Context: an optimization exercise on an open-source flow, tuned for small area, a short achievable clock period and few clock cycles. The choices shown serve that exercise and are no tape-out recipe.
In this exercise RTL edits were held to simulation tests only and were not proved equivalent to the original.
Not every run is shown, and edits may drop behaviour that the tests do not exercise.
Power figures rest on the tool's default switching activity, not on a simulated workload.

[flow/config.mk]
export PLATFORM = sky130hd
export DESIGN_NAME = CPU
export DESIGN_NICKNAME = CPU
export VERILOG_FILES = /design/flow/design.v
export SDC_FILE = /design/flow/constraint.sdc
export NUM_CORES = 4
export LEC_CHECK = 0
export CAP_MARGIN = 20
export CORE_MARGIN = 2
export CORE_UTILIZATION = 45
export PLACE_DENSITY = 0.6
export SLEW_MARGIN = 20
[flow/constraint.sdc]
create_clock -name core_clock -period 6.5 [get_ports {clk}]
set_input_delay 1.3000 -clock core_clock [delete_from_list [all_inputs] [get_ports {clk}]]
set_output_delay 1.3000 -clock core_clock [all_outputs]
set_load 0.01 [all_outputs]
[flow/design.v]
`timescale 1ns / 1ps
module mux_2_1(out, select, in1, in2);
parameter width = 5;
	output [width-1:0] out;
	input select;
	input [width-1:0] in1;
	input [width-1:0] in2;
	assign out = select ? in2:in1;
endmodule
`timescale 1ns / 1ps
module mux_3_1(out, select, in1, in2, in3);
parameter width = 5;
	output reg [width-1:0] out;
	input [1:0] select;
	input [width-1:0] in1;
	input [width-1:0] in2;
	input [width-1:0] in3;
	always@(select or in1 or in2 or in3)
	begin
		if(select == 2'b00)
			out <= in1;
		else if(select == 2'b01)
			out <= in2;
		else if(select == 2'b10)
			out <= in3;
		else
			out <= 1'b0;
	end
endmodule
`timescale 1ns / 1ps
module Ideal_ALU(R1, Zero, R2, R3, ALUOp);
	parameter	word_size = 32;		 
	input  [word_size-1:0] R2, R3;
	input	 [2:0]			  ALUOp;
	output reg [word_size-1:0] R1;	 
	output reg Zero;											 
 always @ (R2, R3, ALUOp)				 
	begin
		case (ALUOp)
			3'h0: R1 = R2;
			3'h1: R1 = ~R2;
			3'h2: R1 = (R2 + R3);
			3'h3: R1 = (R2 - R3);
			3'h4: R1 = (R2 | R3);
			3'h5: R1 = (R2 & R3);
			3'h6: R1 = (R2 ^ R3);
			3'h7: R1 = (($signed(R2) < $signed(R3))? 1:0);	
		endcase
		if(R1 == 32'b0)
			Zero = 1'b1;
		else
			Zero = 1'b0;
	end
endmodule
module nbit_register_file(write_data, 
                          read_data_1, read_data_2, 
                          read_sel_1, read_sel_2, 
                          write_address, RegWrite, WordPosition, clk);
    parameter data_width = 32;
    parameter select_width = 5; 
    input                                       clk, RegWrite;
	 input			  [1:0]								WordPosition;				
    input           [data_width-1:0]            write_data;
    input           [4:0]                       read_sel_1, read_sel_2, write_address;
    output		     [data_width-1:0]            read_data_1, read_data_2;
    reg             [data_width-1:0]            register_file [0:data_width-1];
	 assign		read_data_1 = register_file[read_sel_1];
	 assign		read_data_2 = register_file[read_sel_2];
    always @ (posedge clk) begin
        if (RegWrite) 
		  begin
				if(WordPosition == 2'b1)
					register_file[write_address] <= {register_file[write_address][31:16], write_data[15:0]};
				else if(WordPosition == 2'b10)
					register_file[write_address] <= {write_data[15:0], register_file[write_address][15:0]};
				else
					register_file[write_address] <= write_data;
			end
    end
endmodule
`timescale 1ns / 1ps
module FSM(
			input [5:0] opcode,
			input clk,
			input rst,
			output reg PCWrite,
			output reg PCWriteCond,
			output reg InstMemRead,
			output reg MemRead,
			output reg MemWrite,
			output reg MemtoReg,
			output reg InstrRegWrite,
			output reg [1:0] PCSource,
			output reg [2:0] ALUop,
			output reg [1:0] ALUSrcB,
			output reg [1:0] ALUSrcA,
			output reg RegRead1,
			output reg RegRead2,
			output reg RegWrite,
			output reg ImmExtend,
			output reg BranchType,
			output reg [1:0] RegWordPos
			);
			parameter	LW = 6'b100011, SW = 6'b101011, J = 6'b000001, BEQ = 6'b000100, R_type = 6'b010000;
			reg [3:0] state;
			reg [3:0] next_state;
			always@(*)
			begin
				next_state = state;
				InstMemRead = 0;
				PCWrite = 0;
				PCWriteCond = 0;
				MemRead = 0;
				MemWrite = 0;
				MemtoReg = 0;
				InstrRegWrite = 0;
				PCSource = 2'b0;
				ALUop = 3'b0;
				ALUSrcB = 2'b0;
				ALUSrcA = 2'b0;
				RegRead1 = 0;
				RegRead2 = 0;
				RegWrite = 0;
				ImmExtend = 0;
				BranchType = 0;
				RegWordPos = 0;
				case(state)
					4'd0: 
					begin
						ALUSrcB = 2'b1;
						ALUSrcA = 2'b0;
						ALUop = 3'b010;
						InstrRegWrite = 1;
						PCWrite = 1;
						PCSource = 2'b00;
						next_state = 4'd1;
					end
					4'd1:
					begin
						ALUSrcB = 2'b10;
						ALUSrcA = 2'b0;
						ALUop = 3'b010;
						ImmExtend = 0;
						if(opcode[5:3] == 3'b010 || opcode[5:3] == 3'b110)
						begin
							RegRead1 = 1'b1;
							RegRead2 = 1'b1;
						end
						else if(opcode[5:3] == 3'b100)
						begin
							RegRead1 = 1'b1;
						end
						if(opcode == J)  
							next_state = 4'd2;
						else if(opcode[5:4] == 2'b10)  
							next_state = 4'd3;
						else if(opcode == 6'b111011 || opcode == 6'b111100)  
							next_state = 4'd6;
						else if(opcode[5:4] == 2'b01 || opcode[5:4] == 2'b11)  
							next_state = 4'd4;
						else
							next_state = 4'd0;
					end
					4'd2:
					begin
						PCWrite = 1;
						PCSource = 2'b10;
						next_state = 4'd0;
					end	
					4'd3:
					begin
						ALUSrcB = 2'b0;
						ALUSrcA = 2'b10;
						ALUop = 3'b011;
						PCWriteCond = 1;
						PCSource = 2'b1;
						BranchType = opcode[0];
						next_state = 4'd0;
					end
					4'd4:
					begin
						ALUSrcB = {opcode[5],1'b0};
						if(opcode == 6'b111001 || opcode == 6'b111010)
							ALUSrcA = 2'b1;
						else
							ALUSrcA = 2'b10;
						if(opcode == 6'b111001 || opcode == 6'b111010)
							ALUop = 3'b010;
						else
							ALUop = opcode[2:0];
						if(ALUop == 3'b010 || ALUop == 3'b011 || ALUop == 3'b111)
							ImmExtend = 0;
						else
							ImmExtend = 1;
						next_state = 4'd5;
					end
					4'd5:
					begin
						RegWrite = 1;
						MemtoReg = 0;
						if(opcode == 6'b111001)
							RegWordPos = 2'b1;
						else if(opcode == 6'b111010)  
							RegWordPos = 2'b10;
						else
							RegWordPos = 2'b0;  
						next_state = 4'd0;
					end
					4'd6:
					begin
						ALUop = 3'b010;
						ALUSrcB = 2'b10;
						ImmExtend = 1;
						if(opcode == 6'b111011 || opcode == 6'b111100)  
							ALUSrcA = 2'b1;
						else
							ALUSrcA = 2'b10;  
						if(opcode == 6'b111100 || opcode == 6'b111110)  
								next_state = 4'd9;
						else if(opcode == 6'b111011 || opcode == 6'b111101) 
								next_state = 4'd7;
					end
					4'd7:
					begin
						MemRead = 1;
						next_state = 4'd8;
					end
					4'd8:
					begin
						MemtoReg = 1;
						RegWrite = 1;
						next_state = 4'd0;
					end
					4'd9:
					begin
						MemWrite = 1;
						next_state = 4'd0;
					end
				endcase
			end
			always@(posedge clk)
			begin
				if(rst)
					state <= 4'b0;
				else
					state <= next_state;
			end
endmodule
`timescale 1ns / 1ps
module CPU( 
	input clk,
	input rst,
	output [31:0] PC_OUT,
	input [31:0] instr,
	output [15:0] dmem_addr,
	output [31:0] dmem_wdata,
	output dmem_we,
	input [31:0] dmem_rdata
	);
	reg [31:0] PC;
	reg [31:0] IR;
	assign PC_OUT = PC;
	wire PCWrite;
	wire PCWriteCond;
	wire MemRead;
	wire MemWrite;
	wire MemtoReg;
	wire InstrRegWrite;
	wire [1:0] PCSource;
	wire [2:0] ALUOp;
	wire [1:0] ALUSrcB;
	wire [1:0] ALUSrcA;
	wire RegRead1;
	wire RegRead2;
	wire RegWrite;
	wire ImmExtend;
	wire BranchType;
	wire [1:0] RegWordPos;
	wire [31:0] IR_in;
	assign IR_in = instr;
	FSM stateMachine (
		.opcode(IR[31:26]), 
		.clk(clk), 
		.rst(rst), 
		.PCWrite(PCWrite), 
		.PCWriteCond(PCWriteCond), 
		.MemRead(MemRead), 
		.MemWrite(MemWrite), 
		.MemtoReg(MemtoReg), 
		.InstrRegWrite(InstrRegWrite), 
		.PCSource(PCSource), 
		.ALUop(ALUOp), 
		.ALUSrcB(ALUSrcB), 
		.ALUSrcA(ALUSrcA), 
		.RegRead1(RegRead1), 
		.RegRead2(RegRead2), 
		.RegWrite(RegWrite), 
		.ImmExtend(ImmExtend), 
		.BranchType(BranchType),
		.RegWordPos(RegWordPos)
	);
	wire [31:0] regFileWriteData;
	wire [31:0] readData1;
	wire [31:0] readData2;
	wire [4:0] readSe1;
	wire [4:0] readSe2;
	mux_2_1 #(.width(5)) regFileSelect1 (
		.out(readSe1),
		.select(RegRead1),
		.in1(IR[25:21]),
		.in2(IR[20:16])
	);
	mux_2_1 #(.width(5)) regFileSelect2 (
		.out(readSe2),
		.select(RegRead2),
		.in1(IR[25:21]),
		.in2(IR[15:11])
	);
	nbit_register_file regFile (
		.write_data(regFileWriteData),
		.read_data_1(readData1),
		.read_data_2(readData2),
		.read_sel_1(readSe1),
		.read_sel_2(readSe2),
		.write_address(IR[25:21]),
		.RegWrite(RegWrite),
		.WordPosition(RegWordPos),
		.clk(clk)
	);
	reg [31:0] A;
	reg [31:0] B;
	wire [31:0] immExtIn1;
	wire [31:0] immExtIn2;
	wire [31:0] immExtendOut;
	assign immExtIn1 = {{16{IR[15]}}, IR[15:0]};
	assign immExtIn2 = {16'b0, IR[15:0]};
	mux_2_1 #(.width(32)) immExtender(
		.out(immExtendOut),
		.select(ImmExtend),
		.in1(immExtIn1),
		.in2(immExtIn2)
	);
	wire [31:0] ALUSrc1;
	wire [31:0] ALUSrc2;
	mux_3_1 #(.width(32)) aluIn1 (
		.out(ALUSrc1),
		.select(ALUSrcA),
		.in1(PC),
		.in2(32'b0),
		.in3(A)
	);
	mux_3_1 #(.width(32)) aluIn2 (
		.out(ALUSrc2),
		.select(ALUSrcB),
		.in1(B),
		.in2(32'b1),
		.in3(immExtendOut)
	);
	wire [31:0] ALUOutWire;
	wire ALUZero;
	Ideal_ALU alu (
		.R1(ALUOutWire),
		.Zero(ALUZero),
		.R2(ALUSrc1),
		.R3(ALUSrc2),
		.ALUOp(ALUOp)
	);
	reg [31:0] ALUOut;
	wire ALUZeroInv;
	not branchInv(ALUZeroInv, ALUZero);
	wire branchCon;
	mux_2_1 #(.width(1)) branchMux(
		.out(branchCon),
		.select(BranchType),
		.in1(ALUZero),
		.in2(ALUZeroInv)
	);
	wire branchCond;
	wire PCEnable;
	and (branchCond, PCWriteCond, branchCon);
	or (PCEnable, branchCond, PCWrite);
	wire [31:0] PCData;
	mux_3_1 #(.width(32)) pcSrc (
		.out(PCData),
		.select(PCSource),
		.in1(ALUOutWire),
		.in2(ALUOut),
		.in3({PC[31:26], IR[25:0]})
	);
	wire [31:0] dataMemOut;
	assign dmem_wdata = B;
	assign dmem_addr = ALUOut[15:0];
	assign dmem_we = MemWrite;
	assign dataMemOut = dmem_rdata;
	reg [31:0] memDataRegister;
	mux_2_1 #(.width(32)) regWriteDataMux(
		.out(regFileWriteData),
		.select(MemtoReg),
		.in1(ALUOut),
		.in2(memDataRegister)
	);
	always@(posedge clk)
	begin
		if(rst)
			PC <= 32'b0;
		else if(PCEnable == 1'b1)
		begin
			PC <= PCData;
		end
	end
	always@(posedge clk)
	begin
		A <= readData1;
		B <= readData2;
		ALUOut <= ALUOutWire;
		memDataRegister <= dataMemOut;
		if(InstrRegWrite)
			IR <= IR_in;
	end
endmodule
[flow/run.sh]
#!/bin/bash
# synth_recipe.tcl (not shown) runs the flow's synth.tcl, then flattens the netlist and writes it again
# the make line also repeats each setting of config.mk as NAME=value (left out here)
make -C /OpenROAD-flow-scripts/flow DESIGN_CONFIG=/design/flow/config.mk WORK_HOME=/design/flow/orfs CLKGATE_MAP_FILE= SYNTH_SCRIPT=/design/flow/synth_recipe.tcl finish
Fig. 1: run 1, I/O pins on the die edge
Bar = 100 µm. Pins as bars across the die edge, other pins in grey.
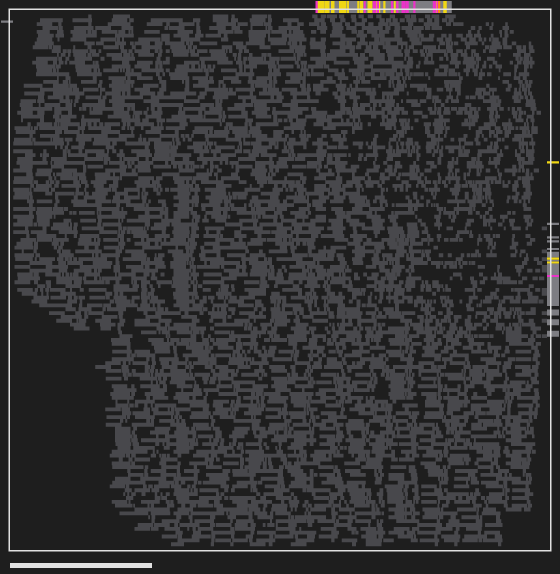
port	colour	pins	direction	edge
dmem_addr	magenta	16	output	15 north, 1 east
instr	yellow	32	input	29 north, 3 east
rst	orange	1	input	north
DIE WIDTH: 381.2 µm
Port Buffer Count: 146
die height: 381.2 µm

Fig. 2: run 1, signal wires on met3
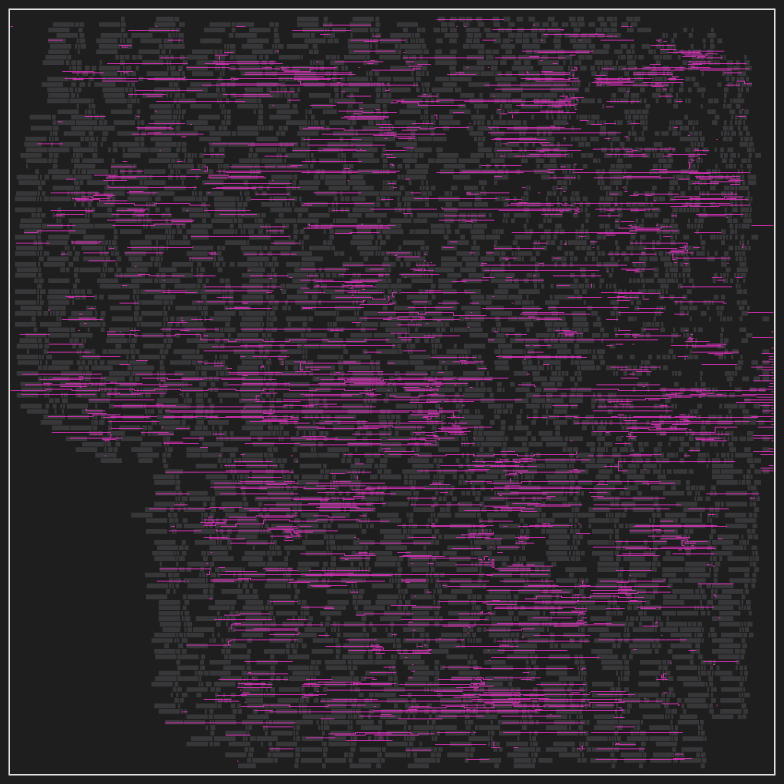
wire length on this layer	22.7 mm
nets with wire on the layer	710
longest straight run	164 µm
main direction	horizontal
final wirelength: 236.2 mm
met3 Track Usage GR: 0.06081
DR vias: 52,962

Fig. 3: run 1, hierarchy map of the flops
Other sequential cells in the stronger grey, the rest of the logic in the fainter grey.
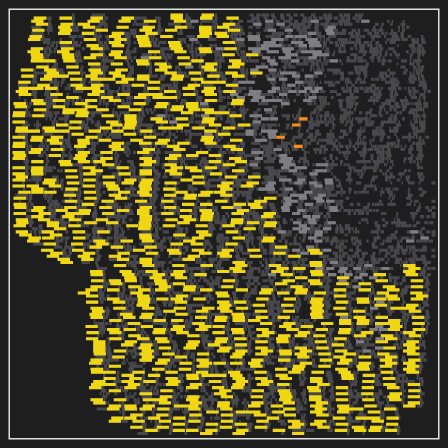
scope	colour	sequential cells
stateMachine	orange	4
regFile	yellow	1,024
number of non-filler instances in the completed layout: 8,191
total die area: 145,300 µm²
final core occ: 0.5162

## run 1: cell usage after synthesis, types with 11 or more instances
library cell	instances	share of area
nand2_1	1209	0.071
edfxtp_1	1056	0.50
a211oi_1	730	0.086
and2_1	517	0.051
clkbuf_1	476	0.028
a21oi_1	330	0.026
a31oi_1	271	0.026
a311oi_1	261	0.036
nor2_1	165	0.0097
dfxtp_1	164	0.051
inv_1	103	0.0060
ha_1	98	0.019
a21o_1	93	0.011
o21ai_0	88	0.0069
nor3_1	49	0.0038
a22oi_1	37	0.0043
buf_2	37	0.0029
buf_1	36	0.0021
mux2i_1	35	0.0055
nand3_1	29	0.0023
o21a_1	26	0.0030
xnor2_1	25	0.0034
nand2b_1	24	0.0023
buf_4	22	0.0026
mux2_2	22	0.0039
a222oi_1	19	0.0030
nor2b_1	18	0.0018
o31ai_1	18	0.0021
o211ai_1	15	0.0018
a211oi_2	14	0.0027
a32oi_1	14	0.0019
a221oi_1	13	0.0018
nand4_1	13	0.0013
a22o_1	12	0.0016
or3_1	12	0.0012
nor4_1	11	0.0011
o21ai_1	11	0.00086
## run 1: kinds of logic after synthesis
family | count (synthesis) | share of synthesized area
AO/OA/AOI/OAI | 2030 | 0.2259
XOR/XNOR | 29 | 0.003966
adder cells (fa/ha/maj) | 100 | 0.01977
buffers and inverters | 677 | 0.04193
flip-flops | 1220 | 0.5464
multiplexers | 59 | 0.009769
AND/OR/NAND/NOR | 2107 | 0.1523
## run 1: routing by layer
layer,up-vias,track usage
li1,23435,-
met1,26205,0.4271
met2,2798,0.4935
met3,520,0.06081
met4,4,0.1378
met5,-,0
## run 1: cell type report
cell class / instances / area (µm²) / share of cell area
sequential: 1220 / 34990 / 0.4794
multi-input combinational: 4325 / 26940 / 0.3690
timing repair buffer: 409 / 3924 / 0.05375
clock buffer: 176 / 3625 / 0.04965
tap: 1890 / 2365 / 0.03239
clock inverter: 65 / 764.5 / 0.01047
inverter: 104 / 390.4 / 0.005347
antenna: 2 / 5.005 / 0.00006856
## run 1: through the flow
| stage | util | worst slack [ps] |
|---|---|---|
| 2_1_floorplan | - | 417.4 |
| 4_1_cts | 0.5155 | 100.7 |
| 3_5_place_dp | 0.4845 | 128.2 |
| 5_1_grt | 0.5162 | -19.61 |
| 3_3_place_gp | 0.4838 | 150.5 |
| 6_report | 0.5162 | 275.6 |
==> impl_results.md, run 1 <==
* Status: complete, no violations
* CTS Sinks at approximately 1,200
* Post-synthesis instance area at 64,040 µm²
* Post-Syn Area per Cell at slightly above 10 µm²
* Sequential share of power at 0.358
* Routed wire per std cell at a little under 30 µm
* Final Hold Viols at 0
* Critical Path Most Common Cell: nor2_1
* Worst-case clock buffer depth at 3
* Worst Hold End: PC[10]
* Seq group at 10.7 mW
* Nets at 6,362
* Finished Cell Area at 73,000 µm²
* Cell variety after synth at 93
* Share of layout cells above drive strength 1 at 0.09875
* Clock latency on the worst-skew pair at 790 ps
* Post-Syn Nets at roughly 6,400
* Max FO, Critical Path at 26
* Crit end category: flop
* Comb power frac at 0.383
* Final TNS setup at 0 ps
* Slowest cell on the critical path: or4_1
* Clk slew on worst S/H paths at 60 ps
* Synth warn at 5
* Root buffer cell: clkbuf_16
* Hold Path Depth at 2
* CP top delay family: simple AND/OR/NAND/NOR gates
* Initial Util at 0.4529
* EDFF count, synth at 1,056
* Max Clk Rate at around 160 MHz
* Max capacitance violation total at 0
* Crit start category: flop
* Sw power at 11.65 mW
* HP Class: flop to flop
* Max FFs per register at 1,024
* Synth-to-Final Area Change at 13.99%
* Hpwl dp at ~150 mm
* Cell count along the critical path at 20
* Internal power at 18.08 mW
* Crit path kind: flop to flop
* Vias in the first global route at 49,728
* Met3 wire len at 22.67 mm
* Worst setup startpoint: stateMachine.state[0]
* Yosys reg bits at 1,220
* Worst slew pin tran at 1114 ps
* Post-route ant nets at 0
* Tmin final at 6224 ps
* Via density at roughly 6.5
* Initial antenna violation count at 9
* Clock tree from TritonCTS: done
* Clk_skew at ~32 ps
* Final slew viol count at 0
* WP data arrival at 6840 ps
* Syn Inst Count at 6,222
* Pwr top: combinational logic
* Most common cell after layout, fill and taps aside: nand2_1
* Worst setup path endpoint: PC[1]
* H-tree levels at 4
* IO Pins at approximately 150
* Fin crit share at 0.9576
* Largest net degree at the start of global routing at 149
* Final setup viols at 0
Testbench counts for the RTL of run 1, summed over its fixed seeds: cycles 117,794.
Fig. 4: run 1, sequential cells coloured by netlist name
Other sequential cells in the stronger grey, the rest of the logic in the fainter grey.
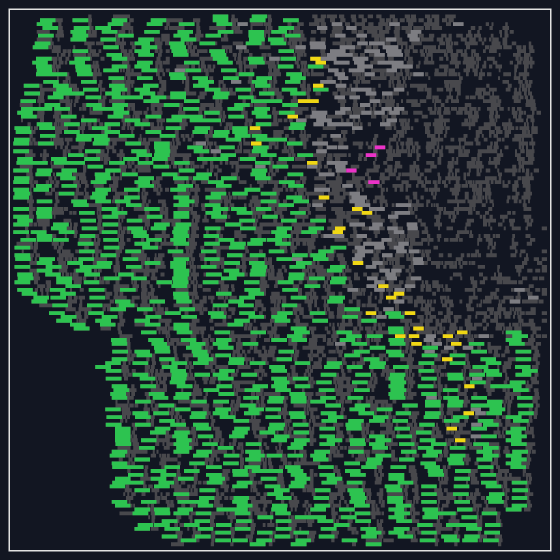

## Run 2: files that changed since run 1, shown whole
==> flow/design.v <==
`timescale 1ns / 1ps
module mux_2_1(out, select, in1, in2);
parameter width = 5;
	output [width-1:0] out;
	input select;
	input [width-1:0] in1;
	input [width-1:0] in2;
	assign out = select ? in2:in1;
endmodule
`timescale 1ns / 1ps
module mux_3_1(out, select, in1, in2, in3);
parameter width = 5;
	output reg [width-1:0] out;
	input [1:0] select;
	input [width-1:0] in1;
	input [width-1:0] in2;
	input [width-1:0] in3;
	always@(select or in1 or in2 or in3)
	begin
		if(select == 2'b00)
			out <= in1;
		else if(select == 2'b01)
			out <= in2;
		else if(select == 2'b10)
			out <= in3;
		else
			out <= 1'b0;
	end
endmodule
`timescale 1ns / 1ps
module Ideal_ALU(A, Y, rdata, add, sub, slt, ld, tl, th, R, eq);
	input  [31:0] A, Y, rdata;
	input  add, sub, slt, ld;
	input  [3:0] tl, th;
	output [31:0] R;
	output eq;
	wire [31:0] sum = A + (Y ^ {32{sub}}) + {31'b0, sub};
	wire lt = (A[31] ^ Y[31]) ? A[31] : sum[31];
	wire [31:0] na = ~A, ny = ~Y;
	wire [31:0] lg_lo = ({32{tl[3]}} & A & Y) | ({32{tl[2]}} & A & ny) | ({32{tl[1]}} & na & Y) | ({32{tl[0]}} & na & ny);
	wire [31:0] lg_hi = ({32{th[3]}} & A & Y) | ({32{th[2]}} & A & ny) | ({32{th[1]}} & na & Y) | ({32{th[0]}} & na & ny);
	wire [31:0] lg = {lg_hi[31:16], lg_lo[15:0]};
	assign R = ({32{(add | sub) & ~slt}} & sum) | {31'b0, slt & lt} | ({32{ld}} & rdata) | lg;
	assign eq = (A == Y);
endmodule
module nbit_register_file(clk, we, waddr, wdata, raddr1, rdata1, raddr2, rdata2);
	input clk, we;
	input [4:0] waddr, raddr1, raddr2;
	input [31:0] wdata;
	output [31:0] rdata1, rdata2;
	reg [31:0] register_file [0:31];
	assign rdata1 = register_file[raddr1];
	assign rdata2 = register_file[raddr2];
	always @(posedge clk)
		if (we)
			register_file[waddr] <= wdata;
endmodule
`timescale 1ns / 1ps
module FSM(
	input [31:0] instr,
	output j,         
	output wr,        
	output swi,       
	output br,        
	output bne,       
	output add,       
	output sub,       
	output slt,       
	output ld,        
	output [3:0] tl,  
	output [3:0] th,  
	output yimm,      
	output [31:0] yval,
	output rr1,       
	output rr2        
	);
	wire [5:0] op = instr[31:26];
	wire [15:0] imm = instr[15:0];
	wire [2:0] f = op[2:0];
	assign rr1 = (op[5:3] == 3'b010) | (op[5:3] == 3'b110) | (op[5:3] == 3'b100);
	assign rr2 = (op[5:3] == 3'b010) | (op[5:3] == 3'b110);
	assign j   = (op == 6'b000001);
	assign br  = (op[5:4] == 2'b10);
	assign bne = op[0];
	wire lwi = (op == 6'b111011);
	assign swi = (op == 6'b111100);
	wire li  = (op == 6'b111001);
	wire lui = (op == 6'b111010);
	wire alu = op[4] & ~lwi & ~swi & ~li & ~lui;    
	assign wr = op[4] & ~swi;
	assign ld  = lwi;
	assign add = alu & (f == 3'd2);
	assign sub = alu & ((f == 3'd3) | (f == 3'd7));
	assign slt = alu & (f == 3'd7);
	reg [3:0] t;
	always @(*) begin
		case (f)
			3'd0: t = 4'b1100;     
			3'd1: t = 4'b0011;     
			3'd4: t = 4'b1110;     
			3'd5: t = 4'b1000;     
			3'd6: t = 4'b0110;     
			default: t = 4'b0000;
		endcase
	end
	assign tl = li ? 4'b1010 : lui ? 4'b1100 : alu ? t : 4'b0000;
	assign th = li ? 4'b1100 : lui ? 4'b1010 : alu ? t : 4'b0000;
	wire sx = (f == 3'd2) | (f == 3'd3) | (f == 3'd7);
	assign yimm = (alu & op[5]) | li | lui;
	assign yval = li  ? {16'b0, imm} :
	              lui ? {imm, 16'b0} :
	              {{16{sx & imm[15]}}, imm};
endmodule
`timescale 1ns / 1ps
module CPU(
	input clk,
	input rst,
	output [31:0] PC_OUT,
	input [31:0] instr,
	output [15:0] dmem_addr,
	output [31:0] dmem_wdata,
	output dmem_we,
	input [31:0] dmem_rdata
	);
	reg [31:0] PC;
	assign PC_OUT = PC;
	reg [31:0] A2;        
	reg [31:0] Y2;        
	reg [15:0] imm2;      
	reg [4:0]  dest2;     
	reg        wr2;       
	reg        swi2;      
	reg        br2;       
	reg        bne2;      
	reg        add2;      
	reg        sub2;      
	reg        slt2;      
	reg        ld2;       
	reg [3:0]  tl2;       
	reg [3:0]  th2;       
	wire [4:0] rs = instr[25:21];
	wire [4:0] rt = instr[20:16];
	wire [4:0] rd = instr[15:11];
	wire [15:0] imm = instr[15:0];
	wire d_j, d_wr, d_swi, d_br, d_bne, d_add, d_sub, d_slt, d_ld, d_yimm, d_rr1, d_rr2;
	wire [3:0] d_tl, d_th;
	wire [31:0] d_yval;
	FSM dec (
		.instr(instr),
		.j(d_j), .wr(d_wr), .swi(d_swi), .br(d_br), .bne(d_bne),
		.add(d_add), .sub(d_sub), .slt(d_slt), .ld(d_ld),
		.tl(d_tl), .th(d_th),
		.yimm(d_yimm), .yval(d_yval),
		.rr1(d_rr1), .rr2(d_rr2)
	);
	wire [4:0] selA = d_rr1 ? rt : rs;
	wire [4:0] selB = d_rr2 ? rd : rs;
	wire [31:0] res;
	wire eq;
	Ideal_ALU alu (
		.A(A2), .Y(Y2), .rdata(dmem_rdata),
		.add(add2), .sub(sub2), .slt(slt2), .ld(ld2), .tl(tl2), .th(th2),
		.R(res), .eq(eq)
	);
	wire taken = br2 & (eq ^ bne2);
	wire wen = wr2;
	wire [31:0] rfA, rfB;
	nbit_register_file regFile (
		.clk(clk),
		.we(wen), .waddr(dest2), .wdata(res),
		.raddr1(selA), .rdata1(rfA),
		.raddr2(selB), .rdata2(rfB)
	);
	wire fwdA = wen & (dest2 == selA);
	wire fwdB = wen & (dest2 == selB) & ~d_yimm;
	wire [31:0] A_next = fwdA ? res : rfA;
	wire [31:0] Y_next = fwdB ? res : (d_yimm ? d_yval : rfB);
	wire [31:0] PCp1 = PC + 32'd1;
	wire [31:0] target = PC + {{16{imm2[15]}}, imm2};
	always @(posedge clk) begin
		if (rst)
			PC <= 32'b0;
		else if (taken)
			PC <= target;
		else if (d_j)
			PC <= {PCp1[31:26], instr[25:0]};
		else
			PC <= PCp1;
	end
	wire kill = rst | taken;
	always @(posedge clk) begin
		A2    <= A_next;
		Y2    <= Y_next;
		imm2  <= imm;
		dest2 <= rs;
		bne2  <= d_bne;
		add2  <= d_add;
		sub2  <= d_sub;
		slt2  <= d_slt;
		ld2   <= d_ld;
		tl2   <= d_tl;
		th2   <= d_th;
		wr2   <= d_wr  & ~kill;
		swi2  <= d_swi & ~kill;
		br2   <= d_br  & ~kill;
	end
	assign dmem_addr = imm2;
	assign dmem_wdata = Y2;
	assign dmem_we = swi2;
endmodule
Fig. 5: run 2, sequential cells coloured by netlist name
Other sequential cells in the stronger grey, the rest of the logic in the fainter grey.
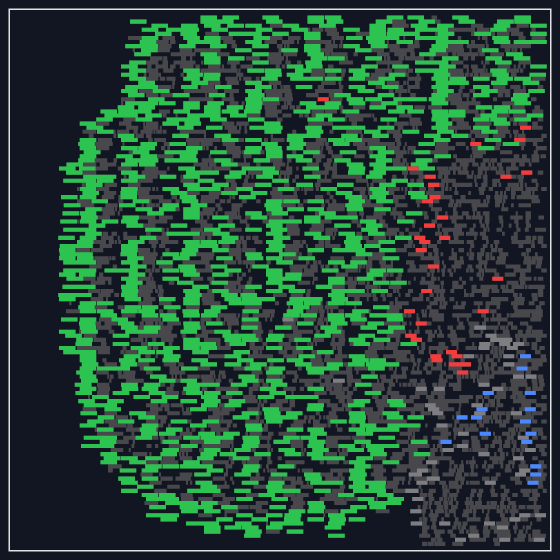
netlist name	colour	sequential cells
Y2	red	32
regFile.register_file	green	1,024
imm2	blue	16
FF+latch area: 32,850 µm²
Seq group: 8.67 mW
final core occ: 0.5254
fraction of area in registers: 0.4972

==> impl_results.md, run 2 <==
* Share of the synthesized area in the top cell type at 0.5391 (+0.04397)
* Nets at 4,101 (-36%)
* Number of non-filler instances in the completed layout at 5,725 (-30%)
* Via density at 6.791 (+5.0%)
* CTS Sinks at 1,128 (-7.5%)
* Total Routing Usage GR at 0.3032
* Tmin final at 6245 ps (+20.37 ps)
* DR vias at 38,881 (-27%)
* Final wirelength at 199.0 mm (-16%)
* Area contributors post-synth: edfxtp_1 (54%), mux4_2 (20%), dfxtp_1 (3.7%), mux2i_1 (2.4%), nand2_1 (2.4%)
* Number of fill cells at between 10,000 and 15,000
* Synth-to-Final Area Change at 15.83%
* Hold Path Depth at 3 (+1)
* Final TNS setup at 0 ps (unchanged)
* Clock tree from TritonCTS: done
* Root buffer cell: clkbuf_16
* Hpwl dp at 128.2 mm (-13%)
* Post-route ant nets at 0 (unchanged)
* R2R cell count at 17
* Most common cell in the netlist: edfxtp_1
* Synth area leader: edfxtp_1
* Synth top cells by count: edfxtp_1 (1,024), mux4_2 (507), nand2_1 (360)
* Vias in the first global route at 37,319 (-25%)
* Initial DRT Pass Iterations at 8
* Worst-case clock buffer depth at 3 (unchanged)
* Most common cell after layout, fill and taps aside: edfxtp_1
* H-tree levels at 3 (-1)
* Fin crit share at 0.9607 (+0.003134)
* Seq/Total Area, Yosys at 0.5756
* Clock latency on the worst-skew pair at 770 ps (-20 ps)
* Initial Util at 0.4536 (+0.0007596)
* DIE WIDTH at 360.0 µm (-5.6%)
* Cell variety after synth at 78 (-16%)
* Most flops, register: regFile.register_file
* RSZ-0062 raised after global routing: false
* Total die area at 129,600 µm² (-11%)
* HP Class: flop to flop
* Power Dens Cells at just under 300 nW/µm²
* Largest net degree at the start of global routing at 67 (-55%)
* Syn Inst Count at 3,715 (-40%)
* WP data arrival at 6740 ps (-100 ps)
* Final setup viols at 0 (unchanged)
* Final GP Congestion at approximately 0.95
* Synth warn at 3 (-2)
* Worst slew pin tran at 1191 ps (+77.17 ps)
* Overflow after GRT at 0
* Max Clk Rate at 160.1 MHz (-0.33%)
* Number of buffers created by CTS at 117
* EDFF count, synth at 1,024 (-3.0%)
* Post-Syn Nets at 3,845 (-40%)
* Yosys reg bits at 1,128 (-7.5%)
* Final slew viol count at 0 (unchanged)
* Max FFs per register at 1,024 (unchanged)
* Post-synth ARST share at 0
* Max capacitance violation total at 0 (unchanged)
* Initial antenna violation count at 14 (+5)
* Clk_skew at 39.59 ps (+7.312 ps)
* Final Hold Viols at 0 (unchanged)
* Post-synthesis instance area at 57,040 µm² (-11%)
* Crit path kind: flop to flop
* First-pass GRT wire length at between 200 and 300 mm
* Post-Syn Area per Cell at 15.35 µm² (+49%)
* Die height at 360.0 µm (-5.6%)
* Crit end category: flop
* Crit start category: flop
* Max FO, Critical Path at 42 (+62%)
* Status: complete, no violations
* Finished Cell Area at 66,070 µm² (-9.5%)
* Clk slew on worst S/H paths at 70 ps (about the same)
* Share of layout cells above drive strength 1 at 0.2625 (+0.1638)
* Min-delay src: PC[31]
* IO Pins at 147 (unchanged)
* Most frequent cells in the layout: edfxtp_1 (1,024), mux4_2 (507), nand2_1 (360), buf_4 (213), nor2_1 (151)
* DRC viols at 0
* Port Buffer Count at 146 (unchanged)
Testbench counts for the RTL of run 2, summed over its fixed seeds: cycles 33,423.
Fig. 6: run 2, track usage over the die
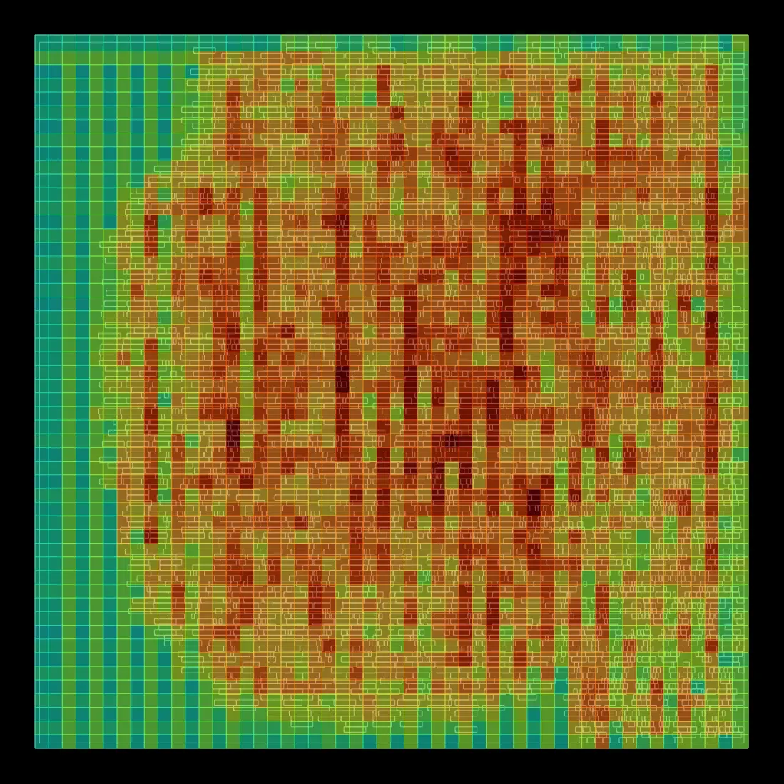
met1 Usage GRT: 0.4236
Routed wire per std cell: 34.76 µm
met3 Track Usage GR: 0.06712
met2 GRT Util: 0.4627

==> run 2: cell types whose count changed after synthesis, moves of 65 or more <==
cell,previous run,this run
mux2i_1,35,137
a21oi_1,330,121
a211oi_1,730,11
nand3_1,29,112
mux4_2,0,507
nand2_1,1209,360
and2_1,517,7
a21o_1,93,28
a31oi_1,271,41
clkbuf_1,476,127
a311oi_1,261,34
==> run 2: cell families after synthesis <==
group,synth area share
AO/OA/AOI/OAI,0.06463
multiplexers,0.2300
adder cells (fa/ha/maj),0.01430
buffers and inverters,0.02536
XOR/XNOR,0.02088
AND/OR/NAND/NOR,0.06919
flip-flops,0.5756
==> run 2: stage by stage <==
stage / utilization / power, mW / setup slack, ps
floorplan: - / 11.07 / 294.4
global placement: 0.4934 / 12.63 / 347.9
detailed placement: 0.4941 / 12.65 / 282.6
CTS: 0.5252 / 19.41 / 230.3
global route: 0.5254 / 20.00 / 7.360
finish: 0.5254 / 19.39 / 255.3
==> run 2: final cells by class <==
type                    count  area, µm²  area share
diodes                      3      7.507   0.0001136
clock buffers             128       2969     0.04494
clock inverters            92      933.4     0.01413
inverters                  62      234.0    0.003542
multi-input cells        2268      23240      0.3518
flip-flops and latches   1128      32850      0.4972
well taps                1650       2064     0.03125
repair buffers            394       3769     0.05704
==> run 2: worst paths after layout <==
check	slack [ps]	endpoint
worst min-delay path	640	PC[31]
worst max-delay path	260	regFile.register_file[30][31]
worst min register to register	640	PC[31]
worst max register to register	260	regFile.register_file[30][31]
==> run 2: per-layer routing <==
layer  GRT usage  vias up  routed length (µm)
met5           0        -                  52
met4      0.1232        8                8598
met3     0.06712      452               24060
met2      0.4627     2653               89870
met1      0.4236    20181               76390
li1            -    15587                   -
==> run 2: critical path, cell delays in order (launching register included) <==
cell	delay (ps)
dfxtp_4	780
buf_12	410
buf_4	370
mux4_2	570
a22o_1	240
a221o_1	290
nor2_2	560
inv_1	100
ha_1	450
and4_1	260
nand2_1	80
a2111oi_0	750
buf_4	240
o21a_1	140
nor2_1	60
xnor2_1	260
o21ai_2	120
buf_12	190
==> run 2: power by group <==
part | internal [mW] | switching, mW
Sequential | 8.50 | 0.172
Combinational | 1.50 | 2.39
Clock | 3.81 | 3.03
Total | 13.8 | 5.59
==> run 2 -> run 3 <==
--- a/flow/design.v
+++ b/flow/design.v
@@ -47,10 +47,19 @@
 	input clk, we;
 	input [4:0] waddr, raddr1, raddr2;
 	input [31:0] wdata;
-	output [31:0] rdata1, rdata2;
+	output reg [31:0] rdata1, rdata2;
 	reg [31:0] register_file [0:31];
-	assign rdata1 = register_file[raddr1];
-	assign rdata2 = register_file[raddr2];
+	wire [31:0] dec1 = 32'b1 << raddr1;
+	wire [31:0] dec2 = 32'b1 << raddr2;
+	integer i;
+	always @(*) begin
+		rdata1 = 32'b0;
+		rdata2 = 32'b0;
+		for (i = 0; i < 32; i = i + 1) begin
+			rdata1 = rdata1 | ({32{dec1[i]}} & register_file[i]);
+			rdata2 = rdata2 | ({32{dec2[i]}} & register_file[i]);
+		end
+	end
 	always @(posedge clk)
 		if (we)
 			register_file[waddr] <= wdata;
--- a/flow/config.mk
+++ b/flow/config.mk
@@ -9,4 +9,5 @@
 export CORE_MARGIN = 2
 export CORE_UTILIZATION = 45
 export PLACE_DENSITY = 0.6
+export SETUP_SLACK_MARGIN = 3.0
 export SLEW_MARGIN = 20
Fig. 7: run 3, wiring heat map
35 x 35 tiles, from dark purple (low) to yellow (high), scaled to the fullest tile. Values are wire area over tile area, all layers added.
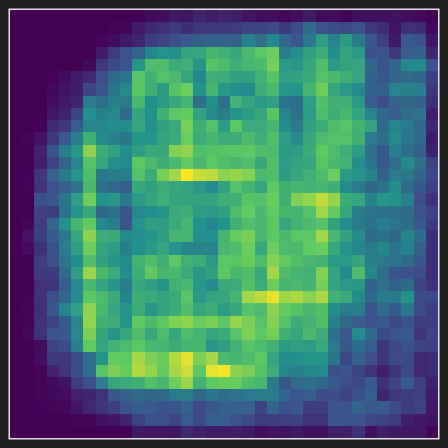
nearly empty tiles	10%
fullest tile	1.2
tiles over half the peak	43%
emptiest ninth of the die	north-west
densest ninth of the die	centre
mean over tiles	0.49
final wirelength: 299.9 mm
DR vias: 50,619
Routed wire per std cell: 46.98 µm
Total Routing Usage GR: 0.4779

==> impl_results.md, run 3 <==
* Tmin final at 3833 ps (-2411 ps)
* Clk slew on worst S/H paths at 70 ps (about the same)
* Peak supply drop at 0.0002635 V
* HP Class: flop to flop
* Final GP Congestion at 1.039 (+8.8%)
* Largest net degree at the start of global routing at 35 (-48%)
* Hpwl dp at 168.2 mm (+31%)
* WP data arrival at 4350 ps (-2390 ps)
* Crit path cell chain: mux2i_4 > fa_2 > nor2b_4 > o31a_1 > o31ai_2 > o211ai_1 > a41oi_2 > buf_4 > a21oi_4 > xnor2_2 > a221oi_4 > buf_12 > clkinvlp_4 > clkbuf_16
* Post-synthesis xor/xnor area fraction at 0.02515 (+0.004265)
* DRC viols at 0 (unchanged)
* Worst setup path endpoint: regFile.register_file[11][20]
* Max Clk Rate at 260.9 MHz (+63%)
* Most common cell in the netlist: edfxtp_1
* Cell variety after synth at 74 (-5.1%)
* Post-route ant nets at 0 (unchanged)
* Most frequent cells in the layout: edfxtp_1 (1,024), a22oi_1 (824), buf_4 (413), nand2_1 (213), nor2_1 (163)
* Crit path required time at 7020 ps
* Max incr delay on CP at 460 ps (-320 ps)
* Setup bufs post-CTS at 239
* Number of buffers created by CTS at 119 (+1.7%)
* Max capacitance violation total at 0 (unchanged)
* Hold Path Depth at 2 (-1)
* Crit start category: flop
* WHS at 569.8 ps
* Post-synthesis instance area at 52,940 µm² (-7.2%)
* EDFF count, synth at 1,024 (unchanged)
* Post-synth ARST share at 0 (unchanged)
* Final TNS setup at 0 ps (unchanged)
* H-tree levels at 3 (unchanged)
* Power Dens Cells at 319.1 nW/µm² (+8.7%)
* Multi-input gate area at 20,760 µm² (-11%)
* Final Hold Viols at 0 (unchanged)
* Share of the synthesized area in compound gates (AO/OA/AOI/OAI) at 0.1981 (+0.1335)
* Number of fill cells at 9,028 (-12%)
* Vias in the first global route at 45,622 (+22%)
* Final setup viols at 0 (unchanged)
* Slew margin rel. at 0.1569
* Reg2reg start: Y2[0]
* Largest family of logic cells by synthesized area: compound AO/OA/AOI/OAI gates
* Row count at ~130
* Reg-to-reg endpoint: regFile.register_file[11][20]
* Status: complete, no violations
* Crit path kind: flop to flop
* Ys flop type: edfxtp_1
* Clock latency on the worst-skew pair at 790 ps (+20 ps)
* Post-Syn Nets at 4,227 (+9.9%)
* Post-Syn Area per Cell at 12.92 µm² (-16%)
* CTS Sinks at 1,155 (+2.4%)
* Max FO, Critical Path at 8 (-81%)
* 1st-iter DRT viols at ~13,000
* Synth area leader: edfxtp_1
* Share of layout cells above drive strength 1 at 0.2529 (-0.009582)
* Synth warn at 3 (unchanged)
* Share of the synthesized area in the top cell type at 0.5809 (+0.04176)
* Total die area at 120,400 µm² (-7.1%)
* # hold bufs at CTS at 0
* Clk_skew at 41.07 ps (+1.477 ps)
* Setup slack at placement at 528.0 ps (+245.5 ps)
* CTS resizes at ~340
* Initial antenna violation count at 20 (+6)
* Synth-to-Final Area Change at 29.95%
* Area contributors post-synth: edfxtp_1 (58%), a22oi_1 (12%), dfxtp_1 (5.0%), nor2_1 (1.7%), nand4_1 (1.6%)
* IO Pins at 147 (unchanged)
* Final slew viol count at 0 (unchanged)
* Max FFs per register at 1,024 (unchanged)
* Nets at 4,868 (+19%)
* Syn Inst Count at 4,097 (+10%)
* Finished Cell Area at 68,790 µm² (+4.1%)
* Root buffer cell: clkbuf_16
* FF+latch area at 33,400 µm² (+1.7%)
* Worst setup startpoint: Y2[0]
* First-pass GRT wire length at 391.5 mm (+40%)
* Initial Util at 0.4549 (+0.001298)
* R2r setup slk at 2670 ps (+2410 ps)
* Via density at 7.929 (+17%)
* Worst-case clock buffer depth at 3 (unchanged)
* Most common cell after layout, fill and taps aside: edfxtp_1
* Leak Pwr at 24.09 nW
* Overflow after GRT at 0 (unchanged)
* Post-Synth Adder-Cell Area at 0.01541 (+0.001108)
* Most flops, register: regFile.register_file
* Post-Synth Simple-Gate Area at 0.08526 (+0.01607)
* Worst slew pin tran at 1262 ps (+70.72 ps)
* Final WS setup at 2667 ps (+2411 ps)
* Slowest cell on the critical path: dfxtp_4
* Crit end category: flop
* Post-synthesis mux area share at 0.02106 (-0.2090)
* R2R cell count at 14 (-3)
* Synth top cells by count: edfxtp_1 (1,024), a22oi_1 (826), nor2_1 (246)
* Yosys reg bits at 1,155 (+2.4%)
* Initial DRT Pass Iterations at 17 (+9)
* Seq/Total Area, Yosys at 0.6304 (+0.05480)
* Fin crit share at 0.5897 (-0.3710)
* RSZ-0062 raised after global routing: true
* Placed inst area at 58,560 µm²
* Core ar. at 116,400 µm²
* Clock tree from TritonCTS: done
* Port Buffer Count at 146 (unchanged)
Testbench counts for the RTL of run 3, summed over its fixed seeds: cycles 33,423.
Fig. 8: run 3, I/O pins on the die edge
Bar = 100 µm. Pins as bars across the die edge, other pins in grey.
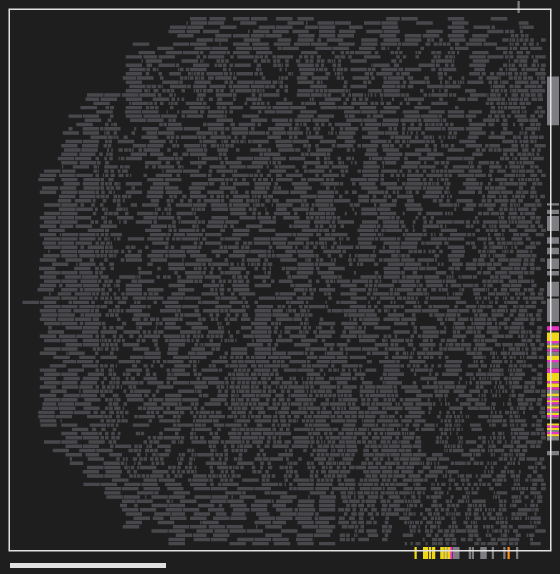
port	colour	pins	direction	edge
instr	yellow	32	input	20 east, 12 south
rst	orange	1	input	south
dmem_addr	magenta	16	output	15 east, 1 south
die height: 347.0 µm
DIE WIDTH: 347.0 µm

[run 3: cell count changes in the layout (fill, tap and decap cells not counted), moves of 45 or more]
cell / change
nand2_1: -147
nand4_1: +109
buf_6: +77
buf_4: +200
nor2_4: +45
a22oi_1: +787
nand3_1: -54
mux2i_1: -117
buf_12: +79
a22o_1: +77
a221o_1: +51
mux4_2: -476
[run 3: how the worst min path moves through the flow]
stage	from	to
3_3_place_gp	PC[31]	PC[31]
2_1_floorplan	slt2	Y2[0]
4_1_cts	PC[31]	PC[31]
6_report	PC[31]	PC[31]
3_5_place_dp	PC[31]	PC[31]
5_1_grt	PC[31]	PC[31]
[run 3: through the flow]
| step | std cells | total power [mW] | utilization |
|---|---|---|---|
| after floorplan | 4097 | 10.99 | - |
| after global placement | 5751 | 12.64 | 0.5029 |
| after detailed placement | 5753 | 12.64 | 0.5033 |
| after CTS | 6248 | 20.95 | 0.5750 |
| after global routing | 6377 | 22.25 | 0.5910 |
| final | 6384 | 21.95 | 0.5912 |
[run 3: logic make-up after synthesis]
kind of cell	Yosys count
buffers and inverters	311
AO/OA/AOI/OAI	1419
AND/OR/NAND/NOR	926
adder cells (fa/ha/maj)	64
flip-flops	1155
multiplexers	70
XOR/XNOR	152
[run 3: per-layer routing]
metal  vias to the layer above  wire, µm  global-route usage  share of wire
li1                      18143         -                   -              -
met1                     24092     94910              0.5679           0.32
met2                      6251    114900              0.6451           0.38
met3                      2093     58120              0.2588           0.19
met4                        40     31210              0.3544           0.10
met5                         -       795             0.02601         0.0027
[run 3: report_power, final]
| part | leakage, nW | switching (mW) | internal, mW | total, mW |
|---|---|---|---|---|
| Combinational | 11.7 | 3.32 | 2.20 | 5.53 |
| Clock | 1.96 | 3.17 | 4.09 | 7.26 |
| Sequential | 10.5 | 0.356 | 8.81 | 9.17 |
[run 3: cell type report]
class                      instances  share of cell area
tap                             1524             0.02772
antenna                           17           0.0006184
multi-input combinational       2642              0.3018
sequential                      1155              0.4855
timing repair inverter            12            0.001455
clock inverter                    80             0.01311
clock buffer                     146             0.04611
timing repair buffer             776              0.1212
inverter                          32            0.002419
[run 3: critical path, delay by kind of cell (launching register included)]
kind	cells	cell delay, ps
AO/OA/AOI/OAI	6	1380
buffers and inverters	4	750
flip-flops	1	460
multiplexers	1	380
adder cells (fa/ha/maj)	1	320
XOR/XNOR	1	190
AND/OR/NAND/NOR	1	50
==> run 3 -> run 4 <==
--- a/flow/design.v
+++ b/flow/design.v
@@ -43,14 +43,15 @@
 	assign R = ({32{(add | sub) & ~slt}} & sum) | {31'b0, slt & lt} | ({32{ld}} & rdata) | lg;
 	assign eq = (A == Y);
 endmodule
-module nbit_register_file(clk, we, waddr, wdata, raddr1, rdata1, raddr2, rdata2);
-	input clk, we;
-	input [4:0] waddr, raddr1, raddr2;
+module nbit_register_file(clk, we, wdata, raddr1, rdata1, raddr2, rdata2);
+	input clk;
+	input [31:0] we;       
+	input [31:0] raddr1, raddr2;    
 	input [31:0] wdata;
 	output reg [31:0] rdata1, rdata2;
 	reg [31:0] register_file [0:31];
-	wire [31:0] dec1 = 32'b1 << raddr1;
-	wire [31:0] dec2 = 32'b1 << raddr2;
+	wire [31:0] dec1 = raddr1;
+	wire [31:0] dec2 = raddr2;
 	integer i;
 	always @(*) begin
 		rdata1 = 32'b0;
@@ -61,8 +62,9 @@
 		end
 	end
 	always @(posedge clk)
-		if (we)
-			register_file[waddr] <= wdata;
+		for (i = 0; i < 32; i = i + 1)
+			if (we[i])
+				register_file[i] <= wdata;
 endmodule
 `timescale 1ns / 1ps
 module FSM(
@@ -136,11 +138,11 @@
 	reg [31:0] A2;        
 	reg [31:0] Y2;        
 	reg [15:0] imm2;      
-	reg [4:0]  dest2;     
-	reg        wr2;       
+	reg [31:0] we2;       
 	reg        swi2;      
 	reg        br2;       
 	reg        bne2;      
+	reg        pred2;     
 	reg        add2;      
 	reg        sub2;      
 	reg        slt2;      
@@ -162,8 +164,11 @@
 		.yimm(d_yimm), .yval(d_yval),
 		.rr1(d_rr1), .rr2(d_rr2)
 	);
-	wire [4:0] selA = d_rr1 ? rt : rs;
-	wire [4:0] selB = d_rr2 ? rd : rs;
+	wire [31:0] dec_rs = 32'b1 << rs;
+	wire [31:0] dec_rt = 32'b1 << rt;
+	wire [31:0] dec_rd = 32'b1 << rd;
+	wire [31:0] selA = d_rr1 ? dec_rt : dec_rs;
+	wire [31:0] selB = d_rr2 ? dec_rd : dec_rs;
 	wire [31:0] res;
 	wire eq;
 	Ideal_ALU alu (
@@ -171,21 +176,27 @@
 		.add(add2), .sub(sub2), .slt(slt2), .ld(ld2), .tl(tl2), .th(th2),
 		.R(res), .eq(eq)
 	);
-	wire taken = br2 & (eq ^ bne2);
-	wire wen = wr2;
+	wire taken = br2 & (eq ^ bne2 ^ pred2);
+	wire kill = rst | taken;
+	wire [31:0] d_we = {32{d_wr & ~kill}} & dec_rs;
 	wire [31:0] rfA, rfB;
 	nbit_register_file regFile (
 		.clk(clk),
-		.we(wen), .waddr(dest2), .wdata(res),
+		.we(we2), .wdata(res),
 		.raddr1(selA), .rdata1(rfA),
 		.raddr2(selB), .rdata2(rfB)
 	);
-	wire fwdA = wen & (dest2 == selA);
-	wire fwdB = wen & (dest2 == selB) & ~d_yimm;
+	wire fwdA = |(we2 & selA);
+	wire fwdB = |(we2 & selB) & ~d_yimm;
 	wire [31:0] A_next = fwdA ? res : rfA;
 	wire [31:0] Y_next = fwdB ? res : (d_yimm ? d_yval : rfB);
 	wire [31:0] PCp1 = PC + 32'd1;
-	wire [31:0] target = PC + {{16{imm2[15]}}, imm2};
+	wire d_pred = d_br & imm[15];
+	wire [32:0] ptarget_c = {PC, 1'b1} + {{16{imm[15]}}, imm, 1'b1};
+	wire [31:0] ptarget = ptarget_c[32:1];
+	wire [31:0] offs = {{16{imm2[15]}}, imm2} ^ {32{pred2}};
+	wire [32:0] target_c = {PC, pred2} + {offs, pred2};
+	wire [31:0] target = target_c[32:1];
 	always @(posedge clk) begin
 		if (rst)
 			PC <= 32'b0;
@@ -193,23 +204,24 @@
 			PC <= target;
 		else if (d_j)
 			PC <= {PCp1[31:26], instr[25:0]};
+		else if (d_pred)
+			PC <= ptarget;
 		else
 			PC <= PCp1;
 	end
-	wire kill = rst | taken;
 	always @(posedge clk) begin
 		A2    <= A_next;
 		Y2    <= Y_next;
 		imm2  <= imm;
-		dest2 <= rs;
 		bne2  <= d_bne;
+		pred2 <= d_pred;
 		add2  <= d_add;
 		sub2  <= d_sub;
 		slt2  <= d_slt;
 		ld2   <= d_ld;
 		tl2   <= d_tl;
 		th2   <= d_th;
-		wr2   <= d_wr  & ~kill;
+		we2   <= d_we;
 		swi2  <= d_swi & ~kill;
 		br2   <= d_br  & ~kill;
 	end
Fig. 9: run 4, sequential cells coloured by netlist name
Other sequential cells in the stronger grey, the rest of the logic in the fainter grey.
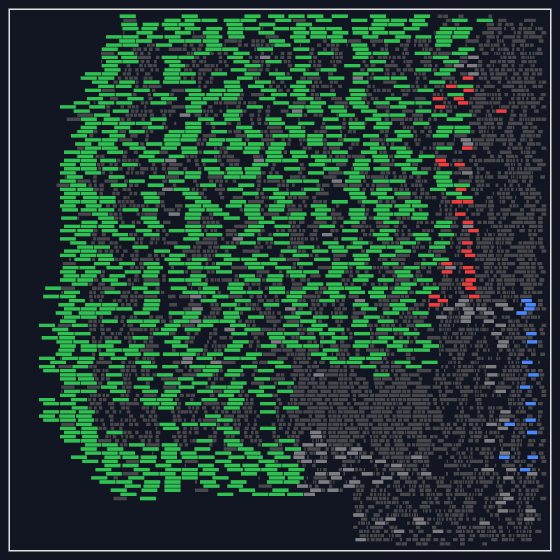
netlist name	colour	sequential cells
imm2	blue	16
Y2	red	32
regFile.register_file	green	1,024
Seq group: 9.23 mW
FF+latch area: 33,970 µm²

Fig. 10: run 4, I/O pins on the die edge
Bar = 100 µm. Pins as bars across the die edge, other pins in grey.
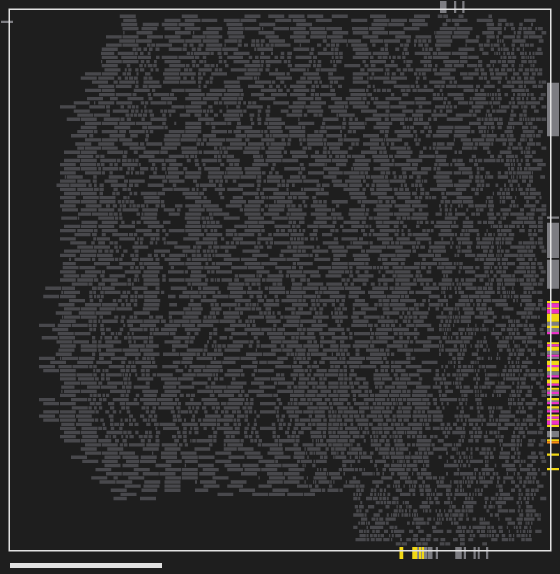
port	colour	pins	direction	edge
instr	yellow	32	input	25 east, 7 south
dmem_addr	magenta	16	output	east
rst	orange	1	input	east
die height: 356.4 µm
DIE WIDTH: 356.4 µm

==> impl_results.md, run 4 <==
* Core ar. at 123,500 µm² (+6.1%)
* Post-Synth Simple-Gate Area at 0.07863 (-0.006629)
* Area contributors post-synth: edfxtp_1 (55%), a22oi_1 (7.1%), dfxtp_1 (5.7%), a221oi_1 (3.4%), a22o_1 (3.3%)
* Slew margin rel. at -0.01450 (-0.1714)
* Number of non-filler instances in the completed layout at 6,437 (+0.83%)
* Yosys reg bits at 1,182 (+2.3%)
* Max FFs per register at 1,024 (unchanged)
* Post-synthesis xor/xnor area fraction at 0.02947 (+0.004322)
* Final wirelength at 285.8 mm (-4.7%)
* Largest net degree at the start of global routing at 40 (+14%)
* Worst slew pin tran at 1522 ps (+260.1 ps)
* Total die area at 127,000 µm² (+5.5%)
* Fin crit share at 0.5865 (-0.003232)
* Final setup viols at 0 (unchanged)
* Vias in the first global route at 46,648 (+2.2%)
* Leak Pwr at 23.62 nW (-1.9%)
* Final Hold Viols at 0 (unchanged)
* Post-synth ARST share at 0 (unchanged)
* DRC viols at 0 (unchanged)
* Ys flop type: edfxtp_1
* Post-synthesis mux area share at 0.02369 (+0.002633)
* HP Class: flop to flop
* Cell variety after synth at 90 (+22%)
* Post-synthesis instance area at 55,870 µm² (+5.5%)
* Hpwl dp at 157.0 mm (-6.7%)
* Status: failed layout checks
* Initial antenna violation count at 13 (-35%)
* Max FO, Critical Path at 7 (-1)
* Crit path required time at 7080 ps (+60 ps)
* Initial DRT Pass Iterations at 14 (-3)
* Nets at 4,850 (-0.37%)
* Routed wire per std cell at 44.40 µm (-5.5%)
* Synth area leader: edfxtp_1
* WP data arrival at 4400 ps (+50 ps)
* Min-delay src: br2
* Worst-case clock buffer depth at 3 (unchanged)
* Total Routing Usage GR at 0.4302 (-0.04772)
* CTS Sinks at 1,182 (+2.3%)
* Multi-input gate area at 23,290 µm² (+12%)
* SO Viols: max-capacitance violations, max-slew violations
* Reg-to-reg endpoint: regFile.register_file[6][29]
* RSZ-0062 raised after global routing: true
* Overflow after GRT at 0 (unchanged)
* Peak supply drop at 0.0002898 V (+10%)
* Via density at 7.885 (-0.56%)
* EDFF count, synth at 1,024 (unchanged)
* Final TNS setup at 0 ps (unchanged)
* R2R cell count at 15 (+1)
* Port Buffer Count at 146 (unchanged)
* Hold Path Depth at 2 (unchanged)
* Share of the synthesized area in the top cell type at 0.5504 (-0.03052)
* Final WS setup at 2688 ps (+21.01 ps)
* 1st-iter DRT viols at 12,031 (-7.4%)
* Placed cells at 5,965 (+3.7%)
* Clock tree from TritonCTS: done
* Share of the synthesized area in compound gates (AO/OA/AOI/OAI) at 0.2157 (+0.01754)
* Most common cell after layout, fill and taps aside: edfxtp_1
* IO Pins at 147 (unchanged)
* Share of layout cells above drive strength 1 at 0.2257 (-0.02720)
* Clk slew on worst S/H paths at 60 ps (about the same)
* Row count at 129 (+3.2%)
* Setup slack at placement at 936.1 ps (+408.1 ps)
* Max capacitance violation total at 1 (+1)
* DR vias at 50,754 (+0.27%)
* Most common cell in the netlist: edfxtp_1
* Tmin final at 3812 ps (-21.01 ps)
* Crit end category: flop
* H-tree levels at 3 (unchanged)
* Post-Syn Area per Cell at 13.07 µm² (+1.1%)
* Clock latency on the worst-skew pair at 760 ps (-30 ps)
* Synth-to-Final Area Change at 25.15%
* Largest family of logic cells by synthesized area: compound AO/OA/AOI/OAI gates
* Power Dens Cells at 300.3 nW/µm² (-5.9%)
* Total power at 21.00 mW (-4.3%)
* Syn Inst Count at 4,276 (+4.4%)
* Number of buffers created by CTS at 119 (unchanged)
* Most flops, register: regFile.register_file
* Synth warn at 4 (+1)
* Crit path kind: input pin to flop
* Clk_skew at 41.29 ps (+0.2209 ps)
* Synth top cells by count: edfxtp_1 (1,024), a22oi_1 (525), clkbuf_1 (234)
* Post-route ant nets at 0 (unchanged)
* Worst Hold End: PC[11]
* First-pass GRT wire length at 378.0 mm (-3.5%)
* Max Clk Rate at 262.3 MHz (+0.55%)
* # hold bufs at CTS at 0 (unchanged)
* Root buffer cell: clkbuf_16
* R2r setup slk at 2920 ps (+250 ps)
* Seq/Total Area, Yosys at 0.6070 (-0.02345)
* Post-Synth Adder-Cell Area at 0.02154 (+0.006133)
* Initial Util at 0.4525 (-0.002434)
* Final slew viol count at 3 (+3)
* Reg2reg start: sub2
* Crit start category: input pin
* Number of fill cells at 9,918 (+9.9%)
Testbench counts for the RTL of run 4, summed over its fixed seeds: cycles 32,316.
-- run 4: cell count changes after synthesis, moves of 102 or more --
cell	before	now
nand2_1	219	109
a22o_1	86	210
nand3_1	67	169
a221oi_1	42	220
a22oi_1	826	525
nor2_1	246	132
-- run 4: stage by stage --
stage / cell area (µm²) / hold slack [ps] / utilization
2_1_floorplan: 56370 / 444.0 / -
5_1_grt: 69910 / 495.3 / 0.5662
4_1_cts: 68360 / 474.0 / 0.5536
3_5_place_dp: 61400 / 464.3 / 0.4972
6_report: 69920 / 470.5 / 0.5663
3_3_place_gp: 61350 / 455.5 / 0.4969
-- run 4: report_power, final --
group | internal [mW] | switching, mW
Sequential | 8.88 | 0.355
Combinational | 1.73 | 2.81
Clock | 4.16 | 3.06
-- run 4: per-layer routing --
layer / vias up / global-route usage / share of wire
met5: - / 0.003333 / 0.0033
met4: 28 / 0.2873 / 0.093
met3: 1819 / 0.2323 / 0.19
met2: 5729 / 0.5914 / 0.39
met1: 24329 / 0.5168 / 0.33
li1: 18849 / - / -
-- run 4: area by class of cell --
class,instances,share of cell area
flip-flops and latches,1182,0.4859
clock buffers,166,0.04926
multi-input cells,2765,0.3331
well taps,1637,0.02929
clock inverters,59,0.008911
repair buffers,584,0.09135
inverters,37,0.001986
diodes,7,0.0002505
-- run 4: critical path, cell delays in order --
cell	delay [ps]
buf_2	180
buf_4	190
nand3b_1	190
buf_4	180
or4_4	160
a21boi_2	60
a2111o_1	420
nor4_4	430
nand3_4	220
buf_12	200
buf_8	120
nor4_4	560
o31ai_2	150
-- run 4: kinds of logic after synthesis --
group / Yosys count
AO/OA/AOI/OAI: 1582
XOR/XNOR: 188
adder cells (fa/ha/maj): 95
buffers and inverters: 338
flip-flops: 1182
multiplexers: 78
AND/OR/NAND/NOR: 813
-- run 4: worst max path at each step --
stage | endpoint | slack [ps] | depth (start not counted)
after floorplan | Y2[26] | 2840 | 11
after global placement | Y2[31] | 1020 | 12
after detailed placement | Y2[26] | 940 | 12
after CTS | Y2[6] | 2910 | 13
after global routing | Y2[1] | 2760 | 13
final | Y2[1] | 2690 | 13
-- run 4: repair_timing --
action,in CTS,in global routing
setup buffers,141,72
pin swaps,78,97
cloned,19,7
resized for setup,325,207
setup endpoints to repair,822,501
Fig. 11: run 4, signal wires on met3
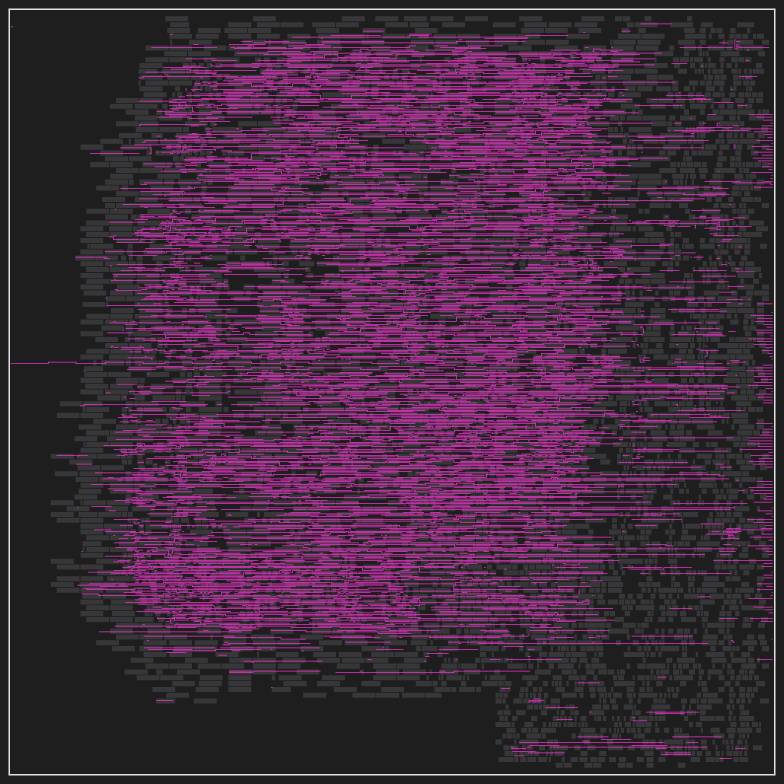

==> run 4 -> run 5 <==
--- a/flow/config.mk
+++ b/flow/config.mk
@@ -5,9 +5,9 @@
 export SDC_FILE = /design/flow/constraint.sdc
 export NUM_CORES = 4
 export LEC_CHECK = 0
-export CAP_MARGIN = 20
+export CAP_MARGIN = 30
 export CORE_MARGIN = 2
 export CORE_UTILIZATION = 45
 export PLACE_DENSITY = 0.6
 export SETUP_SLACK_MARGIN = 3.0
-export SLEW_MARGIN = 20
+export SLEW_MARGIN = 30
Fig. 12: run 5, signal wires on met3
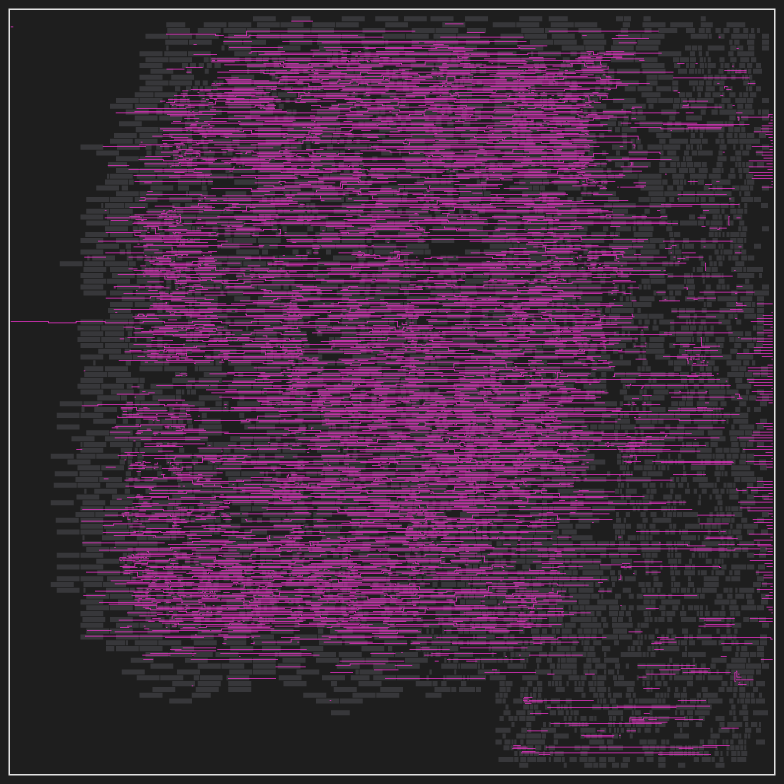
nets with wire on the layer	1,085
wire length on this layer	52.2 mm
main direction	horizontal
share of all routed wire	18%
final wirelength: 282.8 mm
DR vias: 50,627
met3 Track Usage GR: 0.2146

Fig. 13: run 5, track usage over the die
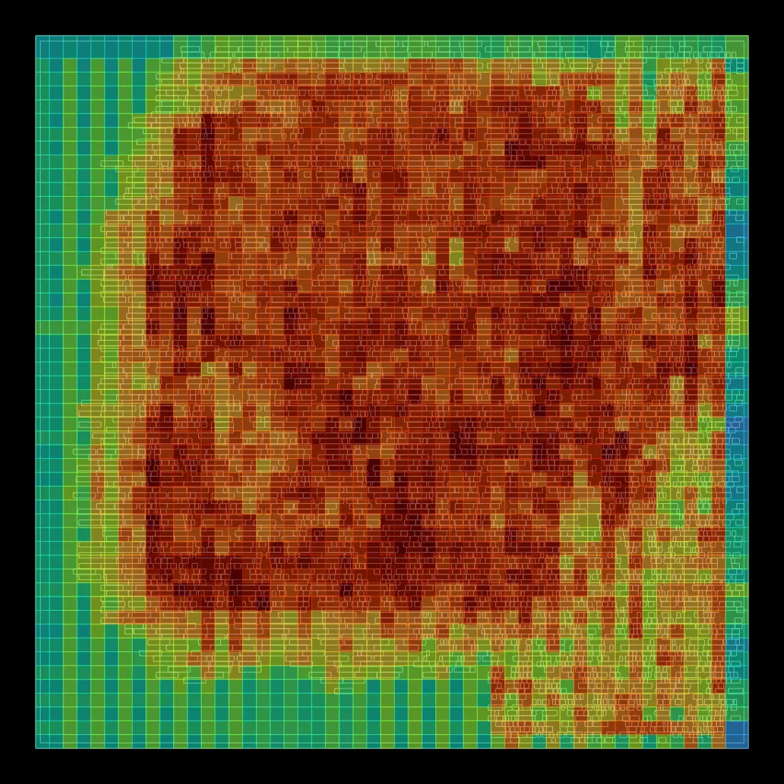
Routed wire per std cell: 44.10 µm
Top Usage Layer GRT: met2
met2 GRT Util: 0.5958
final core occ: 0.5616

==> impl_results.md, run 5 <==
* Max FFs per register at 1,024 (unchanged)
* Hpwl dp at 157.4 mm (+0.28%)
* Share of layout cells above drive strength 1 at 0.2182 (-0.007579)
* Synth-to-Final Area Change at 24.11%
* Clock tree from TritonCTS: done
* WHS at 485.1 ps (+14.56 ps)
* R2R cell count at 9 (-6)
* Total die area at 127,000 µm² (unchanged)
* Crit end category: flop
* Worst setup path endpoint: Y2[23]
* Cell variety after synth at 90 (unchanged)
* Initial DRT Pass Iterations at 15 (+1)
* CTS Sinks at 1,182 (unchanged)
* Post-Syn Nets at roughly 4,400
* Power Dens Cells at 294.5 nW/µm² (-1.9%)
* 1st-iter DRT viols at 12,155 (+1.0%)
* Final setup viols at 0 (unchanged)
* Max capacitance violation total at 0 (-1)
* Syn Inst Count at 4,276 (unchanged)
* Yosys reg bits at 1,182 (unchanged)
* Final GP Congestion at 0.9581
* Worst-case clock buffer depth at 3 (unchanged)
* Core ar. at 123,500 µm² (unchanged)
* Largest net degree at the start of global routing at 40 (unchanged)
* Row count at 129 (unchanged)
* IO Pins at 147 (unchanged)
* Max FO, Critical Path at 5 (-2)
* Most common cell after layout, fill and taps aside: edfxtp_1
* H-tree levels at 3 (unchanged)
* Overflow after GRT at 0 (unchanged)
* Peak supply drop at 0.0002942 V (+1.5%)
* Clk slew on worst S/H paths at 60 ps (about the same)
* Reg2reg start: sub2
* Status: complete, no violations
* Fin crit share at 0.5681 (-0.01835)
* Total Routing Usage GR at 0.4265 (-0.003734)
* Most frequent cells in the layout: edfxtp_1 (1,024), a22oi_1 (519), buf_4 (254), a22o_1 (210), a221oi_1 (198)
* WP data arrival at 4300 ps (-100 ps)
* Synth top cells by count: edfxtp_1 (1,024), a22oi_1 (525), clkbuf_1 (234)
* Crit path required time at 7110 ps (+30 ps)
* Crit start category: input pin
* DIE WIDTH at 356.4 µm (unchanged)
* Root buffer cell: clkbuf_16
* Initial antenna violation count at 11 (-2)
* Leak Pwr at 23.39 nW (-0.96%)
* Tmin final at 3693 ps (-119.3 ps)
* Seq/Total Area, Yosys at 0.6070 (unchanged)
* Reg-to-reg endpoint: A2[23]
* RSZ-0062 raised after global routing: true
* Worst slew pin tran at 1215 ps (-306.6 ps)
* Post-synthesis instance area at 55,870 µm² (unchanged)
* R2r setup slk at 2980 ps (+60 ps)
* Port Buffer Count at 146 (unchanged)
* Most common cell in the netlist: edfxtp_1
* Area contributors post-synth: edfxtp_1 (55%), a22oi_1 (7.1%), dfxtp_1 (5.7%), a221oi_1 (3.4%), a22o_1 (3.3%)
* First-pass GRT wire length at 375.1 mm (-0.76%)
* Synth warn at 4 (unchanged)
* Total power at 20.42 mW (-2.8%)
* Vias in the first global route at 46,313 (-0.72%)
* Crit path kind: input pin to flop
* Final Hold Viols at 0 (unchanged)
* Nets at 4,823 (-0.56%)
* EDFF count, synth at 1,024 (unchanged)
* Via density at 7.896 (+0.14%)
* Clk_skew at 57.42 ps (+16.13 ps)
* Clock latency on the worst-skew pair at 780 ps (+20 ps)
* Number of buffers created by CTS at 120 (+0.84%)
* # hold bufs at CTS at 0 (unchanged)
* Share of the synthesized area in the top cell type at 0.5504 (unchanged)
* Ys flop type: edfxtp_1
* Worst setup startpoint: instr[29]
* Final slew viol count at 0 (-3)
* Final TNS setup at 0 ps (unchanged)
* Post-Syn Area per Cell at 13.07 µm² (unchanged)
* Synth area leader: edfxtp_1
* Die height at 356.4 µm (unchanged)
* DRC viols at 0 (unchanged)
* Max Clk Rate at 270.8 MHz (+3.2%)
* HP Class: flop to flop
* Most flops, register: regFile.register_file
* Slew margin rel. at 0.1899 (+0.2044)
* Post-route ant nets at 0 (unchanged)
* Post-synth ARST share at 0 (unchanged)
* Initial Util at 0.4525 (unchanged)
==> run 5: cell type report <==
type,count,area (µm²)
Tap cell,1637,2048
Timing Repair Buffer,559,6118
Multi-Input combinational cell,2762,23140
Fill cell,9932,54130
Clock inverter,75,631.9
Antenna cell,8,20.02
Clock buffer,152,3277
Inverter,37,138.9
Sequential cell,1182,33970
==> run 5: report_power, final <==
| group | leakage, nW | switching, mW | internal [mW] |
|---|---|---|---|
| clock network | 1.90 | 3.15 | 3.85 |
| registers | 10.7 | 0.349 | 8.88 |
| logic | 10.8 | 2.60 | 1.59 |
| total | 23.4 | 6.10 | 14.3 |
==> run 5: metal layers <==
layer	routed length, µm	vias up	track usage
li1	-	18796	-
met1	92690	24307	0.5181
met2	111700	5717	0.5958
met3	52160	1787	0.2146
met4	25860	20	0.2755
met5	385	-	0.005185
==> run 5: repair_timing <==
item	in CTS	in global routing
resized for setup	307	181
gates cloned	13	10
endpoints found under the setup margin	822	458
setup buffers	136	44
pin swaps	75	95
==> run 5: how the worst min path moves through the flow <==
| stage | from | to | cells after the start |
|---|---|---|---|
| final | br2 | PC[11] | 2 |
| after global routing | br2 | PC[11] | 2 |
| after CTS | br2 | PC[11] | 2 |
| after detailed placement | br2 | PC[11] | 2 |
| after global placement | br2 | PC[11] | 2 |
| after floorplan | br2 | PC[11] | 2 |
==> run 5: critical path: stages <==
cell	delay [ps]
buf_8	100
buf_6	120
and2b_4	300
buf_6	120
o32ai_4	90
and2_4	180
a2111o_1	390
nor4_4	410
nand3_4	230
buf_4	200
buf_4	130
buf_4	190
nor3_4	190
a31oi_4	150
o2bb2ai_1	170
==> run 5: logic make-up after synthesis <==
group	after synthesis	synth area share
and+or+nand+nor	813	0.07863
buffers and inverters	338	0.02401
muxes	78	0.02369
adders and majority gates	95	0.02154
DFF	1182	0.6070
xor gates and xnor gates	188	0.02947
AOI/OAI and AO/OA	1582	0.2157
==> run 5: per-stage QoR <==
step	area, µm²	std cells	worst slack (ps)
2_1_floorplan	56370	4276	2840
3_3_place_gp	61350	5964	1022
3_5_place_dp	61550	5971	995.1
4_1_cts	68000	6347	2909
5_1_grt	69320	6404	2785
6_report	69340	6412	2807
==> run 5 -> run 6 <==
--- a/flow/config.mk
+++ b/flow/config.mk
@@ -8,6 +8,8 @@
 export CAP_MARGIN = 30
 export CORE_MARGIN = 2
 export CORE_UTILIZATION = 45
+export CTS_CLUSTER_DIAMETER = 60
+export CTS_CLUSTER_SIZE = 15
 export PLACE_DENSITY = 0.6
 export SETUP_SLACK_MARGIN = 3.0
 export SLEW_MARGIN = 30
Fig. 14: run 6, I/O pins on the die edge
Bar = 100 µm. Pins as bars across the die edge, other pins in grey.
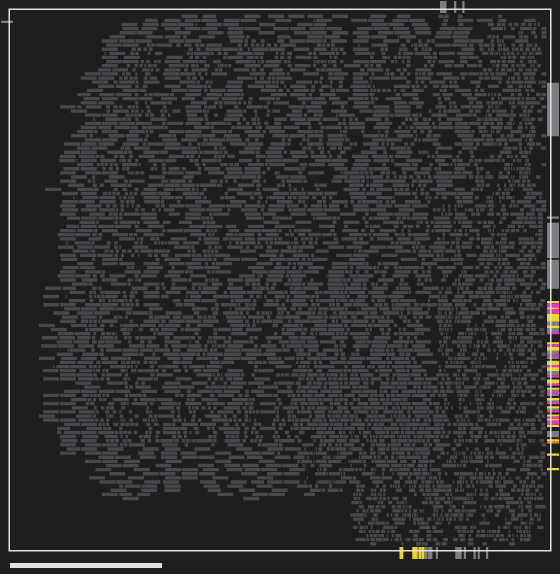
port	colour	pins	direction	edge
instr	yellow	32	input	25 east, 7 south
rst	orange	1	input	east
dmem_addr	magenta	16	output	east
all pins by edge	116 east, 24 south, 6 north, 1 west

==> impl_results.md, run 6 <==
* Slew margin rel. at 0.2001 (+0.01017)
* Reg-to-reg endpoint: A2[31]
* Setup slack at placement at 995.1 ps (unchanged)
* Number of buffers created by CTS at 104 (-13%)
* H-tree levels at 3 (unchanged)
* EDFF count, synth at 1,024 (unchanged)
* Leak Pwr at 23.61 nW (+0.92%)
* Reg2reg start: sub2
* Overflow after GRT at 0 (unchanged)
* R2r setup slk at 2900 ps (-80 ps)
* Hold Path Depth at 2 (unchanged)
* Crit end category: flop
* Share of layout cells above drive strength 1 at 0.2282 (+0.01005)
* Max capacitance violation total at 0 (unchanged)
* Post-route ant nets at 0 (unchanged)
* Final Hold Viols at 0 (unchanged)
* Synth top cells by count: edfxtp_1 (1,024), a22oi_1 (525), clkbuf_1 (234)
* Seq/Total Area, Yosys at 0.6070 (unchanged)
* Placed inst area at 61,550 µm² (unchanged)
* Fin crit share at 0.5873 (+0.01916)
* Nets at 4,878 (+1.1%)
* Synth warn at 4 (unchanged)
* Synth area leader: edfxtp_1
* Final wirelength at 289.4 mm (+2.4%)
* Most common cell after layout, fill and taps aside: edfxtp_1
* Share of the synthesized area in the top cell type at 0.5504 (unchanged)
* Crit path kind: input pin to flop
* Via density at 7.969 (+0.93%)
* Post-Syn Nets at 4,437 (unchanged)
* Clk_skew at 65.74 ps (+8.321 ps)
* CTS Sinks at 1,182 (unchanged)
* Most frequent cells in the layout: edfxtp_1 (1,024), a22oi_1 (521), buf_4 (298), a22o_1 (210), a221oi_1 (192)
* Syn Inst Count at 4,276 (unchanged)
* Crit path required time at 7080 ps (-30 ps)
* Final TNS setup at 0 ps (unchanged)
* Core ar. at 123,500 µm² (unchanged)
* Peak supply drop at 0.0002215 V (-25%)
* Final GP Congestion at 0.9581 (unchanged)
* Hpwl dp at 157.4 mm (unchanged)
* Synth-to-Final Area Change at 24.95%
* Post-synthesis instance area at 55,870 µm² (unchanged)
* Final slew viol count at 0 (unchanged)
* Clk slew on worst S/H paths at 70 ps (about the same)
* Most flops, register: regFile.register_file
* DRC viols at 0 (unchanged)
* Largest net degree at the start of global routing at 40 (unchanged)
* Clock latency on the worst-skew pair at 740 ps (-40 ps)
* Routed wire per std cell at 44.87 µm (+1.7%)
* Worst Hold End: PC[11]
* Cell variety after synth at 90 (unchanged)
* Row count at 129 (unchanged)
* Crit start category: input pin
* IO Pins at 147 (unchanged)
* Max FFs per register at 1,024 (unchanged)
* Power Dens Cells at 285.4 nW/µm² (-3.1%)
* RSZ-0062 raised after global routing: true
* Initial antenna violation count at 11 (unchanged)
* HP Class: flop to flop
* Most common cell in the netlist: edfxtp_1
* First-pass GRT wire length at 375.2 mm (about the same)
* Final setup viols at 0 (unchanged)
* Tmin final at 3818 ps (+124.5 ps)
* Total Routing Usage GR at 0.4262 (about the same)
* Worst-case clock buffer depth at 3 (unchanged)
* Die height at 356.4 µm (unchanged)
* Port Buffer Count at 146 (unchanged)
* Ys flop type: edfxtp_1
* WP data arrival at 4400 ps (+100 ps)
* # hold bufs at CTS at 0 (unchanged)
* DIE WIDTH at 356.4 µm (unchanged)
* Total power at 19.93 mW (-2.4%)
* Status: complete, no violations
* Post-Syn Area per Cell at 13.07 µm² (unchanged)
* Max Clk Rate at 262.0 MHz (-3.3%)
* R2R cell count at 16 (+7)
* Initial DRT Pass Iterations at 13 (-2)
* Final WS setup at 2682 ps (-124.5 ps)
* Initial Util at 0.4525 (unchanged)
* 1st-iter DRT viols at 12,412 (+2.1%)
* Min-delay src: br2
* Post-synth ARST share at 0 (unchanged)
* DR vias at 51,401 (+1.5%)
Fig. 15: run 6, sequential cells coloured by netlist name
Other sequential cells in the stronger grey, the rest of the logic in the fainter grey.
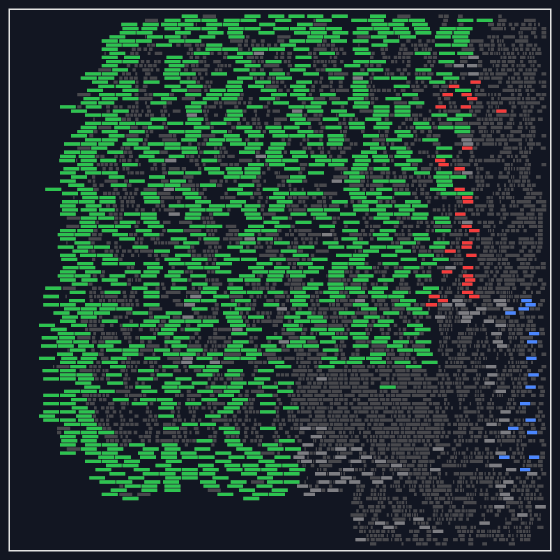
netlist name	colour	sequential cells
Y2	red	32
imm2	blue	16
regFile.register_file	green	1,024
not coloured	110
fraction of area in registers: 0.4866
Seq group: 9.22 mW
final core occ: 0.5654
FF+latch area: 33,970 µm²

-- run 6: worst max path at each step --
stage / cells past startpoint / slack, ps / endpoint / startpoint
final: 12 / 2680 / Y2[1] / instr[29]
after CTS: 13 / 2920 / A2[26] / sub2
after global routing: 13 / 2760 / Y2[6] / instr[29]
after detailed placement: 12 / 1000 / Y2[22] / instr[29]
after floorplan: 11 / 2840 / Y2[26] / instr[29]
after global placement: 12 / 1020 / Y2[31] / instr[29]
-- run 6: power breakdown --
| part | leakage, nW | switching [mW] | internal (mW) |
|---|---|---|---|
| clock network | 1.62 | 3.03 | 3.28 |
| registers | 10.7 | 0.351 | 8.87 |
| logic | 11.3 | 2.69 | 1.71 |
-- run 6: critical path, cell delays in order --
cell and delay [ps]:
buf_8 100, buf_6 110, and2b_4 340, or2_4 230, o22ai_4 100, buf_6 280
buf_6 290, a22o_1 260, a221oi_1 240, nand4_1 230, nor4_4 720, o31ai_1 150
-- run 6: area by class of cell --
type | instances | area (µm²)
Inverter | 37 | 138.9
Fill cell | 9837 | 53660
Tap cell | 1637 | 2048
Timing Repair Buffer | 630 | 7091
Clock buffer | 145 | 2850
Multi-Input combinational cell | 2762 | 23190
Sequential cell | 1182 | 33970
Antenna cell | 15 | 37.54
Clock inverter | 42 | 483.0
-- run 6: cells by family after synthesis --
group / count (synthesis) / share of synthesized area
AND/OR/NAND/NOR: 813 / 0.07863
buffers and inverters: 338 / 0.02401
adder cells (fa/ha/maj): 95 / 0.02154
AO/OA/AOI/OAI: 1582 / 0.2157
flip-flops: 1182 / 0.6070
multiplexers: 78 / 0.02369
XOR/XNOR: 188 / 0.02947
-- run 6: layer usage --
metal,GRT usage,up-vias,routed length (µm)
li1,-,18906,-
met1,0.5155,24760,94000
met2,0.5953,5907,113300
met3,0.2128,1806,54100
met4,0.2841,22,27480
met5,0.003704,-,545
-- run 6: per-stage QoR --
stage	hold WS, ps	cells
finish	476.2	6450
global route	513.0	6439
CTS	473.3	6321
detailed placement	460.5	5971
global placement	455.5	5964
floorplan	444.0	4276
-- run 6: what timing repair did --
action                                  CTS  global route
gates resized for setup                 298           229
endpoints found under the setup margin  822           480
pin swaps                                81            94
setup buffers                           146            96
cloned                                   17            15
Fig. 16: run 6, signal wires on met3
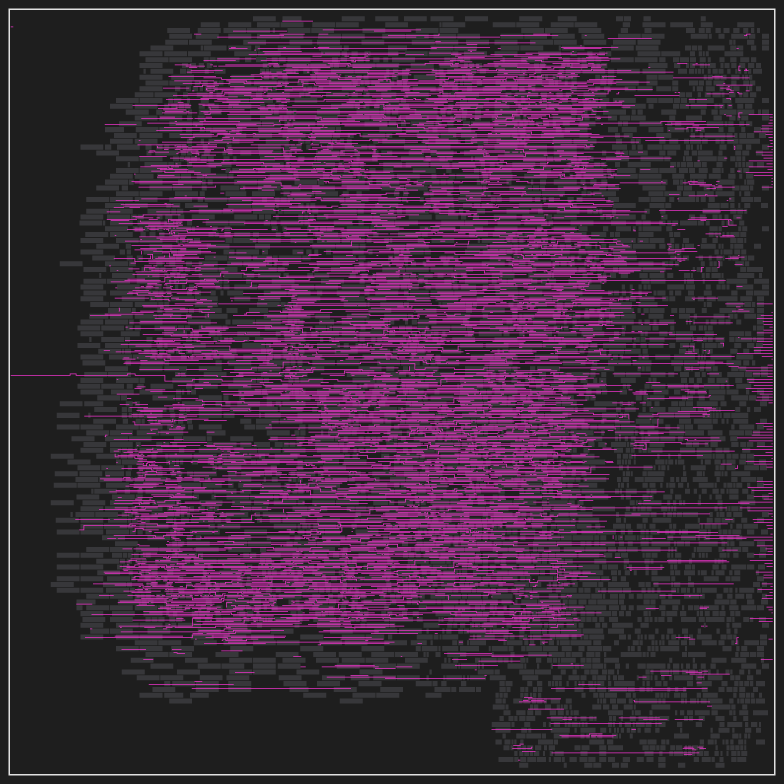

==> run 6 -> run 7 <==
--- a/flow/config.mk
+++ b/flow/config.mk
@@ -9,7 +9,7 @@
 export CORE_MARGIN = 2
 export CORE_UTILIZATION = 45
 export CTS_CLUSTER_DIAMETER = 60
-export CTS_CLUSTER_SIZE = 15
+export CTS_CLUSTER_SIZE = 20
 export PLACE_DENSITY = 0.6
 export SETUP_SLACK_MARGIN = 3.0
 export SLEW_MARGIN = 30
Fig. 17: run 7, signal wires on met3
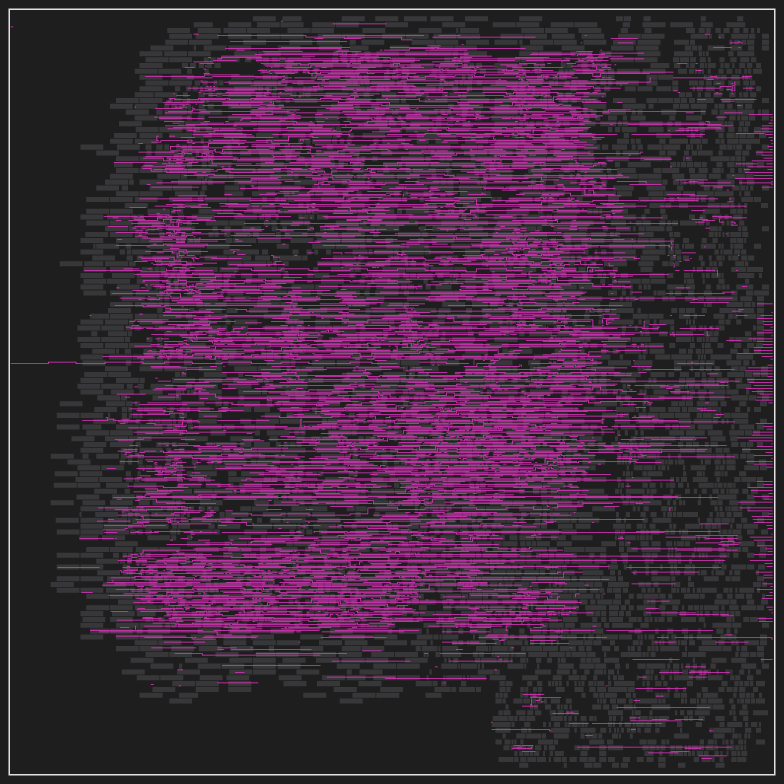
wire length on this layer	51.4 mm
nets with wire on the layer	1,116
longest straight run	202 µm
share of all routed wire	18%
final wirelength: 283.8 mm
met3 Track Usage GR: 0.2130
DR vias: 50,616

==> impl_results.md, run 7 <==
* Status: complete, no violations
* Number of non-filler instances in the completed layout at 6,384 (-1.0%)
* Core ar. at 123,500 µm² (unchanged)
* Crit path required time at 7110 ps (+30 ps)
* Die height at 356.4 µm (unchanged)
* Routed wire per std cell at 44.45 µm (-0.93%)
* Port Buffer Count at 146 (unchanged)
* Power Dens Cells at 290.1 nW/µm² (+1.6%)
* HP Class: flop to flop
* Leak Pwr at 23.29 nW (-1.3%)
* Initial DRT Pass Iterations at 11 (-2)
* Largest net degree at the start of global routing at 40 (unchanged)
* Max incr delay on CP at 480 ps (-240 ps)
* Most common cell in the netlist: edfxtp_1
* Post-Syn Nets at 4,437 (unchanged)
* Share of layout cells above drive strength 1 at 0.2225 (-0.005716)
* Number of buffers created by CTS at 98 (-5.8%)
* Overflow after GRT at 0 (unchanged)
* Most flops, register: regFile.register_file
* Crit path kind: input pin to flop
* EDFF count, synth at 1,024 (unchanged)
* Max FFs per register at 1,024 (unchanged)
* Final TNS setup at 0 ps (unchanged)
* 1st-iter DRT viols at 12,500 (+0.71%)
* Clock latency on the worst-skew pair at 770 ps (+30 ps)
* Max Clk Rate at 268.2 MHz (+2.4%)
* Share of the synthesized area in the top cell type at 0.5504 (unchanged)
* Number of buffer and inverter stages on the critical path at 5 (+1)
* Post-Syn Area per Cell at 13.07 µm² (unchanged)
* Crit start category: input pin
* H-tree levels at 3 (unchanged)
* Synth top cells by count: edfxtp_1 (1,024), a22oi_1 (525), clkbuf_1 (234)
* IO Pins at 147 (unchanged)
* Synth warn at 4 (unchanged)
* Row count at 129 (unchanged)
* Most common cell after layout, fill and taps aside: edfxtp_1
* Number of fill cells at 9,931 (+0.96%)
* Nets at 4,814 (-1.3%)
* Synth-to-Final Area Change at 23.94%
* Post-route ant nets at 0 (unchanged)
* Crit path cell chain: buf_8 > buf_6 > and2b_4 > buf_6 > o32ai_4 > buf_4 > buf_12 > a22o_1 > a221oi_1 > nand3_1 > nor3_2 > nand4_1 > mux2i_2 > a21oi_1
* Slew margin rel. at 0.2235 (+0.02346)
* Slowest cell on the critical path: nand4_1
* WP data arrival at 4340 ps (-60 ps)
* Initial antenna violation count at 12 (+1)
* Post-synthesis instance area at 55,870 µm² (unchanged)
* FF+latch area at 33,970 µm² (about the same)
* Final GP Congestion at 0.9581 (unchanged)
* Most frequent cells in the layout: edfxtp_1 (1,024), a22oi_1 (518), buf_4 (265), a22o_1 (210), a221oi_1 (197)
* Critical Path Most Common Cell: buf_6
* Synth area leader: edfxtp_1
* Post-synth ARST share at 0 (unchanged)
* Crit end category: flop
* Worst-case clock buffer depth at 3 (unchanged)
* Placed cells at 5,971 (unchanged)
* Total Routing Usage GR at 0.4266 (about the same)
* Syn Inst Count at 4,276 (unchanged)
* First-pass GRT wire length at 374.8 mm (-0.13%)
* Clk slew on worst S/H paths at 80 ps (about the same)
* CP top delay family: simple AND/OR/NAND/NOR gates
* RSZ-0062 raised after global routing: true
Fig. 18: run 7, I/O pins on the die edge
Bar = 100 µm. Pins as bars across the die edge, other pins in grey.
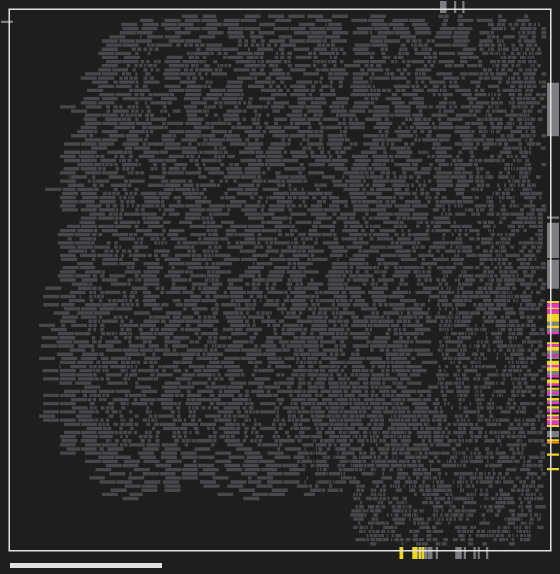
port	colour	pins	direction	edge
dmem_addr	magenta	16	output	east
rst	orange	1	input	east
instr	yellow	32	input	25 east, 7 south
all pins by edge	116 east, 24 south, 6 north, 1 west

run 7: cell counts after synthesis:
Identical to the previous run, type by type.
run 7: cell families after synthesis:
family	share of synthesized area
simple gates	0.07863
flops	0.6070
fa+ha+maj	0.02154
compound gates	0.2157
buf+inv	0.02401
mux	0.02369
xor+xnor	0.02947
run 7: what timing repair did:
action                                  in CTS  in global routing
endpoints found under the setup margin     822                512
buffers inserted                           140                 54
gates cloned                                12                 10
resized for setup                          285                204
hold buffers                                 0                  0
pin swaps                                   80                 89
run 7: stage by stage:
| stage | setup WS (ps) | power, mW |
|---|---|---|
| 4_1_cts | 2908 | 19.50 |
| 3_3_place_gp | 1022 | 12.63 |
| 5_1_grt | 2847 | 20.44 |
| 3_5_place_dp | 995.1 | 12.68 |
| 2_1_floorplan | 2840 | 11.15 |
| 6_report | 2771 | 20.09 |
run 7: area by class of cell:
type	instances	area share
sequential	1182	0.4906
multi-input combinational	2761	0.3352
timing repair buffer	573	0.09060
clock buffer	110	0.03697
tap	1637	0.02958
clock inverter	74	0.01462
inverter	37	0.002006
antenna	10	0.0003614
run 7: worst paths after layout:
path | from | to | slack, ps | cells after the start
hold reg to reg | br2 | PC[11] | 480 | 2
setup / recovery | instr[29] | Y2[16] | 2770 | 14
setup reg to reg | sub2 | regFile.register_file[23][31] | 3010 | 16
hold / removal | br2 | PC[11] | 480 | 2
run 7: metal layers:
metal,part of all wire,track usage,up-vias,wire (µm)
li1,-,-,18747,-
met1,0.33,0.5221,24398,94110
met2,0.39,0.5902,5751,111900
met3,0.18,0.2130,1705,51420
met4,0.092,0.2801,15,26140
met5,0.00067,0.01148,-,189
run 7: tightest hold or removal path: cells and delay by family (launching register included):
kind,cells,cell delay (ps)
AOI/OAI and AO/OA,1,50
DFF,1,320
and+or+nand+nor,1,60
run 7: power by group:
group	internal (mW)	switching [mW]	total, mW
logic	1.63	2.62	4.25
registers	8.87	0.352	9.22
clock network	3.29	3.33	6.62
total	13.8	6.31	20.1

[separate check: timing with driven ports]
The flow's constraints put no driver on any port. The routed layouts listed below were extracted and timed again, unchanged, in two steps.
Step 1 assumes that a clkbuf_16 drives the clock port and a buf_2 every other input.
Step 2 times the ports against the registers' clock, not the clock port: input delays grow and output delays shrink by t, the midpoint of the rising clock arrivals with the driver on.
Slacks: no drivers / after step 1 / after step 2; pairs: no drivers / after step 1.
run | t, ns | setup WS [ns] | hold WS [ns] | clock arrival spread, ns | worst register clock-pin slew, ns
run 1 | 0.851 | 0.276 / 0.276 / 0.276 | 0.536 / 0.536 / 0.536 | 0.035 / 0.035 | 0.07 / 0.07
run 2 | 0.833 | 0.255 / 0.255 / 0.255 | 0.637 / 0.637 / 0.637 | 0.040 / 0.040 | 0.07 / 0.07
run 3 | 0.858 | 2.667 / 2.667 / 2.101 | 0.570 / 0.570 / 0.570 | 0.041 / 0.042 | 0.07 / 0.07
run 4 | 0.807 | 2.688 / 2.724 / 1.917 | 0.471 / 0.471 / 0.471 | 0.046 / 0.046 | 0.07 / 0.07
run 5 | 0.824 | 2.807 / 2.821 / 1.997 | 0.485 / 0.485 / 0.485 | 0.059 / 0.059 | 0.07 / 0.07
run 6 | 0.780 | 2.682 / 2.699 / 1.918 | 0.476 / 0.476 / 0.476 | 0.066 / 0.065 | 0.08 / 0.08
run 7 | 0.813 | 2.771 / 2.782 / 1.969 | 0.481 / 0.481 / 0.481 | 0.065 / 0.064 | 0.09 / 0.09
For run 5, which loses most, drivers alone change the setup slack by +0.014 ns; drivers and shift together by -0.810 ns.
